This design comes from an exercise in tuning for small area and a short achievable clock period on the open sky130 flow, not from production work.
Where RTL was checked, it was by simulation tests only, not by an equivalence proof against the original.
The series may have gaps, and a smaller design here may also do less where the tests do not look.
Only the layout flow was run in runs 5 and 6; the RTL was not checked for function there.

**design/flow/config.mk**
```make
export PLATFORM = sky130hd
export DESIGN_NAME = ALU_TOP
export DESIGN_NICKNAME = ALU_TOP
export VERILOG_FILES = /design/flow/design.v
export SDC_FILE = /design/flow/constraint.sdc
export NUM_CORES = 4
export LEC_CHECK = 0
export CAP_MARGIN = 20
export CORE_MARGIN = 2
export CORE_UTILIZATION = 40
export SLEW_MARGIN = 20
```
**design/flow/constraint.sdc**
```tcl
create_clock -name core_clock -period 130.0 [get_ports {CLK}]
set_input_delay 26.0000 -clock core_clock [delete_from_list [all_inputs] [get_ports {CLK}]]
set_output_delay 26.0000 -clock core_clock [all_outputs]
set_load 0.01 [all_outputs]
```
**design/flow/design.v**
```verilog
module DECOODER 
  (
  input wire [3:0] alu_fun ,
  output reg arith_enable , logic_enable , shift_enable , cmp_enable 
  );
always @ (*)
      begin
          casex (alu_fun)
            4'b00xx :      
            begin
              arith_enable =1'b1;
              logic_enable =1'b0;
              shift_enable =1'b0;
              cmp_enable =1'b0;
            end
            4'b01xx :    
            begin
              arith_enable =1'b0;
              logic_enable =1'b1;
              shift_enable =1'b0;
              cmp_enable =1'b0;
            end
            4'b10xx:     
            begin
              arith_enable =1'b0;
              logic_enable =1'b0;
              shift_enable =1'b0;
              cmp_enable =1'b1;
            end
             4'b11xx:      
            begin
              arith_enable =1'b0;
              logic_enable =1'b0;
              shift_enable =1'b1;
              cmp_enable =1'b0;
            end
           default :
                begin
                  arith_enable =1'b0;
                  logic_enable =1'b0;
                  shift_enable =1'b0;
                  cmp_enable =1'b0;
                end
          endcase
        end
      endmodule          
module ARITHMETIC_UNIT #(parameter width = 32)
  (
  input wire [width-17:0] a, b ,
  input wire [3:0] alu_fun ,
  input wire clk , arith_enable , rst ,
  output reg [width-1:0] arith_out ,
  output reg arith_flag , carry_out
  );
  always @ (posedge clk or negedge rst )
  if (!rst)
    begin
    arith_out <=1'b0;
    carry_out <= 1'b0;
    arith_flag <=1'b0;
    end
  else
    begin
      if (arith_enable)
        begin
        casex (alu_fun)
        4'bxx00 : 
        begin
        {carry_out , arith_out } <= a + b ;
        arith_flag <= 1'b1;
        end
        4'bxx01: 
        begin
        {carry_out , arith_out } <= a - b ;
        arith_flag <= 1'b1;
        end
        4'bxx10 : 
        begin
        {carry_out , arith_out } <= a * b ;
        arith_flag <= 1'b1;
        end
        4'bxx11 : 
        begin
        if (b == 0)
          {carry_out , arith_out } <= 33'h0_0000_FFFF ;  
        else
          {carry_out , arith_out } <= a / b ;
        arith_flag <= 1'b1;
        end
        default :
        begin 
          arith_out <= 1'b0;
          arith_flag <= 1'b0;
          carry_out<= 1'b0;
        end
      endcase
    end
    else
      begin
      arith_flag <= 1'b0;
      arith_out <='b0;
      carry_out <= 1'b0;
    end
  end 
  endmodule
module LOGIC_UNIT #(parameter width = 16)
  (
  input wire [width-1:0] a, b ,
  input wire [3:0] alu_fun ,
  input wire clk , logic_enable , rst ,
  output reg [width-1:0] logic_out ,
  output reg logic_flag
  );
  always @ (posedge clk or negedge rst )
  if (!rst)
    begin
    logic_out <='b0;
    logic_flag <=1'b0;
    end
    else
    begin
      if (logic_enable)
        begin
        casex (alu_fun)
        'bxx00 : 
        begin
        logic_out <= a & b ;
        logic_flag <=1'b1;
        end
        'bxx01 : 
        begin
        logic_out <= a | b ;
        logic_flag <=1'b1;
        end
        'bxx10 : 
        begin
        logic_out <= ~(a & b) ;
        logic_flag <=1'b1;
        end
        'bxx11 : 
        begin
        logic_out <= ~(a | b) ;
        logic_flag <=1'b1;
        end
        default :
        begin 
          logic_out <= 'b0;
          logic_flag <= 1'b0;
        end
      endcase
    end
    else
      begin
      logic_out <='b0;
      logic_flag<= 1'b0;
    end
  end 
  endmodule
module CMP_UNIT #(parameter width = 16)
  (
  input wire [width-1:0] a, b ,
  input wire [3:0] alu_fun ,
  input wire clk , cmp_enable , rst ,
  output reg [width-1:0] cmp_out ,
  output reg cmp_flag
  );
  always @ (posedge clk or negedge rst )
  if (!rst)
    begin
    cmp_out <='b0;
    cmp_flag <=1'b0;
    end
    else
    begin
      if (cmp_enable)
        begin
          casex (alu_fun)
            'bxx00 :      
            begin
              cmp_out <= 'b0;
              cmp_flag <= 1'b1;
            end 
             'bxx01 :    
              begin
                if (a==b)
                  begin
                    cmp_out <= 'b1;
                    cmp_flag <= 1'b1;
                  end
                else
                  begin
                    cmp_out <= 'b0;
                    cmp_flag <= 1'b0;
                  end
                end
              'bxx10 :  
              begin
                if(a>b)
                  begin
                    cmp_out <= 'b1;
                    cmp_flag <= 1'b1;
                  end
                else
                  begin
                    cmp_out <= 'b0;
                    cmp_flag <= 1'b0;
                  end
                end
                'bxx11 :  
                begin
                  if(a<b)
                    begin
                      cmp_out <= 'b1;
                      cmp_flag <= 1'b1;
                    end
                  else
                    begin
                      cmp_out <= 'b0;
                      cmp_flag <= 1'b0;
                    end
                  end
                default :
                begin
                  cmp_out <= 'b0;
                  cmp_flag <= 1'b0;
                end
              endcase
            end
          else
            begin
              cmp_flag <= 1'b0;
              cmp_out <='b0;
            end
          end
          endmodule
module SHIFT_UNIT #(parameter width = 16)
  (
  input wire [width-1:0] a, b ,
  input wire [3:0] alu_fun ,
  input wire clk , shift_enable , rst ,
  output reg [width-1:0] shift_out ,
  output reg shift_flag
  );
  always @ (posedge clk or negedge rst )
  if (!rst)
    begin
    shift_out <='b0;
    shift_flag <=1'b0;
    end
    else
    begin
      if (shift_enable)
        begin
          casex (alu_fun)
            'bxx00 :      
            begin
              shift_out <=  a>>1;
              shift_flag <= 1'b1;
            end 
            'bxx01 :    
            begin
              shift_out <=  a<<1;
              shift_flag <= 1'b1;
            end
            'bxx10:     
            begin
              shift_out <=  b>>1;
              shift_flag <= 1'b1;
            end
            'bxx11:      
            begin
              shift_out <=  b<<1;
              shift_flag <= 1'b1;
            end
          endcase
        end
      else
        begin
          shift_out <=  'b0;
          shift_flag <= 1'b0;
        end
      end
      endmodule          
module ALU_TOP #(parameter width = 32)
  (
  input wire [width-17:0] A ,B,
  input wire [3:0] ALU_FUN,
  input wire CLK,
  input wire RST,
  output wire [width-1:0] ARITH_OUT , 
  output wire [width-17:0] LOGIC_OUT ,CMP_OUT ,SHIFT_OUT ,
  output wire CMP_FLAG ,CARRY_OUT ,LOGIC_FLAG ,SHIFT_FLAG , ARITH_FLAG
  );
  wire ARITH_ENABLE , CMP_ENABLE , SHIFT_ENABLE ,LOGIC_ENABLE ;
      DECOODER  U_decoder(
      .alu_fun(ALU_FUN),
      .arith_enable(ARITH_ENABLE),
      .cmp_enable(CMP_ENABLE),
      .shift_enable(SHIFT_ENABLE),
      .logic_enable(LOGIC_ENABLE)
      );
       ARITHMETIC_UNIT U_arithmetic (
       .a(A),
       .b(B),
       .rst(RST),
       .clk(CLK),
       .alu_fun(ALU_FUN),
       .arith_enable(ARITH_ENABLE),
       .arith_out(ARITH_OUT),
       .carry_out(CARRY_OUT),
       .arith_flag(ARITH_FLAG)
       );
       LOGIC_UNIT U_logic (
       .a(A),
       .b(B),
       .clk(CLK),
       .rst(RST),
       .alu_fun(ALU_FUN),
       .logic_flag(LOGIC_FLAG),
       .logic_out(LOGIC_OUT),
       .logic_enable(LOGIC_ENABLE)
       );
       CMP_UNIT U_cmp (
       .a(A),
       .b(B),
       .rst(RST),
       .clk(CLK),
       .alu_fun(ALU_FUN),
       .cmp_enable(CMP_ENABLE),
       .cmp_flag(CMP_FLAG),
       .cmp_out(CMP_OUT)
       );
       SHIFT_UNIT U_shift (
       .a(A),
       .b(B),
       .rst(RST),
       .clk(CLK),
       .alu_fun(ALU_FUN),
       .shift_enable(SHIFT_ENABLE),
       .shift_flag(SHIFT_FLAG),
       .shift_out(SHIFT_OUT)
       );
     endmodule
```
**design/flow/run.sh**
```bash
#!/bin/bash
# synth_recipe.tcl (not shown) runs the flow's synth.tcl, then flattens the netlist and writes it again
# the make line also repeats each setting of config.mk as NAME=value (left out here)
make -C /OpenROAD-flow-scripts/flow DESIGN_CONFIG=/design/flow/config.mk WORK_HOME=/design/flow/orfs CLKGATE_MAP_FILE= SYNTH_SCRIPT=/design/flow/synth_recipe.tcl finish
```
==> metrics.md, run 1 <==
| Metric | Value |
|---|---|
| Post-route DRC | 0 |
| WP data required | 130260 ps |
| Seq/Total Area, Yosys | between 4 and 5% |
| Critical Path Max Stage Delay | 530 ps |
| # hold bufs at CTS | 0 |
| Min cycle time layout | approximately 120000 ps |
| Synth Register Bits | 70 |
| Die Y | roughly 310 µm |
| Worst Tran Pin Value | 1202 ps |
| Vias per cell | 6.056 |
| Hpwl dp | 100500 µm |
| Rows | roughly 110 |
| Worst-path maximum fanout | 32 |
| Final setup vio count | 0 |
| Yosys top cell by area | ha_1 |
| Layout cell share with drive strength beyond 1 | between 8 and 9% |
| Metal3 WL | 10580 µm |
| Crit-path slowest cell | a2111oi_1 |
| Post-layout nets | around 5700 |
| Tap Count | 1186 |
| Area of the multi-input gates | between 30000 and 40000 µm² |
| Post-synth EDFFs | 0 |
| CTS tree | yes |
| Critical path's top delay family | compound AO/OA/AOI/OAI gates |
| Largest net degree at the start of global routing | 50 |
| Detail Route met2 WL | 55290 µm |
| Final Slew Violations | 0 |
| Final Util | between 40% and 50% |
| Pre-CTS setup slack | about 1700 ps |
| Reg area | roughly 1800 µm² |
| GRT Max-Usage Layer | met2 |
| Async set-reset flop share out of synthesis | 100.0% |
| Yosys warns | 5 |
| Status | timing/DRC/antenna clean |
| Placer Congestion | 0.9659 |
| Die area | between 90000 and 100000 µm² |
| Synth Cell Area | 36700 µm² |
| Setup crit end kind | flip-flop |
| CTS root buf | clkbuf_16 |
| Slew margin rel. | 19.49% |
| Initial antenna violation count | 0 |
| Die X | a little over 300 µm |
| Distinct cells, synth | about 120 |
| Synth Flop Type | dfrtp_1 |
| Fraction of area in registers | 4.396% |
| Ant diodes | 0 |
| Count of plain and timing-repair buffers | roughly 210 |
| Post-Syn Instances | about 4900 |
| Maximum operating frequency | slightly above 0.008 GHz |
| IO Pins | around 120 |
| Cell mode on critical path | o21a_1 |
| CTS clk-pin slew, worst paths | 70 ps |
| Max Used Layer | met4 |
| NonClk Buf Share | around 4.6% |
| CORE AREA | between 90000 and 100000 µm² |
| IO Port Bufs | between 100 and 150 |
| Comb_multi_in | about 4300 |
| GR Util All Layers | a little over a quarter |
| Final hold vios | 0 |
| Layout clock buffers | 9 |
| H-Tree Depth | 3 |
| Area delta synth->final | 8.574% |
| First-pass GRT wire length | slightly above 200000 µm |
| Count leader, synth | ha_1 |
| WL met1 | 61450 µm |
| Hold WC Path Type | in2async |
| Invs w/o clock | ~340 |
| Met2 usage | about two fifths |
| Initial Util | 40.22% |
| Clk tree area frac | less than 1% |
| Seq cells | 70 |
| CP Launch Type | input pin |
| Total gr overflow | 0 |
| Final WS setup | 7434 ps |
| Vias in the first global route | 34768 |
| Max-Cap Viols | 0 |
| Num CTS Buffers | 9 |
| Critical path data arrival time | 122820 ps |
| Commonest cells in the netlist | ha_1 (563), nor2_1 (523), nand2_1 (451) |
| CP bufs+invs | 27 |
| Crit Path Category | in2reg |
| Area-dominant class | multi-input combinational cells |
| Clock buffer depth | 2 |
| Layout fillers | 9373 |
| Sink Count | 70 |
| Multi-input combinational area share | a little over four fifths |
| Initial DRC Count | about 3300 |
| Top cells by area, synth | ha_1 (19%), fa_1 (11%), nor2_1 (5.3%) |
| TritonRoute pass-1 iters | 6 |
| Routed WL per cell | 21.34 µm |
| Final Cycle Share | between 90% and 100% |
| Avg Cell Area, Syn | approximately 7.5 µm² |
==> run 1: flip-flops by register name, indices dropped and copies added (netlist names) <==
register and flops:
U_cmp.cmp_flag 1, U_shift.shift_flag 1, U_arithmetic.arith_flag 1, U_arithmetic.carry_out 1
U_logic.logic_out 16, U_arithmetic.arith_out 32, U_cmp.cmp_out 1, U_logic.logic_flag 1
U_shift.shift_out 16
==> run 1: cells by family after synthesis <==
family | after synthesis | synth area share [%]
AND/OR/NAND/NOR | 1792 | 23.71
adder cells (fa/ha/maj) | 760 | 29.91
other | 1 | 0.01022
buffers and inverters | 531 | 5.820
multiplexers | 160 | 5.230
XOR/XNOR | 246 | 5.871
AO/OA/AOI/OAI | 1313 | 24.68
flip-flops | 70 | 4.773
==> run 1: final timing paths <==
| path | depth (start not counted) | endpoint | start | slack [ps] |
|---|---|---|---|---|
| max | 446 | U_arithmetic.arith_out[0] | B[0] | 7430 |
| min in group core_clock | 3 | U_arithmetic.arith_out[10] | ALU_FUN[0] | 26230 |
| max in group asynchronous | 2 | U_shift.shift_out[3] | RST | 103430 |
| min | 1 | U_arithmetic.arith_out[23] | RST | 25550 |
==> run 1: per-stage QoR <==
stage	setup TNS [ps]	hold slack, ps	cells	cell area [µm²]
2_1_floorplan	0	25700	4904	36820
3_3_place_gp	0	25960	6084	39130
3_5_place_dp	0	25960	6084	39130
4_1_cts	0	25550	6100	39430
5_1_grt	-90.55	25560	6121	39850
6_report	0	25550	6121	39850
==> run 1: placed cells by master, fill, tap and decap left out, drive strengths merged, types with 14 or more instances in the layout <==
cell / n
ha: 563
nor2: 525
nand2: 454
inv: 341
a21oi: 312
nor3: 255
o21a: 217
fa: 196
o21ai: 196
xnor2: 168
o31ai: 112
clkdlybuf4s50: 104
a21o: 102
nand3: 101
buf: 101
mux2: 98
xor2: 78
dfrtp: 70
nor2b: 61
nand4: 57
or2: 55
nand2b: 48
mux2i: 48
nor4: 47
or3: 45
o211ai: 41
a31oi: 39
and2: 38
a211oi: 37
conb: 32
o21bai: 31
and3: 30
or4: 19
o22ai: 18
o31a: 18
mux4: 14
a221oi: 14
==> run 1: timing repair <==
item	in CTS	in global routing
endpoints found under the setup margin	0	2
setup buffers	0	17
gates resized for setup	0	53
Figure 1. Metal 3 (run 1).
Scale: 1.5 px per µm.
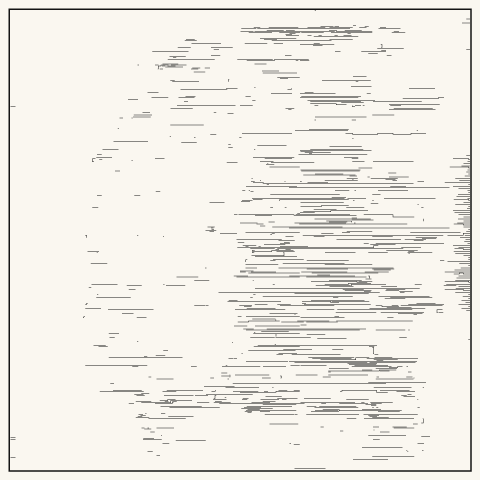
- nets with wire on the layer: 483
- wire length on this layer: 10600 µm
- main direction: horizontal
- share of all routed wire: 8.1%
met3 global-route usage: 3.935%
vias: 37066
routed wire length: 130600 µm

Figure 2. Met1 routing (run 1).
Scale: 2 px per µm.
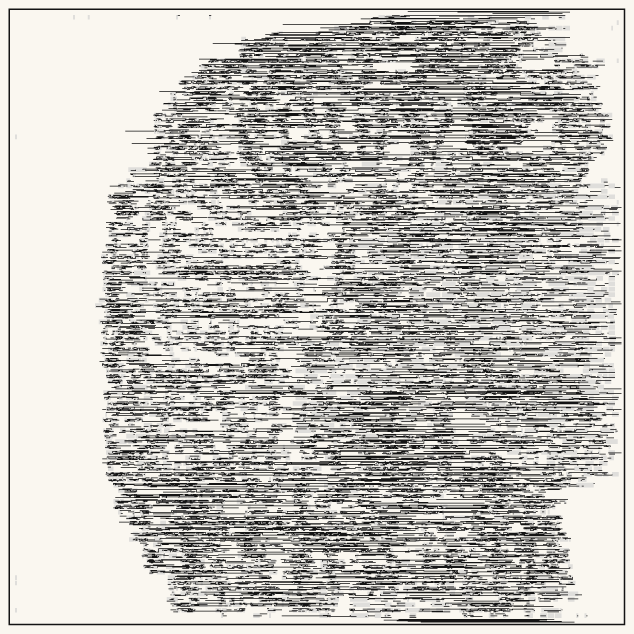
- wire length on this layer: 61.5 mm
- nets with wire on the layer: 5396
- share of all routed wire: 47%
GRT met1 Usage: 39.49%

Figure 3. Pin map (run 1).
Scale: 1.5 px per µm. Pins as bars across the die edge, other pins in grey.
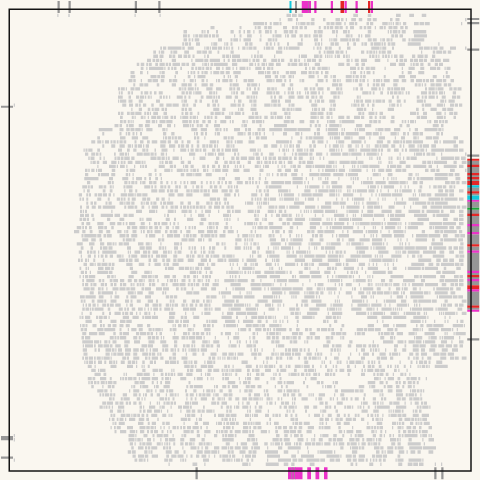
- A: red (pins 16; direction input; edge 13 east, 3 north)
- ALU_FUN: cyan (pins 4; direction input; edge 3 east, 1 north)
- CMP_FLAG: green (pins 1; direction output; edge east)
- ARITH_OUT: magenta (pins 32; direction output; edge 14 south, 10 north, 8 east)
- all pins by edge: 80 east, 20 north, 19 south, 4 west

--- run 2 (diff from run 1) ---
==> design/flow/design.v (replaced) <==
module ALU_TOP (
  input  wire [15:0] A, B,
  input  wire [3:0]  ALU_FUN,
  input  wire        CLK,
  input  wire        RST,
  output reg  [31:0] ARITH_OUT,
  output reg  [15:0] LOGIC_OUT,
  output wire [15:0] CMP_OUT,
  output reg  [15:0] SHIFT_OUT,
  output reg         CMP_FLAG, CARRY_OUT, LOGIC_FLAG, SHIFT_FLAG, ARITH_FLAG
);
  wire [1:0] unit = ALU_FUN[3:2];
  wire [1:0] op   = ALU_FUN[1:0];
  wire        sub = unit[1] | op[0];
  wire [16:0] s   = {1'b0, A} + {1'b0, B ^ {16{sub}}} + sub;
  wire        c16 = s[16];
  wire        eq  = (A == B);
  wire        lt  = ~c16;
  wire        gt  = c16 & ~eq;
  wire [31:0] prod = A * B;
  wire [15:0] q;
  wire [15:0] r [0:16];
  assign r[0] = 16'd0;
  genvar k;
  generate
    for (k = 1; k <= 16; k = k + 1) begin : div_row
      wire [k-1:0] x = (k == 1) ? A[16-k] : {r[k-1][k-2:0], A[16-k]};
      wire hiz;
      if (k == 16) begin : top
        assign hiz = 1'b1;
      end else begin : nt
        assign hiz = ~|B[15:k];
      end
      wire [k:0] d = {1'b0, x} - {1'b0, B[k-1:0]};
      assign q[16-k] = hiz & ~d[k];
      if (k < 16) begin : rr
        assign r[k] = {{(16-k){1'b0}}, (q[16-k] ? d[k-1:0] : x)};
      end
    end
  endgenerate
  reg [32:0] arith;
  always @* begin
    case (op)
      2'b00: arith = {16'd0, s};
      2'b01: arith = {{16{~c16}}, s[16:0] ^ 17'h10000} ;
      2'b10: arith = {1'b0, prod};
      default: arith = {17'd0, q};
    endcase
  end
  reg [15:0] logic_r;
  always @* begin
    case (op)
      2'b00: logic_r = A & B;
      2'b01: logic_r = A | B;
      2'b10: logic_r = ~(A & B);
      default: logic_r = ~(A | B);
    endcase
  end
  reg cmp_r;
  always @* begin
    case (op)
      2'b00: cmp_r = 1'b0;
      2'b01: cmp_r = eq;
      2'b10: cmp_r = gt;
      default: cmp_r = lt;
    endcase
  end
  reg [15:0] shift_r;
  always @* begin
    case (op)
      2'b00: shift_r = {1'b0, A[15:1]};
      2'b01: shift_r = {A[14:0], 1'b0};
      2'b10: shift_r = {1'b0, B[15:1]};
      default: shift_r = {B[14:0], 1'b0};
    endcase
  end
  reg cmp_bit;
  assign CMP_OUT = {15'd0, cmp_bit};
  always @(posedge CLK or negedge RST) begin
    if (!RST) begin
      {CARRY_OUT, ARITH_OUT} <= 33'd0;
      ARITH_FLAG <= 1'b0;
      LOGIC_OUT  <= 16'd0;
      LOGIC_FLAG <= 1'b0;
      cmp_bit    <= 1'b0;
      CMP_FLAG   <= 1'b0;
      SHIFT_OUT  <= 16'd0;
      SHIFT_FLAG <= 1'b0;
    end else begin
      {CARRY_OUT, ARITH_OUT} <= (unit == 2'b00) ? arith : 33'd0;
      ARITH_FLAG <= (unit == 2'b00);
      LOGIC_OUT  <= (unit == 2'b01) ? logic_r : 16'd0;
      LOGIC_FLAG <= (unit == 2'b01);
      cmp_bit    <= (unit == 2'b10) & cmp_r;
      CMP_FLAG   <= (unit == 2'b10) & (cmp_r | (op == 2'b00));
      SHIFT_OUT  <= (unit == 2'b11) ? shift_r : 16'd0;
      SHIFT_FLAG <= (unit == 2'b11);
    end
  end
endmodule
Figure 4. Routed clock nets over the placement (run 2).
Scale: 2 px per µm.
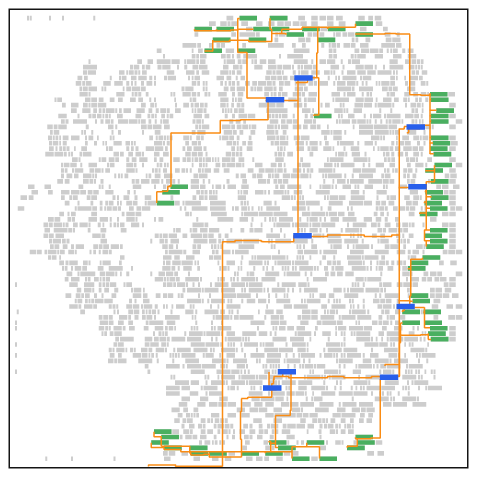
- flip-flops: green (count 70)
- clock-net drivers: blue (count 9)
- clock wires: orange (length 1570 µm)
- routed clock nets: 10

==> run 2 against run 1 <==
  * Synthesized area decreased by 45%
  * Worst hold slack worse by 36 ps
  * Non-clock buffer count fell by 47
  * Sequential share of layout area increased by 3.4 points
  * Global-route usage is 0.59 points lower
  * Die area decreased by 45%
  * First-iteration DRC count fell by 49%
  * Cell area is 44% lower
  * Utilization is 1.0 points higher
  * Largest cell class unchanged
  * Highest routed layer is now met5
==> metrics.md, run 2 <==
| Metric | Value |
|---|---|
| Status | timing/DRC/antenna clean |
| Commonest non-fill, non-tap cell in the layout | inv_1 |
| Critical path data arrival time | 55890 ps |
| Routed WL per cell | ~22 µm |
| CP Launch Type | input pin |
| IO Pins | 123 |
| Seq/Total Area, Yosys | slightly below 9% |
| CORE AREA | around 50000 µm² |
| Commonest cells in the netlist | inv_1 (314), ha_1 (301), nor2_1 (266) |
| Synth Register Bits | 70 |
| Area delta synth->final | 10.85% |
| Layout cell share with drive strength beyond 1 | between 5 and 6% |
| Setup crit end kind | flip-flop |
| Yosys top cell by area | fa_1 |
| Final hold vios | 0 |
| CTS root buf | clkbuf_16 |
| Synth Flop Type | dfrtp_1 |
| Commonest non-fill, non-tap cells in the layout | inv_1 (314), ha_1 (301), nor2_1 (266), nand2_1 (245), fa_1 (209) |
| Yosys warns | 1 |
| Largest net degree at the start of global routing | 50 |
| Reg area | between 1500 and 2000 µm² |
| Final Cycle Share | between 40% and 50% |
| CP Capture Point | ARITH_OUT[0] |
| Max-Cap Viols | 0 |
| Setup_tns | 0 ps |
| Die area | approximately 52000 µm² |
| Critical Path Max Stage Delay | 850 ps |
| CTS tree | yes |
| Post-CTS setup buffer count | 0 |
| H-Tree Depth | 3 |
| Sink Count | 70 |
| Count leader, synth | inv_1 |
| Min cycle time layout | 55630 ps |
| CTS clk-pin slew, worst paths | around 70 ps |
| Routed Antenna Nets | 0 |
| Vias per cell | about 5.7 |
| Placer Congestion | 0.9443 |
| # hold bufs at CTS | 0 |
| GR Util All Layers | approximately a quarter |
| Rows | between 80 and 90 |
| Post-Syn Instances | 2447 |
| Resized Gates After CTS | 0 |
| Initial antenna violation count | 3 |
| Worst-path maximum fanout | 24 |
| Crit Path Category | in2reg |
| TritonRoute pass-1 iters | 6 |
| Vias in the first global route | ~18000 |
| Async set-reset flop share out of synthesis | 100.0% |
| Cell mode on critical path | ha_1 |
| Post-layout nets | 3072 |
| Hold WC Path Type | in2async |
| First-pass GRT wire length | roughly 110000 µm |
| Post-synth EDFFs | 0 |
| Synth Cell Area | between 20000 and 25000 µm² |
| IO Port Bufs | about 110 |
| Post-route DRC | 0 |
| Final setup vio count | 0 |
| Critical Path Start | B[15] |
| Hpwl dp | about 53000 µm |
| Vias | roughly 18000 |
| Largest register FFs | 32 |
| Initial Util | about two fifths |
| Layout fillers | a little under 5000 |
| Num CTS Buffers | 9 |
| Area of the multi-input gates | 16770 µm² |
| WHS | 25510 ps |
| Distinct cells, synth | between 80 and 90 |
| Worst Tran Pin Value | between 1000 and 1500 ps |
| Initial DRC Count | ~1700 |
| RSZ-0062 raised after global routing | false |
| Area share of the largest cell type after synthesis | between 20 and 25% |
| Total gr overflow | 0 |
| Ant diodes | 0 |
| Crit-path slowest cell | nor2_1 |
| WP data required | ~130000 ps |
| Clock buffer depth | 2 |
| Maximum operating frequency | 0.01798 GHz |
| Slew margin rel. | roughly 22% |
| Top cells by area, synth | fa_1 (21%), ha_1 (19%), dfrtp_1 (8.7%) |
| Final Slew Violations | 0 |
| Avg Cell Area, Syn | approximately 8.2 µm² |
Figure 5. Finished layout with every layer on (run 2).
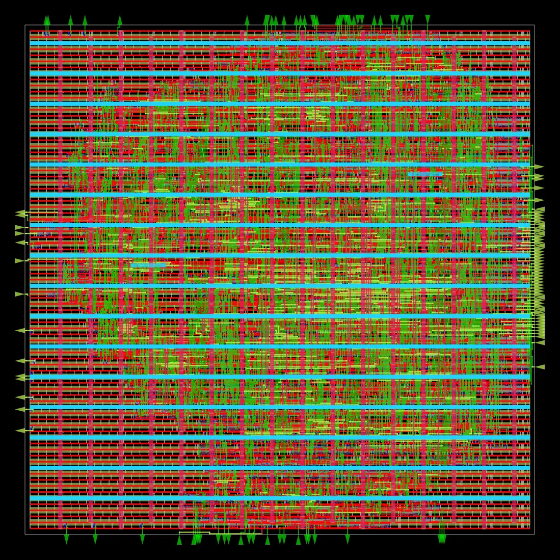
Final Cell Area: 22340 µm²
Final Non-Filler Cells: 3201
routed wire length: 69230 µm
Die X: 228.5 µm

-- run 2: changes by cell type in the layout (fill, tap and decap cells not counted), moves of 94 or more --
cell     change
a21oi_1    -189
ha_1       -262
nand2_1    -204
nor2_1     -256
nor3_1     -192
o21a_1     -167
o31ai_1     -94
-- run 2: worst min path at each step --
stage | start | endpoint | slack [ps] | depth (start not counted)
6_report | RST | ARITH_OUT[25] | 25510 | 1
5_1_grt | RST | ARITH_OUT[25] | 25540 | 1
4_1_cts | RST | ARITH_OUT[25] | 25520 | 1
3_5_place_dp | RST | ARITH_OUT[25] | 25940 | 1
3_3_place_gp | RST | ARITH_OUT[25] | 25930 | 1
2_1_floorplan | RST | ARITH_FLAG | 25700 | 0
-- run 2: worst max-delay path, delay by kind of cell --
family                     cells  cell delay [ps]
muxes                          3             1320
and+or+nand+nor               32             7490
adders and majority gates     15             4950
AOI/OAI and AO/OA             56            14590
buffers and inverters          8             1530
-- run 2: logic make-up (layout without fill, tap and decap cells) --
group,Yosys count,in the layout,share of synthesized area (%)
muxes,61,61,4.010
and+or+nand+nor,763,763,17.35
AOI/OAI and AO/OA,476,476,16.00
adders and majority gates,510,510,39.45
other,1,15,0.01861
xor gates and xnor gates,139,139,6.040
buffers and inverters,427,495,8.449
DFF,70,70,8.691
-- run 2: cell type report --
cell class                 count  area share (%)
timing repair buffer         159           6.497
clock inverter                 5          0.3696
multi-input combinational   1964           75.07
sequential                    70           7.841
clock buffer                  11           1.087
inverter                     320           5.377
tap                          672           3.764
-- run 2: per-stage QoR --
step	cell area (µm²)	worst slack [ps]	util [%]	cells
detailed placement	22010	74430	44.05	3185
CTS	22340	74700	44.70	3201
global placement	22000	75170	44.04	3185
floorplan	20210	78890	-	2461
global route	22340	72150	44.71	3201
finish	22340	74370	44.71	3201
-- run 2: metal layers --
layer  routed length, µm  up-vias  global-route usage (%)
li1                    -     8377                       -
met1               29150     8909                   34.73
met2               31720      803                   43.57
met3                5558      160                   4.067
met4                2781        4                   10.78
met5                  27        -                       0
==> run 3: too many edits to list; what changed since run 2 <==
design/flow/design.v: 100 -> 1263 lines; modules unchanged: 0
  mul16: new, 1010 lines
  div16: new, 170 lines
  ALU_TOP: edited, 100 -> 83 lines
==> module div16 as of run 3 <==
module div16 (input wire [15:0] a, input wire [15:0] b, output wire [15:0] q);
  wire [0:0] r1;
  wire [1:0] r2;
  wire [2:0] r3;
  wire [3:0] r4;
  wire [4:0] r5;
  wire [5:0] r6;
  wire [6:0] r7;
  wire [7:0] r8;
  wire [8:0] r9;
  wire [9:0] r10;
  wire [10:0] r11;
  wire [11:0] r12;
  wire [12:0] r13;
  wire [13:0] r14;
  wire [14:0] r15;
  wire [15:0] r0 = 16'd0;
  wire [1:0] d1 = {1'b0, {a[15]}} - {1'b0, b[0:0]};
  assign q[15] = (~|b[15:1]) & ~d1[1];
  assign r1[0] = q[15] ? d1[0] : a[15];
  wire [2:0] d2 = {1'b0, {r1[0], a[14]}} - {1'b0, b[1:0]};
  assign q[14] = (~|b[15:2]) & ~d2[2];
  assign r2[0] = q[14] ? d2[0] : a[14];
  assign r2[1] = q[14] ? d2[1] : r1[0];
  wire [3:0] d3 = {1'b0, {r2[1], r2[0], a[13]}} - {1'b0, b[2:0]};
  assign q[13] = (~|b[15:3]) & ~d3[3];
  assign r3[0] = q[13] ? d3[0] : a[13];
  assign r3[1] = q[13] ? d3[1] : r2[0];
  assign r3[2] = q[13] ? d3[2] : r2[1];
  wire [4:0] d4 = {1'b0, {r3[2], r3[1], r3[0], a[12]}} - {1'b0, b[3:0]};
  assign q[12] = (~|b[15:4]) & ~d4[4];
  assign r4[0] = q[12] ? d4[0] : a[12];
  assign r4[1] = q[12] ? d4[1] : r3[0];
  assign r4[2] = q[12] ? d4[2] : r3[1];
  assign r4[3] = q[12] ? d4[3] : r3[2];
  wire [5:0] d5 = {1'b0, {r4[3], r4[2], r4[1], r4[0], a[11]}} - {1'b0, b[4:0]};
  assign q[11] = (~|b[15:5]) & ~d5[5];
  assign r5[0] = q[11] ? d5[0] : a[11];
  assign r5[1] = q[11] ? d5[1] : r4[0];
  assign r5[2] = q[11] ? d5[2] : r4[1];
  assign r5[3] = q[11] ? d5[3] : r4[2];
  assign r5[4] = q[11] ? d5[4] : r4[3];
  wire [6:0] d6 = {1'b0, {r5[4], r5[3], r5[2], r5[1], r5[0], a[10]}} - {1'b0, b[5:0]};
  assign q[10] = (~|b[15:6]) & ~d6[6];
  assign r6[0] = q[10] ? d6[0] : a[10];
  assign r6[1] = q[10] ? d6[1] : r5[0];
  assign r6[2] = q[10] ? d6[2] : r5[1];
  assign r6[3] = q[10] ? d6[3] : r5[2];
  assign r6[4] = q[10] ? d6[4] : r5[3];
  assign r6[5] = q[10] ? d6[5] : r5[4];
  wire [7:0] d7 = {1'b0, {r6[5], r6[4], r6[3], r6[2], r6[1], r6[0], a[9]}} - {1'b0, b[6:0]};
  assign q[9] = (~|b[15:7]) & ~d7[7];
  assign r7[0] = q[9] ? d7[0] : a[9];
  assign r7[1] = q[9] ? d7[1] : r6[0];
  assign r7[2] = q[9] ? d7[2] : r6[1];
  assign r7[3] = q[9] ? d7[3] : r6[2];
  assign r7[4] = q[9] ? d7[4] : r6[3];
  assign r7[5] = q[9] ? d7[5] : r6[4];
  assign r7[6] = q[9] ? d7[6] : r6[5];
  wire [8:0] d8 = {1'b0, {r7[6], r7[5], r7[4], r7[3], r7[2], r7[1], r7[0], a[8]}} - {1'b0, b[7:0]};
  assign q[8] = (~|b[15:8]) & ~d8[8];
  assign r8[0] = q[8] ? d8[0] : a[8];
  assign r8[1] = q[8] ? d8[1] : r7[0];
  assign r8[2] = q[8] ? d8[2] : r7[1];
  assign r8[3] = q[8] ? d8[3] : r7[2];
  assign r8[4] = q[8] ? d8[4] : r7[3];
  assign r8[5] = q[8] ? d8[5] : r7[4];
  assign r8[6] = q[8] ? d8[6] : r7[5];
  assign r8[7] = q[8] ? d8[7] : r7[6];
  wire [9:0] d9 = {1'b0, {r8[7], r8[6], r8[5], r8[4], r8[3], r8[2], r8[1], r8[0], a[7]}} - {1'b0, b[8:0]};
  assign q[7] = (~|b[15:9]) & ~d9[9];
  assign r9[0] = q[7] ? d9[0] : a[7];
  assign r9[1] = q[7] ? d9[1] : r8[0];
  assign r9[2] = q[7] ? d9[2] : r8[1];
  assign r9[3] = q[7] ? d9[3] : r8[2];
  assign r9[4] = q[7] ? d9[4] : r8[3];
  assign r9[5] = q[7] ? d9[5] : r8[4];
  assign r9[6] = q[7] ? d9[6] : r8[5];
  assign r9[7] = q[7] ? d9[7] : r8[6];
  assign r9[8] = q[7] ? d9[8] : r8[7];
  wire [10:0] d10 = {1'b0, {r9[8], r9[7], r9[6], r9[5], r9[4], r9[3], r9[2], r9[1], r9[0], a[6]}} - {1'b0, b[9:0]};
  assign q[6] = (~|b[15:10]) & ~d10[10];
  assign r10[0] = q[6] ? d10[0] : a[6];
  assign r10[1] = q[6] ? d10[1] : r9[0];
  assign r10[2] = q[6] ? d10[2] : r9[1];
  assign r10[3] = q[6] ? d10[3] : r9[2];
  assign r10[4] = q[6] ? d10[4] : r9[3];
  assign r10[5] = q[6] ? d10[5] : r9[4];
  assign r10[6] = q[6] ? d10[6] : r9[5];
  assign r10[7] = q[6] ? d10[7] : r9[6];
  assign r10[8] = q[6] ? d10[8] : r9[7];
  assign r10[9] = q[6] ? d10[9] : r9[8];
  wire [11:0] d11 = {1'b0, {r10[9], r10[8], r10[7], r10[6], r10[5], r10[4], r10[3], r10[2], r10[1], r10[0], a[5]}} - {1'b0, b[10:0]};
  assign q[5] = (~|b[15:11]) & ~d11[11];
  assign r11[0] = q[5] ? d11[0] : a[5];
  assign r11[1] = q[5] ? d11[1] : r10[0];
  assign r11[2] = q[5] ? d11[2] : r10[1];
  assign r11[3] = q[5] ? d11[3] : r10[2];
  assign r11[4] = q[5] ? d11[4] : r10[3];
  assign r11[5] = q[5] ? d11[5] : r10[4];
  assign r11[6] = q[5] ? d11[6] : r10[5];
  assign r11[7] = q[5] ? d11[7] : r10[6];
  assign r11[8] = q[5] ? d11[8] : r10[7];
  assign r11[9] = q[5] ? d11[9] : r10[8];
  assign r11[10] = q[5] ? d11[10] : r10[9];
  wire [12:0] d12 = {1'b0, {r11[10], r11[9], r11[8], r11[7], r11[6], r11[5], r11[4], r11[3], r11[2], r11[1], r11[0], a[4]}} - {1'b0, b[11:0]};
  assign q[4] = (~|b[15:12]) & ~d12[12];
  assign r12[0] = q[4] ? d12[0] : a[4];
  assign r12[1] = q[4] ? d12[1] : r11[0];
  assign r12[2] = q[4] ? d12[2] : r11[1];
  assign r12[3] = q[4] ? d12[3] : r11[2];
  assign r12[4] = q[4] ? d12[4] : r11[3];
  assign r12[5] = q[4] ? d12[5] : r11[4];
  assign r12[6] = q[4] ? d12[6] : r11[5];
  assign r12[7] = q[4] ? d12[7] : r11[6];
  assign r12[8] = q[4] ? d12[8] : r11[7];
  assign r12[9] = q[4] ? d12[9] : r11[8];
  assign r12[10] = q[4] ? d12[10] : r11[9];
  assign r12[11] = q[4] ? d12[11] : r11[10];
  wire [13:0] d13 = {1'b0, {r12[11], r12[10], r12[9], r12[8], r12[7], r12[6], r12[5], r12[4], r12[3], r12[2], r12[1], r12[0], a[3]}} - {1'b0, b[12:0]};
  assign q[3] = (~|b[15:13]) & ~d13[13];
  assign r13[0] = q[3] ? d13[0] : a[3];
  assign r13[1] = q[3] ? d13[1] : r12[0];
  assign r13[2] = q[3] ? d13[2] : r12[1];
  assign r13[3] = q[3] ? d13[3] : r12[2];
  assign r13[4] = q[3] ? d13[4] : r12[3];
  assign r13[5] = q[3] ? d13[5] : r12[4];
  assign r13[6] = q[3] ? d13[6] : r12[5];
  assign r13[7] = q[3] ? d13[7] : r12[6];
  assign r13[8] = q[3] ? d13[8] : r12[7];
  assign r13[9] = q[3] ? d13[9] : r12[8];
  assign r13[10] = q[3] ? d13[10] : r12[9];
  assign r13[11] = q[3] ? d13[11] : r12[10];
  assign r13[12] = q[3] ? d13[12] : r12[11];
  wire [14:0] d14 = {1'b0, {r13[12], r13[11], r13[10], r13[9], r13[8], r13[7], r13[6], r13[5], r13[4], r13[3], r13[2], r13[1], r13[0], a[2]}} - {1'b0, b[13:0]};
  assign q[2] = (~|b[15:14]) & ~d14[14];
  assign r14[0] = q[2] ? d14[0] : a[2];
  assign r14[1] = q[2] ? d14[1] : r13[0];
  assign r14[2] = q[2] ? d14[2] : r13[1];
  assign r14[3] = q[2] ? d14[3] : r13[2];
  assign r14[4] = q[2] ? d14[4] : r13[3];
  assign r14[5] = q[2] ? d14[5] : r13[4];
  assign r14[6] = q[2] ? d14[6] : r13[5];
  assign r14[7] = q[2] ? d14[7] : r13[6];
  assign r14[8] = q[2] ? d14[8] : r13[7];
  assign r14[9] = q[2] ? d14[9] : r13[8];
  assign r14[10] = q[2] ? d14[10] : r13[9];
  assign r14[11] = q[2] ? d14[11] : r13[10];
  assign r14[12] = q[2] ? d14[12] : r13[11];
  assign r14[13] = q[2] ? d14[13] : r13[12];
  wire [15:0] d15 = {1'b0, {r14[13], r14[12], r14[11], r14[10], r14[9], r14[8], r14[7], r14[6], r14[5], r14[4], r14[3], r14[2], r14[1], r14[0], a[1]}} - {1'b0, b[14:0]};
  assign q[1] = (~|b[15:15]) & ~d15[15];
  assign r15[0] = q[1] ? d15[0] : a[1];
  assign r15[1] = q[1] ? d15[1] : r14[0];
  assign r15[2] = q[1] ? d15[2] : r14[1];
  assign r15[3] = q[1] ? d15[3] : r14[2];
  assign r15[4] = q[1] ? d15[4] : r14[3];
  assign r15[5] = q[1] ? d15[5] : r14[4];
  assign r15[6] = q[1] ? d15[6] : r14[5];
  assign r15[7] = q[1] ? d15[7] : r14[6];
  assign r15[8] = q[1] ? d15[8] : r14[7];
  assign r15[9] = q[1] ? d15[9] : r14[8];
  assign r15[10] = q[1] ? d15[10] : r14[9];
  assign r15[11] = q[1] ? d15[11] : r14[10];
  assign r15[12] = q[1] ? d15[12] : r14[11];
  assign r15[13] = q[1] ? d15[13] : r14[12];
  assign r15[14] = q[1] ? d15[14] : r14[13];
  wire [16:0] d16 = {1'b0, {r15[14], r15[13], r15[12], r15[11], r15[10], r15[9], r15[8], r15[7], r15[6], r15[5], r15[4], r15[3], r15[2], r15[1], r15[0], a[0]}} - {1'b0, b[15:0]};
  assign q[0] = (1'b1) & ~d16[16];
endmodule
==> module ALU_TOP as of run 3 <==
module ALU_TOP (
  input  wire [15:0] A, B,
  input  wire [3:0]  ALU_FUN,
  input  wire        CLK,
  input  wire        RST,
  output reg  [31:0] ARITH_OUT,
  output reg  [15:0] LOGIC_OUT,
  output wire [15:0] CMP_OUT,
  output reg  [15:0] SHIFT_OUT,
  output reg         CMP_FLAG, CARRY_OUT, LOGIC_FLAG, SHIFT_FLAG, ARITH_FLAG
);
  wire [1:0] unit = ALU_FUN[3:2];
  wire [1:0] op   = ALU_FUN[1:0];
  wire        sub = unit[1] | op[0];
  wire [16:0] s   = {1'b0, A} + {1'b0, B ^ {16{sub}}} + sub;
  wire        c16 = s[16];
  wire        eq  = (A == B);
  wire        lt  = ~c16;
  wire        gt  = c16 & ~eq;
  wire [31:0] prod;
  mul16 u_mul (.a(A), .b(B), .p(prod));
  wire [15:0] q;
  div16 u_div (.a(A), .b(B), .q(q));
  reg [32:0] arith;
  always @* begin
    case (op)
      2'b00: arith = {16'd0, s};
      2'b01: arith = {{16{~c16}}, s[16:0] ^ 17'h10000} ;
      2'b10: arith = {1'b0, prod};
      default: arith = {17'd0, q};
    endcase
  end
  reg [15:0] logic_r;
  always @* begin
    case (op)
      2'b00: logic_r = A & B;
      2'b01: logic_r = A | B;
      2'b10: logic_r = ~(A & B);
      default: logic_r = ~(A | B);
    endcase
  end
  reg cmp_r;
  always @* begin
    case (op)
      2'b00: cmp_r = 1'b0;
      2'b01: cmp_r = eq;
      2'b10: cmp_r = gt;
      default: cmp_r = lt;
    endcase
  end
  reg [15:0] shift_r;
  always @* begin
    case (op)
      2'b00: shift_r = {1'b0, A[15:1]};
      2'b01: shift_r = {A[14:0], 1'b0};
      2'b10: shift_r = {1'b0, B[15:1]};
      default: shift_r = {B[14:0], 1'b0};
    endcase
  end
  reg cmp_bit;
  assign CMP_OUT = {15'd0, cmp_bit};
  always @(posedge CLK or negedge RST) begin
    if (!RST) begin
      {CARRY_OUT, ARITH_OUT} <= 33'd0;
      ARITH_FLAG <= 1'b0;
      LOGIC_OUT  <= 16'd0;
      LOGIC_FLAG <= 1'b0;
      cmp_bit    <= 1'b0;
      CMP_FLAG   <= 1'b0;
      SHIFT_OUT  <= 16'd0;
      SHIFT_FLAG <= 1'b0;
    end else begin
      {CARRY_OUT, ARITH_OUT} <= (unit == 2'b00) ? arith : 33'd0;
      ARITH_FLAG <= (unit == 2'b00);
      LOGIC_OUT  <= (unit == 2'b01) ? logic_r : 16'd0;
      LOGIC_FLAG <= (unit == 2'b01);
      cmp_bit    <= (unit == 2'b10) & cmp_r;
      CMP_FLAG   <= (unit == 2'b10) & (cmp_r | (op == 2'b00));
      SHIFT_OUT  <= (unit == 2'b11) ? shift_r : 16'd0;
      SHIFT_FLAG <= (unit == 2'b11);
    end
  end
endmodule
==> design/flow/flow/run.sh (new file) <==
#!/bin/bash
# Own layout flow: the standard synthesis, then a netlist pass that moves
# full adders to the polarity that needs the fewest inverters (flow/polfix.py),
# then the standard layout from floorplan to finish, with the resizer's
# setup repair asked to keep a margin below the clock period.
set -euo pipefail
R=orfs/results/${FLOW_PLATFORM}/ALU_TOP/base
bash standard.sh synth > run_synth.log 2>&1
cp "$R/1_2_yosys.v" polfix_in.v
python3 flow/polfix.py polfix_in.v polfix_out.v > polfix.log 2>&1
cp polfix_out.v "$R/1_2_yosys.v"
touch "$R/1_2_yosys.v"
export SETUP_SLACK_MARGIN=$(cat flow/setup_margin.txt)
bash standard.sh finish > run_layout.log 2>&1
==> design/flow/flow/polfix.py (new file) <==
#!/usr/bin/env python3
"""Remove inverters around full adders in a flat Yosys netlist of sky130hd cells.

A full adder is self-dual: FA(~a,~b,~c) = (~sum, ~cout).  Yosys's extract_fa
often leaves an inverter between one adder's output and the next adder's
input.  This script picks, for each fa cell, whether it computes in true or
complemented polarity so that as few inverters as possible are needed, and
swaps simple gates for their complement (nand2 <-> and2, ...) when all of a
gate's loads want the complement.  Every net keeps its logical function; only
inverters are removed or added and gate types swapped.

usage: polfix.py IN.v OUT.v"""
import re, sys, random
from collections import defaultdict

LIB = "sky130_fd_sc_hd__"
OUTPINS = {"X", "Y", "Q", "Q_N", "SUM", "COUT", "HI", "LO"}
AREA = {"inv_1": 3.7536, "nand2_1": 3.7536, "and2_1": 6.256, "and2_0": 6.256, "nor2_1": 3.7536,
        "or2_1": 6.256, "or2_0": 6.256, "xor2_1": 8.7584, "xnor2_1": 8.7584,
        "nand3_1": 5.0048, "and3_1": 6.256, "nor3_1": 5.0048, "or3_1": 6.256,
        "a21oi_1": 5.0048, "a21o_1": 7.5072, "o21ai_0": 5.0048, "o21ai_1": 5.0048, "o21a_1": 7.5072,
        "a22oi_1": 7.5072, "a22o_1": 8.7584, "o22ai_1": 6.256, "o22a_1": 8.7584,
        "nand4_1": 6.256, "and4_1": 8.7584, "nor4_1": 6.256, "or4_1": 7.5072,
        "xnor3_1": 22.5216, "xor3_1": 23.7728, "mux2i_1": 10.0096, "mux2_1": 11.2608}
# complementary pairs (same inputs, complemented output)
COMP = {}
for a, b in [("nand2_1", "and2_1"), ("nor2_1", "or2_1"), ("xor2_1", "xnor2_1"), ("nand3_1", "and3_1"),
             ("nor3_1", "or3_1"), ("a21oi_1", "a21o_1"), ("o21ai_1", "o21a_1"),
             ("a22oi_1", "a22o_1"), ("o22ai_1", "o22a_1"), ("nand4_1", "and4_1"), ("nor4_1", "or4_1"),
             ("xor3_1", "xnor3_1")]:
    COMP[a] = b; COMP[b] = a
COMP["o21ai_0"] = "o21a_1"
COMP["and2_0"] = "nand2_1"; COMP["or2_0"] = "nor2_1"
INV_AREA = AREA["inv_1"]
def outpin(t):
    return "Y" if re.match(r"(nand|nor|xnor2|a21oi|o21ai|a22oi|o22ai)", t) else "X"

def main(src, dst):
    text = open(src).read()
    m = re.search(r"module\s+(\S+)\s*\((.*?)\);", text, re.S)
    head_end = m.end()
    body = text[head_end:text.rindex("endmodule")]
    cell_re = re.compile(r"^\s*(sky130_fd_sc_hd__\w+)\s+(\S+)\s*\((.*?)\);", re.S | re.M)
    decls = []
    cells = []
    pos = 0
    for cm in cell_re.finditer(body):
        cells.append([cm.group(1)[len(LIB):], cm.group(2),
                      [(p, n.strip()) for p, n in re.findall(r"\.(\w+)\(([^()]*)\)", cm.group(3))]])
    decl_text = cell_re.sub("", body)
    if "assign" in decl_text:
        raise SystemExit("netlist has assign statements; not handled")
    ports = set()
    for dm in re.finditer(r"^\s*(input|output)\s*(\[(\d+):(\d+)\])?\s*(\S+);", decl_text, re.M):
        if dm.group(2):
            hi, lo = int(dm.group(3)), int(dm.group(4))
            for i in range(min(hi, lo), max(hi, lo) + 1):
                ports.add(f"{dm.group(5)}[{i}]")
        else:
            ports.add(dm.group(5))

    driver = {}
    for ci, (t, nm, pins) in enumerate(cells):
        for p, n in pins:
            if p in OUTPINS:
                driver[n] = (ci, p)
    def is_inv(ci):
        t = cells[ci][0]
        return (t.startswith("inv_") or t.startswith("clkinv_"))
    # inverters that drive a port stay as they are
    fixed_inv = set()
    for ci, (t, nm, pins) in enumerate(cells):
        if (t.startswith("inv_") or t.startswith("clkinv_")):
            y = dict(pins)["Y"]
            if y in ports:
                fixed_inv.add(ci)
    removable = lambda ci: is_inv(ci) and ci not in fixed_inv
    memo = {}
    def base(n):
        if n in memo: return memo[n]
        d = driver.get(n)
        if d is not None and removable(d[0]):
            a = dict(cells[d[0]][2])["A"]
            b, p = base(a)
            r = (b, p ^ 1)
        else:
            r = (n, 0)
        memo[n] = r
        return r
    # consumers: (cell index, pin) -> (base, pol)
    cons = []   # list of [ci, pin, base, pol]
    for ci, (t, nm, pins) in enumerate(cells):
        if removable(ci):
            continue
        for p, n in pins:
            if p in OUTPINS or n.startswith("1'") or n == "":
                continue
            b, pol = base(n)
            cons.append([ci, p, b, pol])
    # port outputs driven through removable inverters: treat the port as a consumer
    # (not expected for this design: every output port comes straight from a flip-flop)
    for n in ports:
        d = driver.get(n)
        if d is not None and removable(d[0]):
            raise SystemExit(f"port {n} driven by an inverter")
    fa = [ci for ci, c in enumerate(cells) if c[0].startswith("fa_")]
    x = defaultdict(int)           # flip of fa cells
    swap = defaultdict(int)        # complement-swap of simple gates
    by_base = defaultdict(list)
    for k, (ci, p, b, pol) in enumerate(cons):
        by_base[b].append(k)
    def drv_cell(b):
        d = driver.get(b)
        return d[0] if d else None
    def base_cost(b):
        dc = drv_cell(b)
        s = x[dc] if (dc is not None and cells[dc][0].startswith("fa_")) else 0
        want = [cons[k][3] ^ x[cons[k][0]] ^ s for k in by_base[b]]
        # swappable driver
        if dc is not None and cells[dc][0] in COMP and b not in ports and all(cells[dc][2][i][0] not in ("Q",) for i in range(len(cells[dc][2]))):
            t = cells[dc][0]
            n1 = sum(want); n0 = len(want) - n1
            keep = (INV_AREA if n1 else 0.0)
            other = AREA.get(COMP[t], 99) - AREA.get(t, 0) + (INV_AREA if n0 else 0.0)
            return min(keep, other)
        return INV_AREA if any(want) else 0.0
    # bases touched by each fa
    touch = defaultdict(set)
    for ci in fa:
        for p, n in cells[ci][2]:
            if p in OUTPINS:
                touch[ci].add(n)
    for k, (ci, p, b, pol) in enumerate(cons):
        if ci in touch:
            touch[ci].add(b)
    total = sum(base_cost(b) for b in by_base)
    print(f"initial inverter-equivalent cost {total:.1f}", file=sys.stderr)
    improved = True
    it = 0
    while improved and it < 50:
        improved = False; it += 1
        for ci in fa:
            bs = touch[ci]
            before = sum(base_cost(b) for b in bs)
            x[ci] ^= 1
            after = sum(base_cost(b) for b in bs)
            if after < before - 1e-9:
                improved = True
                total += after - before
            else:
                x[ci] ^= 1
    print(f"after flips {total:.1f} ({it} passes, {sum(x.values())} of {len(fa)} adders flipped)", file=sys.stderr)

    # rebuild
    out_cells = []
    newwires = []
    inv_of = {}
    cnt = [0]
    def need_inv(phys_net):
        if phys_net not in inv_of:
            cnt[0] += 1
            w = f"_polfix_n{cnt[0]}_"
            newwires.append(w)
            out_cells.append(["inv_1", f"_polfix_inv{cnt[0]}_", [("A", phys_net), ("Y", w)]])
            inv_of[phys_net] = w
        return inv_of[phys_net]
    # decide per base: physical polarity s_b, whether driver swapped
    s_of = {}
    for b in by_base:
        dc = drv_cell(b)
        s = x[dc] if (dc is not None and cells[dc][0].startswith("fa_")) else 0
        if dc is not None and cells[dc][0] in COMP and b not in ports:
            want = [cons[k][3] ^ x[cons[k][0]] ^ s for k in by_base[b]]
            n1 = sum(want); n0 = len(want) - n1
            keep = (INV_AREA if n1 else 0.0)
            t = cells[dc][0]
            other = AREA.get(COMP[t], 99) - AREA.get(t, 0) + (INV_AREA if n0 else 0.0)
            if other < keep:
                swap[dc] = 1
                s = 1
        s_of[b] = s
    consmap = {(ci, p): (b, pol) for ci, p, b, pol in cons}
    for ci, (t, nm, pins) in enumerate(cells):
        if removable(ci):
            continue
        nt = COMP[t] if swap[ci] else t
        npins = []
        for p, n in pins:
            if swap[ci] and p in ("X", "Y"):
                p = outpin(nt)
            if (ci, p) in consmap:
                b, pol = consmap[(ci, p)]
                phys = pol ^ (x[ci] if t.startswith("fa_") else 0) ^ s_of[b]
                npins.append((p, need_inv(b) if phys else b))
            else:
                npins.append((p, n))
        out_cells.append([nt, nm, npins])
    nrem = sum(1 for ci in range(len(cells)) if removable(ci))
    print(f"removed {nrem} inverters, added {cnt[0]}, swapped {sum(swap.values())} gates", file=sys.stderr)
    # used nets
    used = set()
    for t, nm, pins in out_cells:
        for p, n in pins:
            used.add(n)
    # declarations: keep port decls, keep wire decls of used nets
    keep_lines = []
    for line in decl_text.splitlines():
        s = line.strip()
        if not s:
            continue
        wm = re.match(r"wire\s+(\[[^\]]*\]\s*)?(\S+);", s)
        if wm and not wm.group(1):
            if wm.group(2) not in used and wm.group(2) not in ports:
                continue
        keep_lines.append(line)
    with open(dst, "w") as f:
        f.write(text[:head_end] + "\n")
        f.write("\n".join(keep_lines) + "\n")
        for w in newwires:
            f.write(f"  wire {w};\n")
        for t, nm, pins in out_cells:
            f.write(f"  {LIB}{t} {nm} (\n" + ",\n".join(f"    .{p}({n})" for p, n in pins) + "\n  );\n")
        f.write("endmodule\n")

if __name__ == "__main__":
    main(sys.argv[1], sys.argv[2])
==> design/flow/flow/setup_margin.txt (new file) <==
0
==> design/flow/standard.sh (new file) <==
#!/bin/bash
# synth_recipe.tcl (not shown) runs the flow's synth.tcl, then flattens the netlist and writes it again
# the make line also repeats each setting of config.mk as NAME=value (left out here)
make -C /OpenROAD-flow-scripts/flow DESIGN_CONFIG=/design/flow/config.mk WORK_HOME=/design/flow/orfs CLKGATE_MAP_FILE= SYNTH_SCRIPT=/design/flow/synth_recipe.tcl "${@:-finish}"
--- a/design/flow/config.mk
+++ b/design/flow/config.mk
@@ -6,4 +6,5 @@
 export NUM_CORES = 4
 export LEC_CHECK = 0
+export ABC_AREA = 1
 export CAP_MARGIN = 20
 export CORE_MARGIN = 2
removed: design/flow/run.sh
Figure 6. Metal 3 (run 3).
Scale: 2 px per µm.
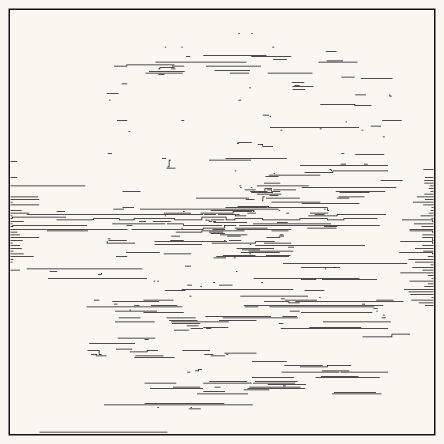
- share of all routed wire: 8.8%
- main direction: horizontal

==> run 3 against run 2 <==
  * First-iteration DRC count shrank 22%
  * Non-clock buffer count fell by 5
  * Final cell count down 12%
  * Clock-buffer cell count did not move
  * Die area shrank 14%
  * Utilization rose by 0.24 points
  * Maximum frequency fell by 0.50%
  * Synthesized cell count decreased by 12%
  * Critical endpoint unchanged
==> metrics.md, run 3 <==
| Metric | Value |
|---|---|
| Status | timing/DRC/antenna clean |
| Post-CTS setup buffer count | 0 |
| TritonRoute pass-1 iters | 6 |
| Largest net degree at the start of global routing | 71 |
| Cell mode on critical path | nand2_1 |
| Final Slew Violations | 0 |
| Area delta synth->final | 11.33% |
| IO Pins | between 100 and 150 |
| Resized Gates After CTS | 0 |
| Area of the multi-input gates | about 14000 µm² |
| Clock buffer depth | 2 |
| Maximum operating frequency | around 0.018 GHz |
| Final setup vio count | 0 |
| CORE AREA | between 40000 and 50000 µm² |
| Yosys warns | 1 |
| Final Cell Area | around 19000 µm² |
| Commonest non-fill, non-tap cell in the layout | nand2_1 |
| GR Util All Layers | roughly 27% |
| Final Non-Filler Cells | ~2800 |
| # hold bufs at CTS | 0 |
| Pre-CTS setup slack | approximately 74000 ps |
| Worst-path maximum fanout | 26 |
| Avg Cell Area, Syn | just over 8 µm² |
| Vias in the first global route | 15680 |
| Layout fillers | roughly 4200 |
| CTS clk-pin slew, worst paths | around 80 ps |
| Placed cell area | between 15000 and 20000 µm² |
| Slew margin rel. | around 27% |
| Post-Place Cells | ~2800 |
| Critical path data arrival time | 56200 ps |
| Largest register FFs | 32 |
| Min cycle time layout | 55910 ps |
| Num CTS Buffers | 9 |
| Routed Antenna Nets | 0 |
| Placer Congestion | 0.9627 |
| Vias per cell | 5.431 |
| Post-Syn Instances | ~2200 |
| Initial antenna violation count | 2 |
| First-pass GRT wire length | about 90000 µm |
| CTS root buf | clkbuf_16 |
| Final Cycle Share | between 40% and 50% |
| WP data required | about 130000 ps |
| IO Port Bufs | 107 |
| Hpwl dp | roughly 43000 µm |
| Worst Tran Pin Value | around 1100 ps |
| Final hold vios | 0 |
| CP Launch Type | input pin |
| Sink Count | 70 |
| Initial DRC Count | 1286 |
| Synth Cell Area | approximately 17000 µm² |
| H-Tree Depth | 3 |
| Final WS setup | roughly 74000 ps |
| CTS tree | yes |
| Rows | 76 |
| Post-layout nets | 2709 |
| Crit Path Category | in2reg |
| Ant diodes | 0 |
| Die X | 212.1 µm |
| Crit-path slowest cell | clkdlybuf4s50_1 |
| Total gr overflow | 0 |
| Routed WL per cell | a little over 20 µm |
Figure 7. Met1 routing (run 3).
Scale: 3 px per µm.
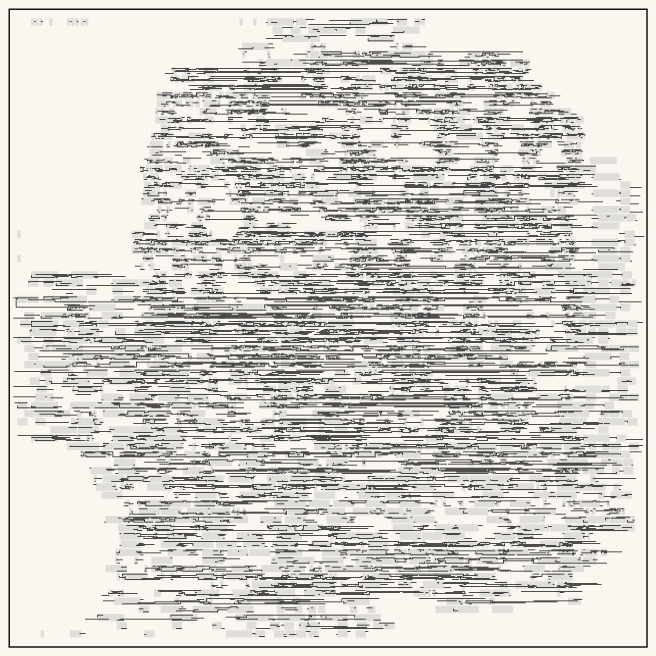
- main direction: horizontal
- nets with wire on the layer: 2429
- wire length on this layer: 24.2 mm
GRT met1 Usage: 35.93%
routed wire length: 57250 µm
vias: 15257

==> run 3: layer usage <==
| layer | share of wire (%) | track usage, % |
|---|---|---|
| met5 | 0.019 | 0 |
| met4 | 3.8 | 10.81 |
| met3 | 8.8 | 6.027 |
| met2 | 45 | 42.01 |
| met1 | 42 | 35.93 |
==> run 3: area by class of cell <==
type,count,share of cell area [%]
Timing Repair Buffer,154,7.367
Sequential cell,70,9.087
Clock inverter,5,0.4284
Clock buffer,11,1.259
Multi-Input combinational cell,1715,72.82
Tap cell,585,3.797
Inverter,269,5.238
==> run 3: worst paths after layout <==
check,from,to,slack [ps],cells past startpoint
max,B[6],ARITH_OUT[0],74090,169
min in group core_clock,ALU_FUN[3],cmp_bit,26340,3
min,RST,LOGIC_OUT[9],25590,1
max in group asynchronous,RST,ARITH_FLAG,103800,1
==> run 3: worst max-delay path: cells and delay by family <==
kind            cells  cell delay (ps)
buf+inv            16             3120
fa+ha+maj          15             5640
simple gates       64             9090
compound gates     74            12190
==> run 3: per-stage QoR <==
stage	utilization (%)	hold slack (ps)
after global routing	44.95	25670
after floorplan	-	25700
after detailed placement	44.18	26230
after CTS	44.94	25800
final	44.95	25590
after global placement	44.18	26210
--- run 4 (diff from run 3) ---
==> design/flow/flow/setup_margin.txt (replaced) <==
40
Figure 8. Routed clock nets over the placement (run 4).
Scale: 2 px per µm.
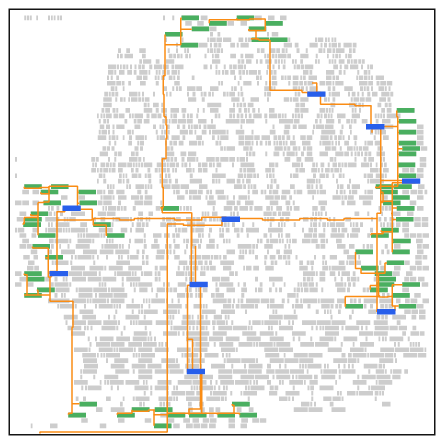
- clock wires: orange (length 1650 µm)
- clock-net drivers: blue (count 9)
- flip-flops: green (count 70)
- flops lie: all over the die

==> run 4 against run 3 <==
  * Via count stayed put
  * First-iteration DRC count stayed put
  * Setup slack stayed put
  * Still clean
  * Critical path type unchanged
  * Worst hold slack stayed put
==> metrics.md, run 4 <==
| Metric | Value |
|---|---|
| Status | timing/DRC/antenna clean |
| Num CTS Buffers | 9 |
| Post-CTS setup buffer count | 0 |
| Worst Tran Pin Value | roughly 1100 ps |
| Max-Cap Viols | 0 |
| CP Launch Type | input pin |
| CTS clk-pin slew, worst paths | 80 ps |
| Vias per cell | between 5 and 6 |
| Hpwl dp | 42810 µm |
| Crit Path Category | in2reg |
| Area delta synth->final | 11.33% |
| Vias | about 15000 |
| Vias in the first global route | 15680 |
| Critical Path Start | B[6] |
| Pre-CTS setup slack | about 74000 ps |
| Initial Util | about 40% |
| Routed wire length | around 57000 µm |
| Critical Path Max Stage Delay | 990 ps |
| Final Non-Filler Cells | between 2000 and 3000 |
| Clock buffer depth | 2 |
| Commonest non-fill, non-tap cell in the layout | nand2_1 |
| Commonest non-fill, non-tap cells in the layout | nand2_1 (510), inv_1 (269), fa_1 (239), ha_1 (213), a21oi_1 (148) |
| RSZ-0062 raised after global routing | false |
| Critical path's top delay family | compound AO/OA/AOI/OAI gates |
| CTS root buf | clkbuf_16 |
| IO Port Bufs | approximately 110 |
| Rows | between 70 and 80 |
| CORE AREA | 42890 µm² |
| Total gr overflow | 0 |
| CP bufs+invs | 16 |
| Yosys warns | 1 |
| Die X | 212.1 µm |
| Worst-path maximum fanout | 26 |
| Setup_tns | 0 ps |
| CTS tree | yes |
| Post-layout nets | ~2700 |
| First-pass GRT wire length | roughly 90000 µm |
| Layout cell share with drive strength beyond 1 | ~6% |
| # hold bufs at CTS | 0 |
| Crit-path slowest cell | clkdlybuf4s50_1 |
| Final WS setup | ~74000 ps |
| H-Tree Depth | 3 |
| Final Cycle Share | ~43% |
| Post-Syn Instances | ~2200 |
| Initial antenna violation count | 2 |
| Maximum operating frequency | between 0.015 and 0.02 GHz |
| Area of the multi-input gates | around 14000 µm² |
| Slew margin rel. | between 20% and 30% |
| Die area | roughly 45000 µm² |
| Layout fillers | between 4000 and 5000 |
| Ant diodes | 0 |
| WP data required | around 130000 ps |
| Avg Cell Area, Syn | 8.049 µm² |
| Resized Gates After CTS | 0 |
| Hold WC Path Type | in2async |
| Final Slew Violations | 0 |
| Post-route DRC | 0 |
| Routed WL per cell | slightly above 20 µm |
| IO Pins | between 100 and 150 |
| Largest register FFs | 32 |
Figure 9. Pin map (run 4).
Scale: 2 px per µm. Pins as bars across the die edge, other pins in grey.
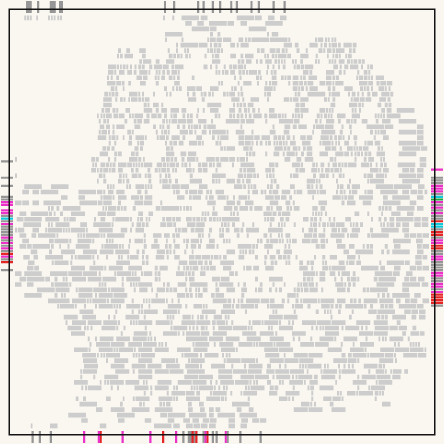
- A: red (pins 16; direction input; edge 9 east, 5 south, 2 west)
- ARITH_OUT: magenta (pins 32; direction output; edge 16 east, 9 west, 7 south)
- ALU_FUN: cyan (pins 4; direction input; edge 3 east, 1 west)
- CMP_FLAG: green (pins 1; direction output; edge east)
- all pins by edge: 49 east, 28 west, 25 south, 21 north

run 4: cell counts in the layout (fill, tap and decap cells not counted):
Identical to the previous run, type by type.
run 4: cell type report:
cell class | count | area share, %
inverters | 269 | 5.238
clock buffers | 11 | 1.259
multi-input cells | 1715 | 72.82
clock inverters | 5 | 0.4284
well taps | 585 | 3.797
repair buffers | 154 | 7.367
flip-flops and latches | 70 | 9.087
run 4: metal layers:
metal,vias to the layer above,share of wire [%],wire length (µm),GRT usage (%)
met2,623,45,25830,42.01
met5,-,0.019,11,0
met4,2,3.8,2154,10.81
met1,7459,42,24220,35.93
li1,7063,-,-,-
met3,110,8.8,5034,6.027
run 4: through the flow:
| stage | utilization [%] | hold WS, ps | cell area [µm²] |
|---|---|---|---|
| floorplan | - | 25700 | 17370 |
| global placement | 44.18 | 26210 | 18950 |
| detailed placement | 44.18 | 26230 | 18950 |
| CTS | 44.94 | 25800 | 19270 |
| global route | 44.95 | 25670 | 19280 |
| finish | 44.95 | 25590 | 19280 |
run 4: final timing paths:
check	slack (ps)	end	cells past startpoint
setup / recovery	74090	ARITH_OUT[0]	169
hold / removal	25590	LOGIC_OUT[9]	1
max in group asynchronous	103800	ARITH_FLAG	1
min in group core_clock	26340	cmp_bit	3
--- run 5 (diff from run 4) ---
--- a/design/flow/design.v
+++ b/design/flow/design.v
@@ -1194,5 +1194,16 @@
   wire        sub = unit[1] | op[0];
-  wire [16:0] s   = {1'b0, A} + {1'b0, B ^ {16{sub}}} + sub;
+  wire [15:0] bx = B ^ {16{sub}};
+  wire [16:0] cy;
+  wire [16:0] s;
+  assign cy[0] = sub;
+  genvar i;
+  generate
+    for (i = 0; i < 16; i = i + 1) begin : add_bit
+      assign s[i]    = A[i] ^ bx[i] ^ cy[i];
+      assign cy[i+1] = (A[i] & bx[i]) | (A[i] & cy[i]) | (bx[i] & cy[i]);
+    end
+  endgenerate
+  assign s[16] = cy[16];
   wire        c16 = s[16];
-  wire        eq  = (A == B);
+  wire        eq  = ~|s[15:0];
   wire        lt  = ~c16;
==> design/flow/flow/setup_margin.txt (replaced) <==
80
Figure 10. Pin map (run 5).
Scale: 2 px per µm. Pins as bars across the die edge, other pins in grey.
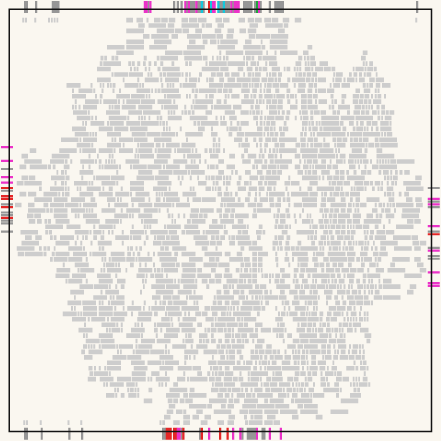
- ARITH_OUT: magenta (pins 32; direction output; edge 13 north, 8 south, 7 east, 4 west)
- CMP_FLAG: green (pins 1; direction output; edge north)
- ALU_FUN: cyan (pins 4; direction input; edge north)
- A: red (pins 16; direction input; edge 9 south, 5 west, 1 north, 1 east)
- all pins by edge: 57 north, 34 south, 17 west, 15 east

==> run 5 against run 4 <==
  * Via count rose by 3.2%
  * Sequential share of layout area fell by 1.1 points
  * Non-clock buffer count rose by 149
  * Clock-buffer cell count fell by 2
  * Critical path type unchanged
==> metrics.md, run 5 <==
| Metric | Value |
|---|---|
| Status | timing/DRC/antenna clean |
| Final WS setup | between 80000 and 90000 ps |
| Placer Congestion | a little over 0.9 |
| Routed WL per cell | approximately 22 µm |
| Min cycle time layout | just under 50000 ps |
| GR Util All Layers | a little over a quarter |
| Worst-path maximum fanout | 11 |
| Sink Count | 70 |
| Final Slew Violations | 0 |
| Die area | about 44000 µm² |
| Crit-path slowest cell | fa_2 |
| First-pass GRT wire length | 90560 µm |
| Total gr overflow | 0 |
| Maximum operating frequency | 0.02036 GHz |
| Final setup vio count | 0 |
| Commonest non-fill, non-tap cells in the layout | nand2_1 (436), fa_1 (244), inv_1 (235), buf_4 (156), ha_1 (127) |
| Post-Syn Instances | 2067 |
| Post-route DRC | 0 |
| Synth Cell Area | around 17000 µm² |
| CTS tree | yes |
| H-Tree Depth | 3 |
| Max-Cap Viols | 0 |
| Vias | ~16000 |
| Routed Antenna Nets | 0 |
| CP Capture Point | ARITH_OUT[0] |
| CTS clk-pin slew, worst paths | about 80 ps |
| Layout cell share with drive strength beyond 1 | 24.08% |
| Critical path data arrival time | between 40000 and 50000 ps |
| Worst Tran Pin Value | about 1100 ps |
| Die X | between 200 and 250 µm |
| Critical Path Start | B[12] |
| Vias in the first global route | between 15000 and 20000 |
| Pre-CTS setup slack | between 70000 and 80000 ps |
| Initial antenna violation count | 2 |
| CP Launch Type | input pin |
| Cell mode on critical path | nand2_1 |
| Avg Cell Area, Syn | about 8.2 µm² |
| Area delta synth->final | 28.34% |
| Crit Path Category | in2reg |
| Final Cycle Share | 37.79% |
| Hold WC Path Type | in2async |
| Setup crit end kind | flip-flop |
Figure 11. Finished layout with every layer on (run 5).
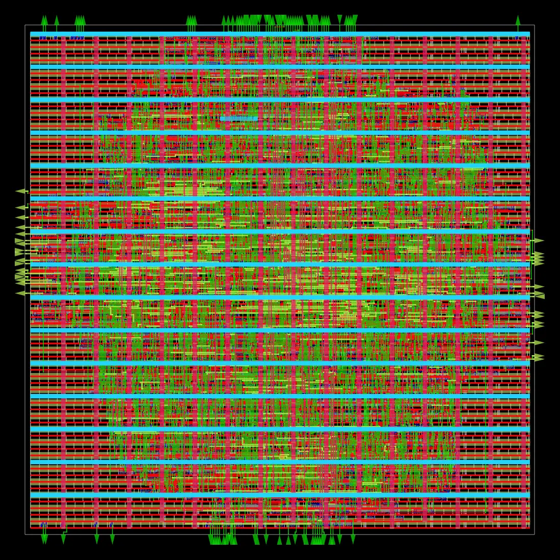
Final Cell Area: 21870 µm²
Die Y: 210.4 µm
Final Non-Filler Cells: 2832
IO Pins: 123

run 5: changes by cell type in the layout (fill, tap and decap cells not counted), sizes merged, moves of 14 or more:
| cell | change |
|---|---|
| buf | +138 |
| o21ai | -49 |
| ha | -45 |
| nor2 | +26 |
| nand2 | -24 |
| clkdlybuf4s50 | -18 |
| o22ai | +16 |
| clkbuf | +15 |
| fa | +14 |
run 5: cell type report:
class	instances	area [µm²]
antenna	1	2.502
clock buffer	9	225.2
clock inverter	7	62.56
fill	3795	20170
inverter	257	997.2
multi-input combinational	1646	15100
sequential	70	1752
tap	539	674.4
timing repair buffer	303	3050
run 5: how the worst min path moves through the flow:
stage	endpoint	slack, ps	from	cells after the start
2_1_floorplan	ARITH_FLAG	25700	RST	0
3_3_place_gp	SHIFT_OUT[10]	26220	RST	1
3_5_place_dp	SHIFT_OUT[10]	26230	RST	1
4_1_cts	SHIFT_OUT[11]	25800	RST	1
5_1_grt	SHIFT_OUT[11]	25850	RST	1
6_report	SHIFT_OUT[11]	25760	RST	1
run 5: worst max-delay path, delay by kind of cell:
family,cells,cell delay (ps)
buffers and inverters,39,4580
adders and majority gates,14,3910
and+or+nand+nor,65,6130
AOI/OAI and AO/OA,63,8700
run 5: layer usage:
metal,vias up,track usage [%],share of wire (%),wire length (µm)
li1,7079,-,-,-
met2,712,45.90,48,29580
met3,169,4.380,7.5,4639
met4,2,12.07,5.0,3124
met1,7789,33.33,40,24520
met5,-,0,0.021,13
run 5: timing repair:
| action | in CTS | in global routing |
|---|---|---|
| setup endpoints to repair | 2 | 2 |
| setup buffers | 66 | 70 |
| resized for setup | 81 | 259 |
| endpoints found under the hold margin | 0 | 0 |
| gates cloned | 6 | 13 |
| pin swaps | 33 | 110 |
run 5: through the flow:
step           hold WS, ps
2_1_floorplan        25700
3_3_place_gp         26220
3_5_place_dp         26230
4_1_cts              25800
5_1_grt              25850
6_report             25760
--- run 6 (diff from run 5) ---
==> design/flow/flow/setup_margin.txt (replaced) <==
90
Figure 12. Pin map (run 6).
Scale: 2 px per µm. Pins as bars across the die edge, other pins in grey.
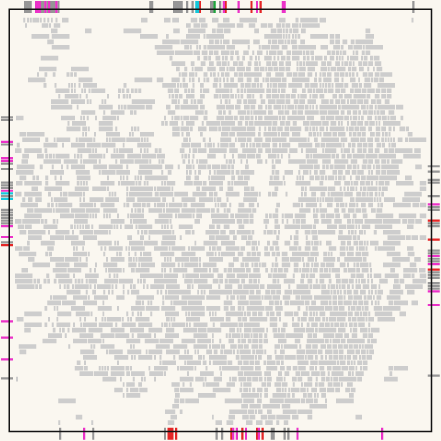
- A: red (pins 16; direction input; edge 8 south, 4 north, 3 east, 1 west)
- ALU_FUN: cyan (pins 4; direction input; edge 2 west, 2 north)
- CMP_FLAG: green (pins 1; direction output; edge north)
- ARITH_OUT: magenta (pins 32; direction output; edge 11 north, 9 west, 7 south, 5 east)
- all pins by edge: 42 north, 29 west, 28 east, 24 south

==> run 6 against run 5 <==
  * Largest cell class unchanged
  * First-iteration DRC count rose by 3.7%
  * Critical path type unchanged
  * Wire length rose by 8.9%
  * Synthesized cell count did not move
  * Synthesized area did not move
==> metrics.md, run 6 <==
| Metric | Value |
|---|---|
| CP Launch Type | input pin |
| Commonest non-fill, non-tap cell in the layout | nand2_1 |
| Reg area | about 1800 µm² |
| CORE AREA | roughly 42000 µm² |
| Critical Path Max Stage Delay | roughly 380 ps |
| Setup crit end kind | flip-flop |
| Final Slew Violations | 0 |
| Hpwl dp | approximately 42000 µm |
| Largest net degree at the start of global routing | 71 |
| Worst Tran Pin Value | 1101 ps |
| Yosys warns | 1 |
| Pre-CTS setup slack | 76950 ps |
| Avg Cell Area, Syn | 8.243 µm² |
| Initial antenna violation count | 0 |
| Commonest non-fill, non-tap cells in the layout | nand2_1 (402), buf_4 (318), fa_1 (245), inv_1 (218), a21oi_1 (121) |
| RSZ-0062 raised after global routing | true |
| Largest register FFs | 32 |
| Post-layout nets | roughly 2900 |
| Cell mode on critical path | buf_4 |
| Setup_tns | 0 ps |
| CTS tree | yes |
| Crit-path slowest cell | fa_2 |
| Sink Count | 70 |
| Area delta synth->final | 40.74% |
| Final Cell Area | 23980 µm² |
| Post-Syn Instances | just over 2000 |
| Critical path data arrival time | around 49000 ps |
| Routed Antenna Nets | 0 |
| Status | timing/DRC/antenna clean |
| Vias | between 15000 and 20000 |
| IO Pins | ~120 |
| Vias per cell | 5.646 |
| Worst-path maximum fanout | 8 |
| Slew margin rel. | a little over a quarter |
| WHS | roughly 26000 ps |
| Final WS setup | between 80000 and 90000 ps |
| WP data required | about 130000 ps |
| Post-route DRC | 0 |
| CP bufs+invs | between 40 and 50 |
| Layout cell share with drive strength beyond 1 | between 30% and 40% |
| Routed wire length | approximately 67000 µm |
| Synth Cell Area | ~17000 µm² |
| TritonRoute pass-1 iters | 5 |
| Layout fillers | 3561 |
| Rows | between 70 and 80 |
| Min cycle time layout | 48860 ps |
| Total gr overflow | 0 |
| Critical path's top delay family | compound AO/OA/AOI/OAI gates |
| Die area | approximately 44000 µm² |
| Maximum operating frequency | 0.02047 GHz |
| Clock buffer depth | 2 |
| Final hold vios | 0 |
| Final Cycle Share | 37.58% |
| Die Y | between 200 and 250 µm |
| Crit Path Category | in2reg |
| Hold WC Path Type | in2async |
| IO Port Bufs | 107 |
| # hold bufs at CTS | 0 |
| Final Non-Filler Cells | approximately 3000 |
| Routed WL per cell | 22.39 µm |
| Vias in the first global route | approximately 18000 |
| Final Util | between 50% and 60% |
| Placer Congestion | ~0.91 |
| Num CTS Buffers | 9 |
| Ant diodes | 0 |
| GR Util All Layers | about 30% |
| H-Tree Depth | 3 |
| Post-Place Cells | about 2700 |
| Area of the multi-input gates | between 15000 and 20000 µm² |
| CTS clk-pin slew, worst paths | ~90 ps |
| Max-Cap Viols | 0 |
| CTS root buf | clkbuf_16 |
| First-pass GRT wire length | slightly above 100000 µm |
| Die X | around 210 µm |
| Initial Util | about two fifths |
| Placed cell area | roughly 19000 µm² |
| Initial DRC Count | 1253 |
| Final setup vio count | 0 |
Figure 13. Metal 3 (run 6).
Scale: 2 px per µm.
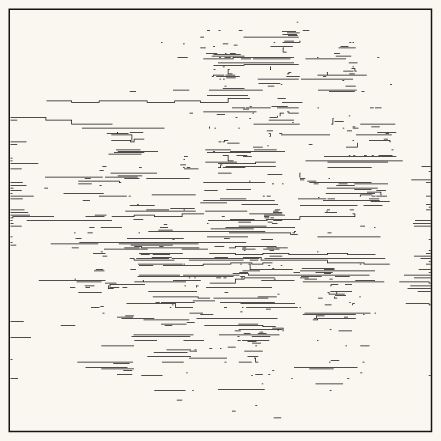
- nets with wire on the layer: 308
- longest straight run: 83.3 µm
- wire length on this layer: 5540 µm
- main direction: horizontal
- share of all routed wire: 8.2%

run 6: what timing repair did:
item	CTS	global route
pin swaps	172	142
setup endpoints to repair	7	6
resized for setup	349	110
gates cloned	23	0
setup buffers	261	56
run 6: layout make-up:
| cell class | count | share of cell area [%] |
|---|---|---|
| Clock buffer | 9 | 0.9392 |
| Clock inverter | 7 | 0.3078 |
| Inverter | 257 | 4.294 |
| Multi-Input combinational cell | 1648 | 65.38 |
| Sequential cell | 70 | 7.305 |
| Tap cell | 539 | 2.812 |
| Timing Repair Buffer | 477 | 18.93 |
| Timing Repair inverter | 1 | 0.03131 |
run 6: per-layer routing:
metal	routed length, µm	vias up	part of all wire [%]	GRT usage [%]
met5	0	-	0	0
met4	4296	0	6.4	17.17
met3	5535	269	8.2	5.751
met2	31500	885	47	50.39
met1	26030	8403	39	38.02
li1	-	7425	-	-
run 6: worst max path at each step:
stage | from | endpoint | slack (ps) | depth (start not counted)
detailed placement | B[2] | ARITH_OUT[0] | 76950 | 179
floorplan | A[15] | ARITH_OUT[0] | 82720 | 182
global route | B[0] | ARITH_OUT[0] | 79830 | 177
global placement | B[2] | ARITH_OUT[0] | 77830 | 176
finish | B[0] | ARITH_OUT[0] | 81140 | 179
CTS | B[0] | ARITH_OUT[0] | 81840 | 173
--- run 7 (diff from run 6) ---
--- a/design/flow/design.v
+++ b/design/flow/design.v
@@ -1194,16 +1194,5 @@
   wire        sub = unit[1] | op[0];
-  wire [15:0] bx = B ^ {16{sub}};
-  wire [16:0] cy;
-  wire [16:0] s;
-  assign cy[0] = sub;
-  genvar i;
-  generate
-    for (i = 0; i < 16; i = i + 1) begin : add_bit
-      assign s[i]    = A[i] ^ bx[i] ^ cy[i];
-      assign cy[i+1] = (A[i] & bx[i]) | (A[i] & cy[i]) | (bx[i] & cy[i]);
-    end
-  endgenerate
-  assign s[16] = cy[16];
+  wire [16:0] s   = {1'b0, A} + {1'b0, B ^ {16{sub}}} + sub;
   wire        c16 = s[16];
-  wire        eq  = ~|s[15:0];
+  wire        eq  = (A == B);
   wire        lt  = ~c16;
==> design/flow/run.sh (new file) <==
#!/bin/bash
# synth_recipe.tcl (not shown) runs the flow's synth.tcl, then flattens the netlist and writes it again
# the make line also repeats each setting of config.mk as NAME=value (left out here)
make -C /OpenROAD-flow-scripts/flow DESIGN_CONFIG=/design/flow/config.mk WORK_HOME=/design/flow/orfs CLKGATE_MAP_FILE= SYNTH_SCRIPT=/design/flow/synth_recipe.tcl finish
removed: design/flow/flow/run.sh
removed: design/flow/flow/polfix.py
removed: design/flow/flow/setup_margin.txt
removed: design/flow/standard.sh
Figure 14. Met1 routing (run 7).
Scale: 3 px per µm.
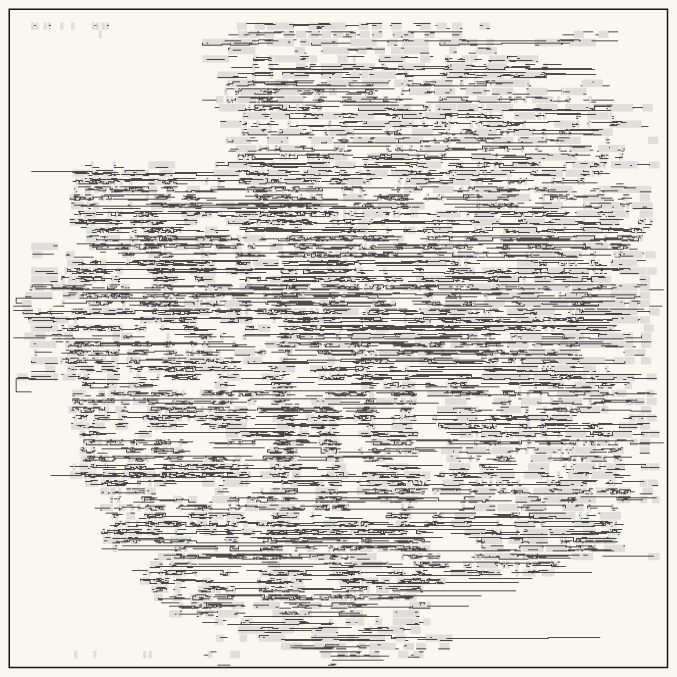
- nets with wire on the layer: 2840
- wire length on this layer: 25.0 mm

==> run 7 against run 6 <==
  * Sequential share of layout area increased by 1.3 points
  * Critical path depth decreased by 8
  * Sequential cell count unchanged
  * Die area increased by 8.3%
  * Wire length decreased by 12%
  * Clock-buffer cell count unchanged
  * Utilization decreased by 12 points
  * Maximum frequency decreased by 12%
  * Setup slack got worse by 7000 ps
  * Critical path type unchanged
==> metrics.md, run 7 <==
| Metric | Value |
|---|---|
| Total gr overflow | 0 |
| Post-route DRC | 0 |
| CTS clk-pin slew, worst paths | ~80 ps |
| Final Cycle Share | 42.95% |
| Top cells by area, synth | fa_1 (26%), ha_1 (14%), inv_1 (12%) |
| Seq/Total Area, Yosys | 9.481% |
| Status | timing/DRC/antenna clean |
| Final WS setup | 74170 ps |
| # hold bufs at CTS | 0 |
| Routed WL per cell | approximately 19 µm |
| CTS tree | yes |
| Pre-CTS setup slack | 74210 ps |
| Vias | around 16000 |
| Resized Gates After CTS | 0 |
| Commonest non-fill, non-tap cells in the layout | inv_1 (589), nand2_1 (546), fa_1 (239), ha_1 (213), a21oi_1 (151) |
| Count leader, synth | inv_1 |
| Area delta synth->final | 10.52% |
| Die area | ~48000 µm² |
| Min cycle time layout | approximately 56000 ps |
| CP Launch Type | input pin |
| Routed Antenna Nets | 0 |
| Synth Register Bits | 70 |
| Worst Tran Pin Value | 1101 ps |
| RSZ-0062 raised after global routing | false |
| GR Util All Layers | between 20% and 30% |
| Vias per cell | approximately 5.2 |
| Post-Syn Instances | around 2500 |
| Commonest cells in the netlist | inv_1 (589), nand2_1 (546), fa_1 (239) |
| Max-Cap Viols | 0 |
| Cell mode on critical path | nand2_1 |
| Largest register FFs | 32 |
| Critical path data arrival time | approximately 56000 ps |
| Rows | around 80 |
| Crit Path Category | in2reg |
| Final setup vio count | 0 |
| Slew margin rel. | between 20% and 30% |
| Hpwl dp | roughly 44000 µm |
| CORE AREA | between 40000 and 50000 µm² |
| Distinct cells, synth | 51 |
| Initial DRC Count | between 1000 and 1500 |
| Largest net degree at the start of global routing | just over 70 |
| Clock buffer depth | 2 |
| First-pass GRT wire length | 93380 µm |
| Setup crit end kind | flip-flop |
| Final Cell Area | between 20000 and 25000 µm² |
| Layout cell share with drive strength beyond 1 | under 10% |
| WP data required | about 130000 ps |
| Area share of the largest cell type after synthesis | 25.90% |
| Yosys top cell by area | fa_1 |
| Num CTS Buffers | 9 |
| Initial antenna violation count | 4 |
| Initial Util | approximately two fifths |
| Die X | around 220 µm |
| Commonest non-fill, non-tap cell in the layout | inv_1 |
| IO Pins | around 120 |
| Avg Cell Area, Syn | ~7.4 µm² |
| CTS root buf | clkbuf_16 |
| Sink Count | 70 |
| Worst-path maximum fanout | 26 |
| Placer Congestion | 0.9181 |
Figure 15. Finished layout with every layer on (run 7).
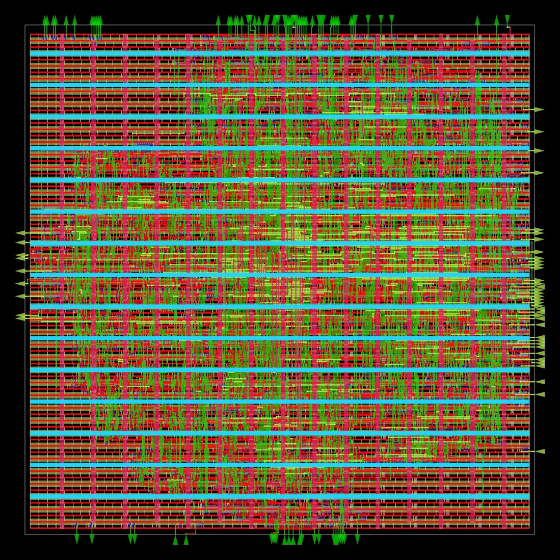
Final Util: 44.90%
routed wire length: 59380 µm

run 7: metrics by stage:
step,instances
final,3157
after global routing,3156
after CTS,3154
after detailed placement,3138
after global placement,3138
after floorplan,2502
run 7: logic make-up after synthesis:
family	after synthesis	synth area share [%]
simple gates	764	17.84
other cells	1	0.02030
xor+xnor	93	4.409
fa+ha+maj	452	40.32
flops	70	9.481
buf+inv	717	15.39
compound gates	391	12.54
run 7: cell type report:
type / count / area [µm²]
Multi-Input combinational cell: 1715 / 13930
Antenna cell: 3 / 7.507
Inverter: 606 / 2276
Sequential cell: 70 / 1752
Fill cell: 4650 / 25060
Tap cell: 600 / 750.7
Timing Repair Buffer: 147 / 1368
Clock buffer: 9 / 225.2
Clock inverter: 7 / 105.1
run 7: worst max-delay path by stage:
stage                     slack (ps)  from  cells after the start            to
after floorplan                80760  B[3]                    178  ARITH_OUT[0]
after global routing           70760  B[5]                    174  ARITH_OUT[0]
after detailed placement       74210  B[5]                    172  ARITH_OUT[0]
after CTS                      74500  B[5]                    171  ARITH_OUT[0]
final                          74170  B[5]                    171  ARITH_OUT[0]
after global placement         75470  B[5]                    171  ARITH_OUT[0]
run 7: critical path, delay by kind of cell:
kind | cells | cell delay [ps]
compound gates | 74 | 12110
fa+ha+maj | 15 | 5650
buf+inv | 17 | 2660
simple gates | 65 | 9570
run 7: metal layers:
metal / up-vias / track usage, % / wire length (µm)
met5: - / 0 / 0
met3: 115 / 4.130 / 4176
met2: 581 / 43.18 / 28350
met1: 7952 / 33.13 / 24960
li1: 7729 / - / -
met4: 0 / 9.077 / 1892
--- run 8 (diff from run 7) ---
--- a/design/flow/config.mk
+++ b/design/flow/config.mk
@@ -10,3 +10,3 @@
 export CORE_MARGIN = 2
-export CORE_UTILIZATION = 40
+export CORE_UTILIZATION = 65
 export SLEW_MARGIN = 20
Figure 16. Finished layout with every layer on (run 8).
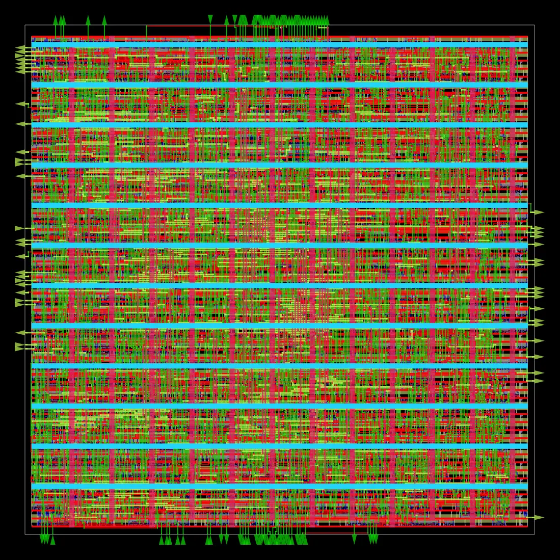
Final Util: 72.29%
Die X: 172.6 µm

==> run 8 against run 7 <==
  * Still clean
  * Largest cell class unchanged
  * Synthesized cell count did not move
  * Critical path depth rose by 3
  * Via count rose by 3.4%
  * Worst hold slack got worse by 45 ps
  * Global-route usage rose by 14 points
  * Highest routed layer unchanged
==> metrics.md, run 8 <==
| Metric | Value |
|---|---|
| Status | timing/DRC/antenna clean |
| Area share of the largest cell type after synthesis | approximately a quarter |
| Placer Congestion | approximately 0.97 |
| Slew margin rel. | 24.39% |
| Critical Path Max Stage Delay | 580 ps |
| Hold WC Path Type | in2async |
| RSZ-0062 raised after global routing | false |
| Count leader, synth | inv_1 |
| Hpwl dp | approximately 42000 µm |
| Final WS setup | between 70000 and 80000 ps |
| Resized Gates After CTS | 0 |
| H-Tree Depth | 3 |
| Post-CTS setup buffer count | 0 |
| Crit-path slowest cell | nand3_1 |
| GR Util All Layers | between 30% and 40% |
| Vias per cell | approximately 5.8 |
| Yosys top cell by area | fa_1 |
| Placed cell area | 19800 µm² |
| Post-layout nets | 3042 |
| Post-synth EDFFs | 0 |
| WP data required | 130260 ps |
| TritonRoute pass-1 iters | 7 |
| Final Slew Violations | 0 |
| Async set-reset flop share out of synthesis | 100.0% |
| Critical path data arrival time | about 56000 ps |
| Synth Area in Adders | between 40% and 50% |
| Die area | 29790 µm² |
| Post-synthesis mux area share | 0% |
| Avg Cell Area, Syn | roughly 7.4 µm² |
| Routed Antenna Nets | 0 |
| Post-route DRC | 0 |
| Worst Tran Pin Value | between 1000 and 1500 ps |
| Commonest non-fill, non-tap cell in the layout | inv_1 |
| IO Pins | 123 |
| Critical path's top delay family | compound AO/OA/AOI/OAI gates |
| IO Port Bufs | approximately 110 |
| Pre-CTS setup slack | 74500 ps |
| # hold bufs at CTS | 0 |
| Distinct cells, synth | 51 |
| Vias in the first global route | 17230 |
| Sink Count | 70 |
| CP bufs+invs | 17 |
Figure 17. Metal 3 (run 8).
Scale: 3 px per µm.
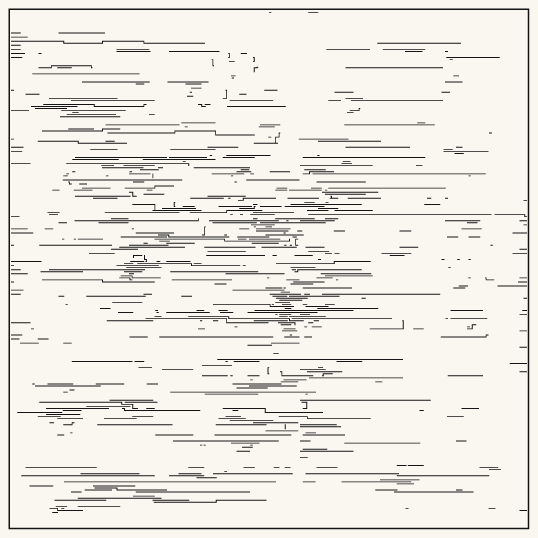
- wire length on this layer: 5350 µm
- longest straight run: 70.4 µm
- share of all routed wire: 9.3%
met3 global-route usage: 5.607%
vias: 16937
routed wire length: 57250 µm

[run 8: changes by cell type in the layout (fill, tap and decap cells not counted), sizes merged]
cell    before  now
buf         42   45
bufinv       2    1
clkinv       6    8
diode        3    0
inv        604  603
[run 8: path summary, 6_finish.rpt]
check,end,slack [ps],from,depth (start not counted)
worst min-delay path,ARITH_OUT[13],25610,RST,1
worst max-delay path,ARITH_OUT[0],74320,B[5],174
min in group core_clock,SHIFT_OUT[15],26300,ALU_FUN[2],3
max in group asynchronous,SHIFT_OUT[13],103800,RST,2
[run 8: routing by layer]
metal	wire length, µm	vias up	track usage (%)
li1	-	7734	-
met1	22000	8012	51.12
met3	5348	241	5.607
met4	3229	0	20.16
met5	0	-	0
met2	26670	950	64.49
[run 8: metrics by stage]
stage / std cells / hold WS [ps] / utilization, %
after detailed placement: 2917 / 26220 / 71.09
after CTS: 2933 / 25840 / 72.19
after floorplan: 2502 / 25700 / -
after global routing: 2935 / 25640 / 72.29
after global placement: 2917 / 26210 / 71.09
final: 2935 / 25610 / 72.29
[run 8: cell type report]
class	count	area [µm²]
tap	378	473.0
sequential	70	1752
multi-input combinational	1715	13930
inverter	606	2276
timing repair buffer	150	1399
fill	2285	7720
clock inverter	7	81.33
clock buffer	9	225.2
[run 8: kinds of logic after synthesis]
group	after synthesis
xor+xnor	93
simple gates	764
compound gates	391
other cells	1
buf+inv	717
fa+ha+maj	452
flops	70
==> run 9: too many edits to list; what changed since run 8 <==
design/flow/design.v: 1263 -> 1850 lines; modules unchanged: 1
  div16: edited, 170 -> 746 lines
  ALU_TOP: edited, 83 -> 94 lines
==> module ALU_TOP as of run 9 <==
module ALU_TOP (
  input  wire [15:0] A, B,
  input  wire [3:0]  ALU_FUN,
  input  wire        CLK,
  input  wire        RST,
  output reg  [31:0] ARITH_OUT,
  output reg  [15:0] LOGIC_OUT,
  output wire [15:0] CMP_OUT,
  output reg  [15:0] SHIFT_OUT,
  output reg         CMP_FLAG, CARRY_OUT, LOGIC_FLAG, SHIFT_FLAG, ARITH_FLAG
);
  wire [1:0] unit = ALU_FUN[3:2];
  wire [1:0] op   = ALU_FUN[1:0];
  wire        sub = unit[1] | op[0];
  wire [15:0] bx = B ^ {16{sub}};
  wire [16:0] cy;
  wire [16:0] s;
  assign cy[0] = sub;
  genvar i;
  generate
    for (i = 0; i < 16; i = i + 1) begin : add_bit
      assign s[i]    = A[i] ^ bx[i] ^ cy[i];
      assign cy[i+1] = (A[i] & bx[i]) | (A[i] & cy[i]) | (bx[i] & cy[i]);
    end
  endgenerate
  assign s[16] = cy[16];
  wire        c16 = s[16];
  wire        eq  = ~|s[15:0];
  wire        lt  = ~c16;
  wire        gt  = c16 & ~eq;
  wire [31:0] prod;
  mul16 u_mul (.a(A), .b(B), .p(prod));
  wire [15:0] q;
  div16 u_div (.a(A), .b(B), .q(q));
  reg [32:0] arith;
  always @* begin
    case (op)
      2'b00: arith = {16'd0, s};
      2'b01: arith = {{16{~c16}}, s[16:0] ^ 17'h10000} ;
      2'b10: arith = {1'b0, prod};
      default: arith = {17'd0, q};
    endcase
  end
  reg [15:0] logic_r;
  always @* begin
    case (op)
      2'b00: logic_r = A & B;
      2'b01: logic_r = A | B;
      2'b10: logic_r = ~(A & B);
      default: logic_r = ~(A | B);
    endcase
  end
  reg cmp_r;
  always @* begin
    case (op)
      2'b00: cmp_r = 1'b0;
      2'b01: cmp_r = eq;
      2'b10: cmp_r = gt;
      default: cmp_r = lt;
    endcase
  end
  reg [15:0] shift_r;
  always @* begin
    case (op)
      2'b00: shift_r = {1'b0, A[15:1]};
      2'b01: shift_r = {A[14:0], 1'b0};
      2'b10: shift_r = {1'b0, B[15:1]};
      default: shift_r = {B[14:0], 1'b0};
    endcase
  end
  reg cmp_bit;
  assign CMP_OUT = {15'd0, cmp_bit};
  always @(posedge CLK or negedge RST) begin
    if (!RST) begin
      {CARRY_OUT, ARITH_OUT} <= 33'd0;
      ARITH_FLAG <= 1'b0;
      LOGIC_OUT  <= 16'd0;
      LOGIC_FLAG <= 1'b0;
      cmp_bit    <= 1'b0;
      CMP_FLAG   <= 1'b0;
      SHIFT_OUT  <= 16'd0;
      SHIFT_FLAG <= 1'b0;
    end else begin
      {CARRY_OUT, ARITH_OUT} <= (unit == 2'b00) ? arith : 33'd0;
      ARITH_FLAG <= (unit == 2'b00);
      LOGIC_OUT  <= (unit == 2'b01) ? logic_r : 16'd0;
      LOGIC_FLAG <= (unit == 2'b01);
      cmp_bit    <= (unit == 2'b10) & cmp_r;
      CMP_FLAG   <= (unit == 2'b10) & (cmp_r | (op == 2'b00));
      SHIFT_OUT  <= (unit == 2'b11) ? shift_r : 16'd0;
      SHIFT_FLAG <= (unit == 2'b11);
    end
  end
endmodule
==> design/flow/flow/run.sh (new file) <==
#!/bin/bash
# Own layout flow: the standard synthesis, then a netlist pass that moves
# full adders to the polarity that needs the fewest inverters (flow/polfix.py),
# then the standard layout from floorplan to finish, with the resizer's
# setup repair asked to keep a margin below the clock period.
set -euo pipefail
R=orfs/results/${FLOW_PLATFORM}/ALU_TOP/base
bash standard.sh synth > run_synth.log 2>&1
cp "$R/1_2_yosys.v" polfix_in.v
python3 flow/polfix.py polfix_in.v polfix_out.v > polfix.log 2>&1
cp polfix_out.v "$R/1_2_yosys.v"
touch "$R/1_2_yosys.v"
export SETUP_SLACK_MARGIN=$(cat flow/setup_margin.txt)
bash standard.sh finish > run_layout.log 2>&1
==> design/flow/flow/polfix.py (new file) <==
#!/usr/bin/env python3
"""Remove inverters around full adders in a flat Yosys netlist of sky130hd cells.

A full adder is self-dual: FA(~a,~b,~c) = (~sum, ~cout).  Yosys's extract_fa
often leaves an inverter between one adder's output and the next adder's
input.  This script picks, for each fa cell, whether it computes in true or
complemented polarity so that as few inverters as possible are needed, and
swaps simple gates for their complement (nand2 <-> and2, ...) when all of a
gate's loads want the complement.  Every net keeps its logical function; only
inverters are removed or added and gate types swapped.

usage: polfix.py IN.v OUT.v"""
import re, sys, random
from collections import defaultdict

LIB = "sky130_fd_sc_hd__"
OUTPINS = {"X", "Y", "Q", "Q_N", "SUM", "COUT", "HI", "LO"}
AREA = {"inv_1": 3.7536, "nand2_1": 3.7536, "and2_1": 6.256, "and2_0": 6.256, "nor2_1": 3.7536,
        "or2_1": 6.256, "or2_0": 6.256, "xor2_1": 8.7584, "xnor2_1": 8.7584,
        "nand3_1": 5.0048, "and3_1": 6.256, "nor3_1": 5.0048, "or3_1": 6.256,
        "a21oi_1": 5.0048, "a21o_1": 7.5072, "o21ai_0": 5.0048, "o21ai_1": 5.0048, "o21a_1": 7.5072,
        "a22oi_1": 7.5072, "a22o_1": 8.7584, "o22ai_1": 6.256, "o22a_1": 8.7584,
        "nand4_1": 6.256, "and4_1": 8.7584, "nor4_1": 6.256, "or4_1": 7.5072,
        "xnor3_1": 22.5216, "xor3_1": 23.7728, "mux2i_1": 10.0096, "mux2_1": 11.2608}
# complementary pairs (same inputs, complemented output)
COMP = {}
for a, b in [("nand2_1", "and2_1"), ("nor2_1", "or2_1"), ("xor2_1", "xnor2_1"), ("nand3_1", "and3_1"),
             ("nor3_1", "or3_1"), ("a21oi_1", "a21o_1"), ("o21ai_1", "o21a_1"),
             ("a22oi_1", "a22o_1"), ("o22ai_1", "o22a_1"), ("nand4_1", "and4_1"), ("nor4_1", "or4_1"),
             ("xor3_1", "xnor3_1")]:
    COMP[a] = b; COMP[b] = a
COMP["o21ai_0"] = "o21a_1"
COMP["and2_0"] = "nand2_1"; COMP["or2_0"] = "nor2_1"
INV_AREA = AREA["inv_1"]
def outpin(t):
    return "Y" if re.match(r"(nand|nor|xnor2|a21oi|o21ai|a22oi|o22ai)", t) else "X"

def main(src, dst):
    text = open(src).read()
    m = re.search(r"module\s+(\S+)\s*\((.*?)\);", text, re.S)
    head_end = m.end()
    body = text[head_end:text.rindex("endmodule")]
    cell_re = re.compile(r"^\s*(sky130_fd_sc_hd__\w+)\s+(\S+)\s*\((.*?)\);", re.S | re.M)
    decls = []
    cells = []
    pos = 0
    for cm in cell_re.finditer(body):
        cells.append([cm.group(1)[len(LIB):], cm.group(2),
                      [(p, n.strip()) for p, n in re.findall(r"\.(\w+)\(([^()]*)\)", cm.group(3))]])
    decl_text = cell_re.sub("", body)
    if "assign" in decl_text:
        raise SystemExit("netlist has assign statements; not handled")
    ports = set()
    for dm in re.finditer(r"^\s*(input|output)\s*(\[(\d+):(\d+)\])?\s*(\S+);", decl_text, re.M):
        if dm.group(2):
            hi, lo = int(dm.group(3)), int(dm.group(4))
            for i in range(min(hi, lo), max(hi, lo) + 1):
                ports.add(f"{dm.group(5)}[{i}]")
        else:
            ports.add(dm.group(5))

    driver = {}
    for ci, (t, nm, pins) in enumerate(cells):
        for p, n in pins:
            if p in OUTPINS:
                driver[n] = (ci, p)
    def is_inv(ci):
        t = cells[ci][0]
        return (t.startswith("inv_") or t.startswith("clkinv_"))
    # inverters that drive a port stay as they are
    fixed_inv = set()
    for ci, (t, nm, pins) in enumerate(cells):
        if (t.startswith("inv_") or t.startswith("clkinv_")):
            y = dict(pins)["Y"]
            if y in ports:
                fixed_inv.add(ci)
    removable = lambda ci: is_inv(ci) and ci not in fixed_inv
    memo = {}
    def base(n):
        if n in memo: return memo[n]
        d = driver.get(n)
        if d is not None and removable(d[0]):
            a = dict(cells[d[0]][2])["A"]
            b, p = base(a)
            r = (b, p ^ 1)
        else:
            r = (n, 0)
        memo[n] = r
        return r
    # consumers: (cell index, pin) -> (base, pol)
    cons = []   # list of [ci, pin, base, pol]
    for ci, (t, nm, pins) in enumerate(cells):
        if removable(ci):
            continue
        for p, n in pins:
            if p in OUTPINS or n.startswith("1'") or n == "":
                continue
            b, pol = base(n)
            cons.append([ci, p, b, pol])
    # port outputs driven through removable inverters: treat the port as a consumer
    # (not expected for this design: every output port comes straight from a flip-flop)
    for n in ports:
        d = driver.get(n)
        if d is not None and removable(d[0]):
            raise SystemExit(f"port {n} driven by an inverter")
    fa = [ci for ci, c in enumerate(cells) if c[0].startswith("fa_")]
    x = defaultdict(int)           # flip of fa cells
    swap = defaultdict(int)        # complement-swap of simple gates
    by_base = defaultdict(list)
    for k, (ci, p, b, pol) in enumerate(cons):
        by_base[b].append(k)
    def drv_cell(b):
        d = driver.get(b)
        return d[0] if d else None
    def base_cost(b):
        dc = drv_cell(b)
        s = x[dc] if (dc is not None and cells[dc][0].startswith("fa_")) else 0
        want = [cons[k][3] ^ x[cons[k][0]] ^ s for k in by_base[b]]
        # swappable driver
        if dc is not None and cells[dc][0] in COMP and b not in ports and all(cells[dc][2][i][0] not in ("Q",) for i in range(len(cells[dc][2]))):
            t = cells[dc][0]
            n1 = sum(want); n0 = len(want) - n1
            keep = (INV_AREA if n1 else 0.0)
            other = AREA.get(COMP[t], 99) - AREA.get(t, 0) + (INV_AREA if n0 else 0.0)
            return min(keep, other)
        return INV_AREA if any(want) else 0.0
    # bases touched by each fa
    touch = defaultdict(set)
    for ci in fa:
        for p, n in cells[ci][2]:
            if p in OUTPINS:
                touch[ci].add(n)
    for k, (ci, p, b, pol) in enumerate(cons):
        if ci in touch:
            touch[ci].add(b)
    total = sum(base_cost(b) for b in by_base)
    print(f"initial inverter-equivalent cost {total:.1f}", file=sys.stderr)
    improved = True
    it = 0
    while improved and it < 50:
        improved = False; it += 1
        for ci in fa:
            bs = touch[ci]
            before = sum(base_cost(b) for b in bs)
            x[ci] ^= 1
            after = sum(base_cost(b) for b in bs)
            if after < before - 1e-9:
                improved = True
                total += after - before
            else:
                x[ci] ^= 1
    print(f"after flips {total:.1f} ({it} passes, {sum(x.values())} of {len(fa)} adders flipped)", file=sys.stderr)

    # rebuild
    out_cells = []
    newwires = []
    inv_of = {}
    cnt = [0]
    def need_inv(phys_net):
        if phys_net not in inv_of:
            cnt[0] += 1
            w = f"_polfix_n{cnt[0]}_"
            newwires.append(w)
            out_cells.append(["inv_1", f"_polfix_inv{cnt[0]}_", [("A", phys_net), ("Y", w)]])
            inv_of[phys_net] = w
        return inv_of[phys_net]
    # decide per base: physical polarity s_b, whether driver swapped
    s_of = {}
    for b in by_base:
        dc = drv_cell(b)
        s = x[dc] if (dc is not None and cells[dc][0].startswith("fa_")) else 0
        if dc is not None and cells[dc][0] in COMP and b not in ports:
            want = [cons[k][3] ^ x[cons[k][0]] ^ s for k in by_base[b]]
            n1 = sum(want); n0 = len(want) - n1
            keep = (INV_AREA if n1 else 0.0)
            t = cells[dc][0]
            other = AREA.get(COMP[t], 99) - AREA.get(t, 0) + (INV_AREA if n0 else 0.0)
            if other < keep:
                swap[dc] = 1
                s = 1
        s_of[b] = s
    consmap = {(ci, p): (b, pol) for ci, p, b, pol in cons}
    for ci, (t, nm, pins) in enumerate(cells):
        if removable(ci):
            continue
        nt = COMP[t] if swap[ci] else t
        npins = []
        for p, n in pins:
            if swap[ci] and p in ("X", "Y"):
                p = outpin(nt)
            if (ci, p) in consmap:
                b, pol = consmap[(ci, p)]
                phys = pol ^ (x[ci] if t.startswith("fa_") else 0) ^ s_of[b]
                npins.append((p, need_inv(b) if phys else b))
            else:
                npins.append((p, n))
        out_cells.append([nt, nm, npins])
    nrem = sum(1 for ci in range(len(cells)) if removable(ci))
    print(f"removed {nrem} inverters, added {cnt[0]}, swapped {sum(swap.values())} gates", file=sys.stderr)
    # used nets
    used = set()
    for t, nm, pins in out_cells:
        for p, n in pins:
            used.add(n)
    # declarations: keep port decls, keep wire decls of used nets
    keep_lines = []
    for line in decl_text.splitlines():
        s = line.strip()
        if not s:
            continue
        wm = re.match(r"wire\s+(\[[^\]]*\]\s*)?(\S+);", s)
        if wm and not wm.group(1):
            if wm.group(2) not in used and wm.group(2) not in ports:
                continue
        keep_lines.append(line)
    with open(dst, "w") as f:
        f.write(text[:head_end] + "\n")
        f.write("\n".join(keep_lines) + "\n")
        for w in newwires:
            f.write(f"  wire {w};\n")
        for t, nm, pins in out_cells:
            f.write(f"  {LIB}{t} {nm} (\n" + ",\n".join(f"    .{p}({n})" for p, n in pins) + "\n  );\n")
        f.write("endmodule\n")

if __name__ == "__main__":
    main(sys.argv[1], sys.argv[2])
==> design/flow/flow/setup_margin.txt (new file) <==
78
==> design/flow/standard.sh (new file) <==
#!/bin/bash
# synth_recipe.tcl (not shown) runs the flow's synth.tcl, then flattens the netlist and writes it again
# the make line also repeats each setting of config.mk as NAME=value (left out here)
make -C /OpenROAD-flow-scripts/flow DESIGN_CONFIG=/design/flow/config.mk WORK_HOME=/design/flow/orfs CLKGATE_MAP_FILE= SYNTH_SCRIPT=/design/flow/synth_recipe.tcl "${@:-finish}"
--- a/design/flow/config.mk
+++ b/design/flow/config.mk
@@ -9,4 +9,4 @@
 export CAP_MARGIN = 20
 export CORE_MARGIN = 2
-export CORE_UTILIZATION = 65
+export CORE_UTILIZATION = 40
 export SLEW_MARGIN = 20
removed: design/flow/run.sh
Figure 18. Met1 routing (run 9).
Scale: 3 px per µm.
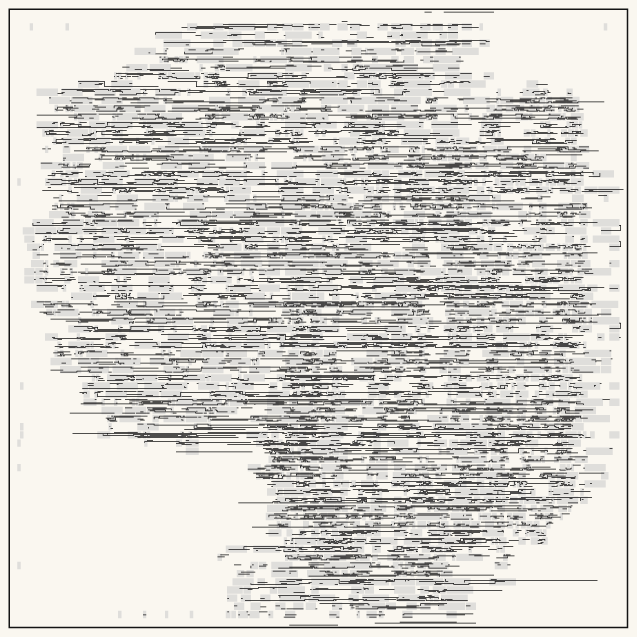
- wire length on this layer: 21.5 mm
- main direction: horizontal
- longest straight run: 62.1 µm
- share of all routed wire: 38%

==> run 9 against run 8 <==
  * Cell area is 1.2% higher
  * Non-clock buffer count rose by 153
  * Die area grew 42%
  * Clock-buffer cell count rose by 1
  * Via count shrank 15%
  * Synthesized area shrank 12%
  * Setup slack improved by 4900 ps
  * Utilization down 21 points
  * Global-route usage shrank 14 points
  * Maximum frequency increased by 9.7%
  * Highest routed layer unchanged
==> metrics.md, run 9 <==
| Metric | Value |
|---|---|
| Status | timing/DRC/antenna clean |
| # hold bufs at CTS | 0 |
| First-pass GRT wire length | between 80000 and 90000 µm |
| Crit-path slowest cell | fa_1 |
| Slew margin rel. | between 20% and 30% |
| Final setup vio count | 0 |
| Setup crit end kind | flip-flop |
| Post-Syn Instances | ~1900 |
| Initial DRC Count | about 1100 |
| Post-route DRC | 0 |
| Critical Path Max Stage Delay | 530 ps |
| Routed wire length | between 50000 and 60000 µm |
| Post-layout nets | roughly 2600 |
| Commonest non-fill, non-tap cell in the layout | nand2_1 |
| Max-Cap Viols | 0 |
| Layout cell share with drive strength beyond 1 | 23.64% |
| Die area | around 42000 µm² |
| Avg Cell Area, Syn | around 8.6 µm² |
| Worst Tran Pin Value | between 1000 and 1500 ps |
| CORE AREA | about 40000 µm² |
| Final Cell Area | 20390 µm² |
| Largest register FFs | 32 |
| Rows | between 70 and 80 |
| IO Pins | 123 |
| Initial antenna violation count | 0 |
| Largest net degree at the start of global routing | 71 |
| Cell mode on critical path | nand2_2 |
| Routed Antenna Nets | 0 |
| Commonest non-fill, non-tap cells in the layout | nand2_1 (412), fa_1 (268), inv_1 (208), buf_4 (160), ha_1 (135) |
| Setup_tns | 0 ps |
| CTS root buf | clkbuf_16 |
| CTS clk-pin slew, worst paths | 60 ps |
| Worst-path maximum fanout | 14 |
| Final hold vios | 0 |
| Initial Util | 40.72% |
| Layout fillers | approximately 3700 |
| Crit Path Category | in2reg |
| Routed WL per cell | about 21 µm |
| Ant diodes | 0 |
| Clock buffer depth | 2 |
| Synth Cell Area | roughly 16000 µm² |
| Final Cycle Share | between 30% and 40% |
| Area delta synth->final | 25.46% |
| Post-Place Cells | 2466 |
| RSZ-0062 raised after global routing | false |
| Vias | 14350 |
| Hpwl dp | between 30000 and 40000 µm |
| WHS | 25750 ps |
| Yosys warns | 1 |
| Total gr overflow | 0 |
| GR Util All Layers | 25.42% |
| Vias in the first global route | around 15000 |
| WP data required | 130270 ps |
| Sink Count | 70 |
| H-Tree Depth | 3 |
| Final Non-Filler Cells | 2640 |
| TritonRoute pass-1 iters | 7 |
| Maximum operating frequency | approximately 0.020 GHz |
| Final Slew Violations | 0 |
| Min cycle time layout | slightly above 50000 ps |
| Hold WC Path Type | in2async |
| IO Port Bufs | about 110 |
| Critical path data arrival time | roughly 50000 ps |
| Die X | 205.6 µm |
| Placed cell area | between 15000 and 20000 µm² |
| Num CTS Buffers | 9 |
| Die Y | a little over 200 µm |
| CTS tree | yes |
| Vias per cell | 5.436 |
| Placer Congestion | about 0.9 |
| CP Launch Type | input pin |
Figure 19. Pin map (run 9).
Scale: 2 px per µm. Pins as bars across the die edge, other pins in grey.
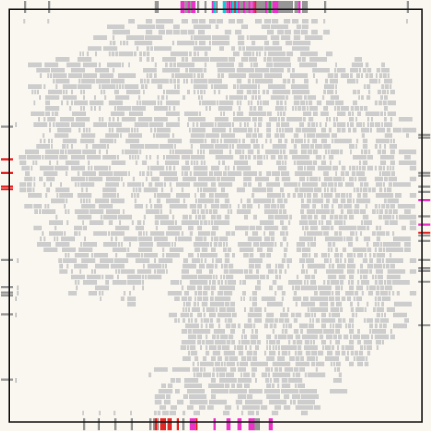
- ALU_FUN: cyan (pins 4; direction input; edge north)
- CMP_FLAG: green (pins 1; direction output; edge north)
- ARITH_OUT: magenta (pins 32; direction output; edge 17 north, 13 south, 2 east)
- A: red (pins 16; direction input; edge 8 south, 4 west, 3 north, 1 east)
- all pins by edge: 63 north, 32 south, 17 east, 11 west

## run 9: through the flow
stage	util, %	setup WS [ps]
6_report	51.08	79230
3_3_place_gp	44.42	76000
3_5_place_dp	44.42	74810
4_1_cts	45.98	78030
5_1_grt	51.08	77380
2_1_floorplan	-	80330
## run 9: final timing paths
kind / start / endpoint / cells past startpoint
max: B[8] / ARITH_OUT[0] / 202
min: RST / LOGIC_OUT[0] / 1
max in group asynchronous: RST / SHIFT_OUT[11] / 1
min in group core_clock: B[1] / SHIFT_OUT[0] / 4
## run 9: worst max-delay path: cells and delay by family
family / cells / cell delay (ps)
compound gates: 40 / 5560
simple gates: 123 / 10600
buf+inv: 19 / 2490
mux: 1 / 200
fa+ha+maj: 19 / 6150
## run 9: what timing repair did
item	4_1_cts	5_1_grt
buffers inserted	24	122
resized for setup	47	257
setup endpoints to repair	2	2
hold endpoints to repair	0	0
pin swaps	13	117
gates cloned	0	11
## run 9: area by class of cell
| class | count | area, µm² | area share, % |
|---|---|---|---|
| repair buffers | 303 | 2945 | 14.45 |
| flip-flops and latches | 70 | 1752 | 8.591 |
| well taps | 525 | 656.9 | 3.222 |
| clock buffers | 10 | 239.0 | 1.172 |
| multi-input cells | 1502 | 13870 | 68.02 |
| inverters | 224 | 883.3 | 4.332 |
| clock inverters | 6 | 45.04 | 0.2209 |
## run 9: metal layers
metal / vias to the layer above / track usage (%) / part of all wire [%]
met5: - / 0 / 0
met1: 7255 / 30.74 / 38
met4: 0 / 10.56 / 4.4
li1: 6357 / - / -
met3: 174 / 2.344 / 6.4
met2: 564 / 46.18 / 51
--- run 10 (diff from run 9) ---
==> design/flow/flow/setup_margin.txt (replaced) <==
75
Figure 20. Routed clock nets over the placement (run 10).
Scale: 2 px per µm.
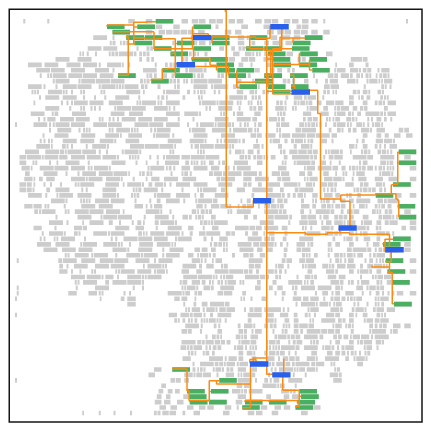
- clock wires: orange (length 1320 µm)
- flip-flops: green (count 70)
- clock-net drivers: blue (count 9)
- routed clock nets: 10

==> run 10 against run 9 <==
  * Highest routed layer unchanged
  * Non-clock buffer count is 97 lower
  * Maximum frequency is 3.5% lower
  * Setup slack worse by 1900 ps
  * Die area stayed put
  * Final cell count is 3.7% lower
  * Utilization is 4.5 points lower
==> metrics.md, run 10 <==
| Metric | Value |
|---|---|
| Final hold vios | 0 |
| CP Launch Type | input pin |
| Synth Cell Area | approximately 16000 µm² |
| CORE AREA | 39910 µm² |
| Commonest non-fill, non-tap cell in the layout | nand2_1 |
| Final Slew Violations | 0 |
| TritonRoute pass-1 iters | 5 |
| Post-Place Cells | about 2500 |
| Layout cell share with drive strength beyond 1 | 13.09% |
| Final setup vio count | 0 |
| Worst-path maximum fanout | 18 |
| Min cycle time layout | 52630 ps |
| Final Cell Area | roughly 19000 µm² |
| Initial antenna violation count | 0 |
| Placer Congestion | 0.8861 |
| Area delta synth->final | 14.40% |
| Hold WC Path Type | in2async |
| Routed Antenna Nets | 0 |
| IO Pins | approximately 120 |
| Die X | ~210 µm |
| Clock buffer depth | 2 |
| Vias in the first global route | roughly 15000 |
| GR Util All Layers | 25.13% |
| H-Tree Depth | 3 |
| Post-layout nets | 2486 |
| Commonest non-fill, non-tap cells in the layout | nand2_1 (464), fa_1 (284), inv_1 (216), ha_1 (151), clkdlybuf4s50_1 (101) |
| Crit-path slowest cell | fa_1 |
| Vias | between 10000 and 15000 |
| First-pass GRT wire length | 80070 µm |
| Yosys warns | 1 |
| Critical Path Max Stage Delay | ~500 ps |
| Avg Cell Area, Syn | between 8 and 9 µm² |
| Setup crit end kind | flip-flop |
| Num CTS Buffers | 9 |
| Critical path data arrival time | between 50000 and 60000 ps |
| Routed wire length | 51590 µm |
| Post-Syn Instances | around 1900 |
| WP data required | between 100000 and 150000 ps |
| Total gr overflow | 0 |
| Largest register FFs | 32 |
| CP Capture Point | ARITH_OUT[0] |
| Ant diodes | 0 |
| Status | timing/DRC/antenna clean |
| CTS root buf | clkbuf_16 |
| Initial Util | roughly two fifths |
| Max-Cap Viols | 0 |
| IO Port Bufs | approximately 110 |
| Routed WL per cell | 20.29 µm |
| Critical Path Start | B[7] |
| Crit Path Category | in2reg |
| Initial DRC Count | ~940 |
| Placed cell area | ~18000 µm² |
| Maximum operating frequency | approximately 0.019 GHz |
| Post-route DRC | 0 |
| RSZ-0062 raised after global routing | false |
| Cell mode on critical path | nand2_1 |
| Area of the multi-input gates | ~13000 µm² |
| Worst Tran Pin Value | ~1100 ps |
| Largest net degree at the start of global routing | 71 |
| Layout fillers | slightly below 4000 |
| Hpwl dp | 38510 µm |
| Final Cycle Share | between 40% and 50% |
| Rows | 73 |
| WHS | between 20000 and 30000 ps |
| Setup_tns | 0 ps |
| Sink Count | 70 |
| Reg area | between 1500 and 2000 µm² |
| Vias per cell | roughly 5.4 |
| CTS tree | yes |
| CTS clk-pin slew, worst paths | approximately 60 ps |
| Slew margin rel. | 27.89% |
Figure 21. Finished layout with every layer on (run 10).
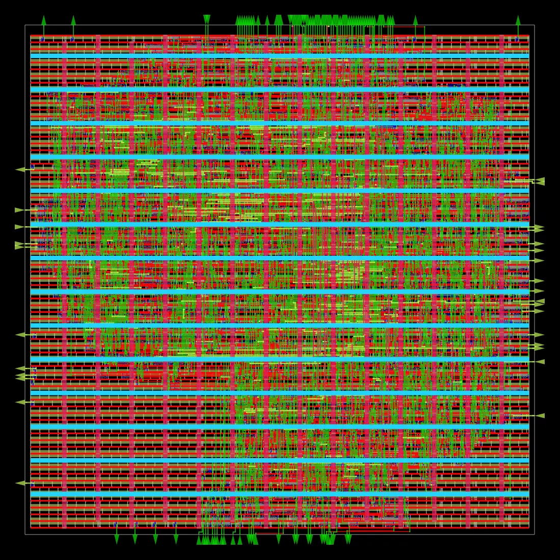
Die Y: 205.6 µm
Final Non-Filler Cells: 2542
Final Util: 46.58%
die area: 42260 µm²

-- run 10: worst min path at each step --
stage	from	endpoint	slack (ps)	cells after the start
after global placement	RST	LOGIC_FLAG	26190	1
after floorplan	RST	ARITH_FLAG	25700	0
final	RST	LOGIC_OUT[0]	25760	1
after CTS	RST	SHIFT_OUT[1]	25800	1
after global routing	RST	SHIFT_OUT[1]	25850	1
after detailed placement	RST	SHIFT_OUT[4]	26200	1
-- run 10: cell type report --
class                   count  share of cell area [%]
clock buffers              10                   1.285
clock inverters             6                  0.2423
inverters                 224                   4.664
multi-input cells        1501                   71.10
flip-flops and latches     70                   9.421
well taps                 525                   3.533
repair buffers            206                   9.758
-- run 10: critical path: cells and delay by family --
kind | cells | cell delay, ps
AO/OA/AOI/OAI | 39 | 5250
adder cells (fa/ha/maj) | 19 | 7170
buffers and inverters | 19 | 2900
multiplexers | 1 | 330
AND/OR/NAND/NOR | 120 | 11130
-- run 10: repair_timing --
action,CTS,global route
hold buffers,0,0
hold endpoints to repair,0,0
setup buffers,0,58
setup endpoints to repair,0,2
gates resized for setup,0,37
-- run 10: layer usage --
metal	routed length, µm	GRT usage [%]	vias up
met5	0	0	-
met4	2080	10.17	0
met3	2496	2.281	134
met2	26520	45.60	469
met1	20490	30.57	6891
li1	-	-	6171
-- run 10: per-stage QoR --
step                worst slack, ps  utilization, %
floorplan                     80330               -
global placement              76000           44.42
detailed placement            74810           44.42
CTS                           75160           45.14
global route                  74900           46.58
finish                        77370           46.58
--- run 11 (diff from run 10) ---
--- a/design/flow/flow/run.sh
+++ b/design/flow/flow/run.sh
@@ -3,4 +3,5 @@
 # full adders to the polarity that needs the fewest inverters (flow/polfix.py),
-# then the standard layout from floorplan to finish, with the resizer's
-# setup repair asked to keep a margin below the clock period.
+# then the standard layout from floorplan to finish.  flow/env.sh sets the
+# resizer's setup margin (how far below the clock period its repair aims) and
+# any other ORFS variables for the layout steps.
 set -euo pipefail
@@ -12,3 +13,3 @@
 touch "$R/1_2_yosys.v"
-export SETUP_SLACK_MARGIN=$(cat flow/setup_margin.txt)
+source flow/env.sh
 bash standard.sh finish > run_layout.log 2>&1
==> design/flow/flow/env.sh (new file) <==
export SETUP_SLACK_MARGIN=75
--- a/design/flow/config.mk
+++ b/design/flow/config.mk
@@ -8,5 +8,5 @@
 export ABC_AREA = 1
-export CAP_MARGIN = 20
+export CAP_MARGIN = 5
 export CORE_MARGIN = 2
 export CORE_UTILIZATION = 40
-export SLEW_MARGIN = 20
+export SLEW_MARGIN = 5
removed: design/flow/flow/setup_margin.txt
Figure 22. Metal 3 (run 11).
Scale: 2 px per µm.
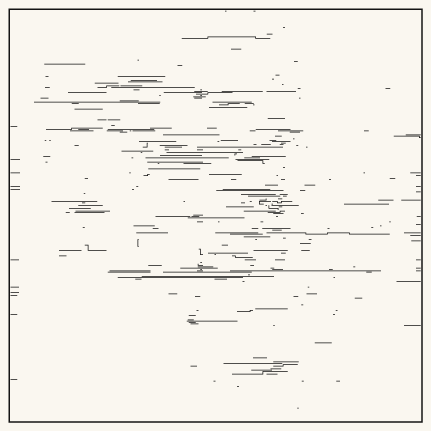
- wire length on this layer: 2430 µm
- nets with wire on the layer: 135

==> run 11 against run 10 <==
  * Via count is 0.13% higher
  * Utilization hardly changed
  * Still clean
  * Critical endpoint unchanged
==> metrics.md, run 11 <==
| Metric | Value |
|---|---|
| Status | timing/DRC/antenna clean |
| Final hold vios | 0 |
| Hold WC Path Type | in2async |
| Hpwl dp | between 30000 and 40000 µm |
| Placed cell area | about 18000 µm² |
| CORE AREA | around 40000 µm² |
| Avg Cell Area, Syn | about 8.6 µm² |
| Initial antenna violation count | 0 |
| Yosys warns | 1 |
| TritonRoute pass-1 iters | 7 |
| Initial Util | between 40% and 50% |
| Post-Place Cells | 2466 |
| Vias in the first global route | around 15000 |
| Min cycle time layout | about 53000 ps |
| Setup_tns | 0 ps |
| H-Tree Depth | 3 |
| Placer Congestion | 0.8861 |
| Rows | between 70 and 80 |
| Num CTS Buffers | 9 |
| IO Pins | 123 |
| Final WS setup | roughly 77000 ps |
| Sink Count | 70 |
| WP data required | ~130000 ps |
| Maximum operating frequency | around 0.019 GHz |
| Vias per cell | approximately 5.4 |
| Die area | roughly 42000 µm² |
| Critical path data arrival time | 52900 ps |
| CTS clk-pin slew, worst paths | about 60 ps |
| Synth Cell Area | ~16000 µm² |
| Largest register FFs | 32 |
| Die Y | slightly above 200 µm |
| CTS root buf | clkbuf_16 |
| Routed wire length | about 52000 µm |
| First-pass GRT wire length | around 80000 µm |
| Final Cell Area | 18590 µm² |
| Largest net degree at the start of global routing | 71 |
| Routed WL per cell | slightly above 20 µm |
| CTS tree | yes |
| Pre-CTS setup slack | ~75000 ps |
Figure 23. Met1 routing (run 11).
Scale: 3 px per µm.
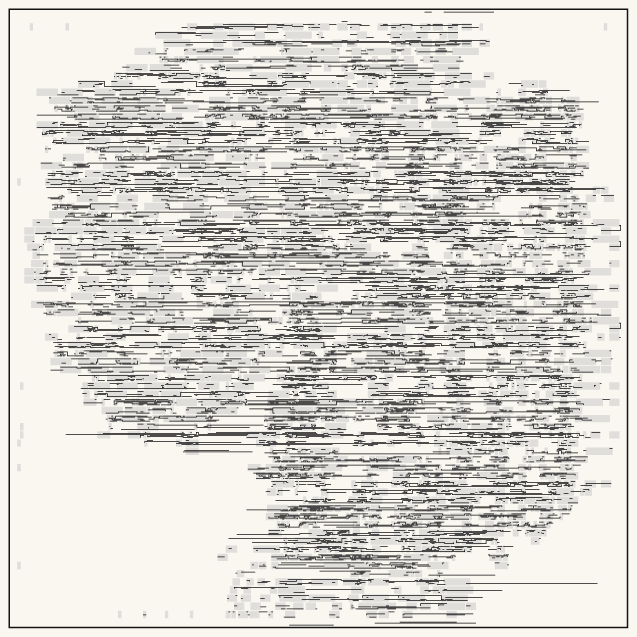
- longest straight run: 47.8 µm
- nets with wire on the layer: 2229
- wire length on this layer: 20.5 mm

## run 11: worst paths after layout
check	endpoint	cells past startpoint
max	ARITH_OUT[0]	202
min	LOGIC_OUT[0]	1
max in group asynchronous	SHIFT_OUT[11]	1
min in group core_clock	LOGIC_OUT[10]	3
## run 11: repair_timing
| action | 4_1_cts | 5_1_grt |
|---|---|---|
| buffers inserted | 0 | 58 |
| gates resized for setup | 0 | 37 |
| setup endpoints to repair | 0 | 2 |
## run 11: layer usage
metal	wire length, µm	global-route usage [%]	vias up
met5	0	0	-
met4	2126	10.17	0
met3	2430	2.281	140
met2	26410	45.60	449
met1	20550	30.57	6924
li1	-	-	6170
## run 11: area by class of cell
class                   count  area [µm²]
inverters                 224       867.1
well taps                 525       656.9
fillers                  3872       21330
flip-flops and latches     70        1752
multi-input cells        1501       13220
clock buffers              10       239.0
repair buffers            205        1807
clock inverters             6       45.04
## run 11: through the flow
step                      hold slack (ps)  util, %
after floorplan                     25700        -
after global placement              26190    44.42
after detailed placement            26200    44.42
after CTS                           25800    45.14
after global routing                25850    46.56
final                               25750    46.56
## run 11: worst max-delay path, delay by kind of cell
family          cells  cell delay [ps]
mux                 1              320
fa+ha+maj          19             6970
compound gates     39             5400
simple gates      123            11220
buf+inv            20             2880

==> afterwards: timing with drivers on the ports <==
In the flow no input, the clock included, has a driving cell. The finished layouts below were timed again as built, in two steps.
Step 1: set_driving_cell puts a clkbuf_16 on CLK and a buf_2 on each other input, an assumption about the parent block.
Step 2 also shifts input and output timing later by t, the mid clock arrival at the registers, as if the neighbouring blocks saw the same clock.
a / b / c = ideal / step 1 / step 2; a / b = the first two.
| run | shift t [ns] | setup slack, ns | hold slack, ns |
|---|---|---|---|
| run 1 | 0.436 | 7.434 / 7.460 / 7.023 | 25.548 / 25.512 / 25.948 |
| run 2 | 0.428 | 74.368 / 74.389 / 73.961 | 25.512 / 25.483 / 25.911 |
| run 3 | 0.442 | 74.090 / 74.120 / 73.678 | 25.594 / 25.576 / 26.018 |
| run 4 | 0.442 | 74.090 / 74.120 / 73.678 | 25.594 / 25.576 / 26.018 |
| run 5 | 0.432 | 80.873 / 80.894 / 80.462 | 25.761 / 25.742 / 26.174 |
| run 6 | 0.448 | 81.144 / 81.156 / 80.708 | 25.649 / 25.634 / 26.082 |
| run 7 | 0.436 | 74.170 / 74.204 / 73.767 | 25.656 / 25.635 / 26.072 |
| run 8 | 0.418 | 74.315 / 74.345 / 73.927 | 25.610 / 25.583 / 26.001 |
| run 9 | 0.411 | 79.227 / 79.245 / 78.834 | 25.754 / 25.736 / 26.148 |
| run 10 | 0.405 | 77.366 / 77.387 / 76.981 | 25.760 / 25.744 / 26.149 |
| run 11 | 0.406 | 77.369 / 77.387 / 76.981 | 25.754 / 25.738 / 26.144 |
After both steps setup and hold are still met in every run listed. The setup slack of run 6, which loses most, moves by +0.012 ns with the drivers and by -0.436 ns with both steps.
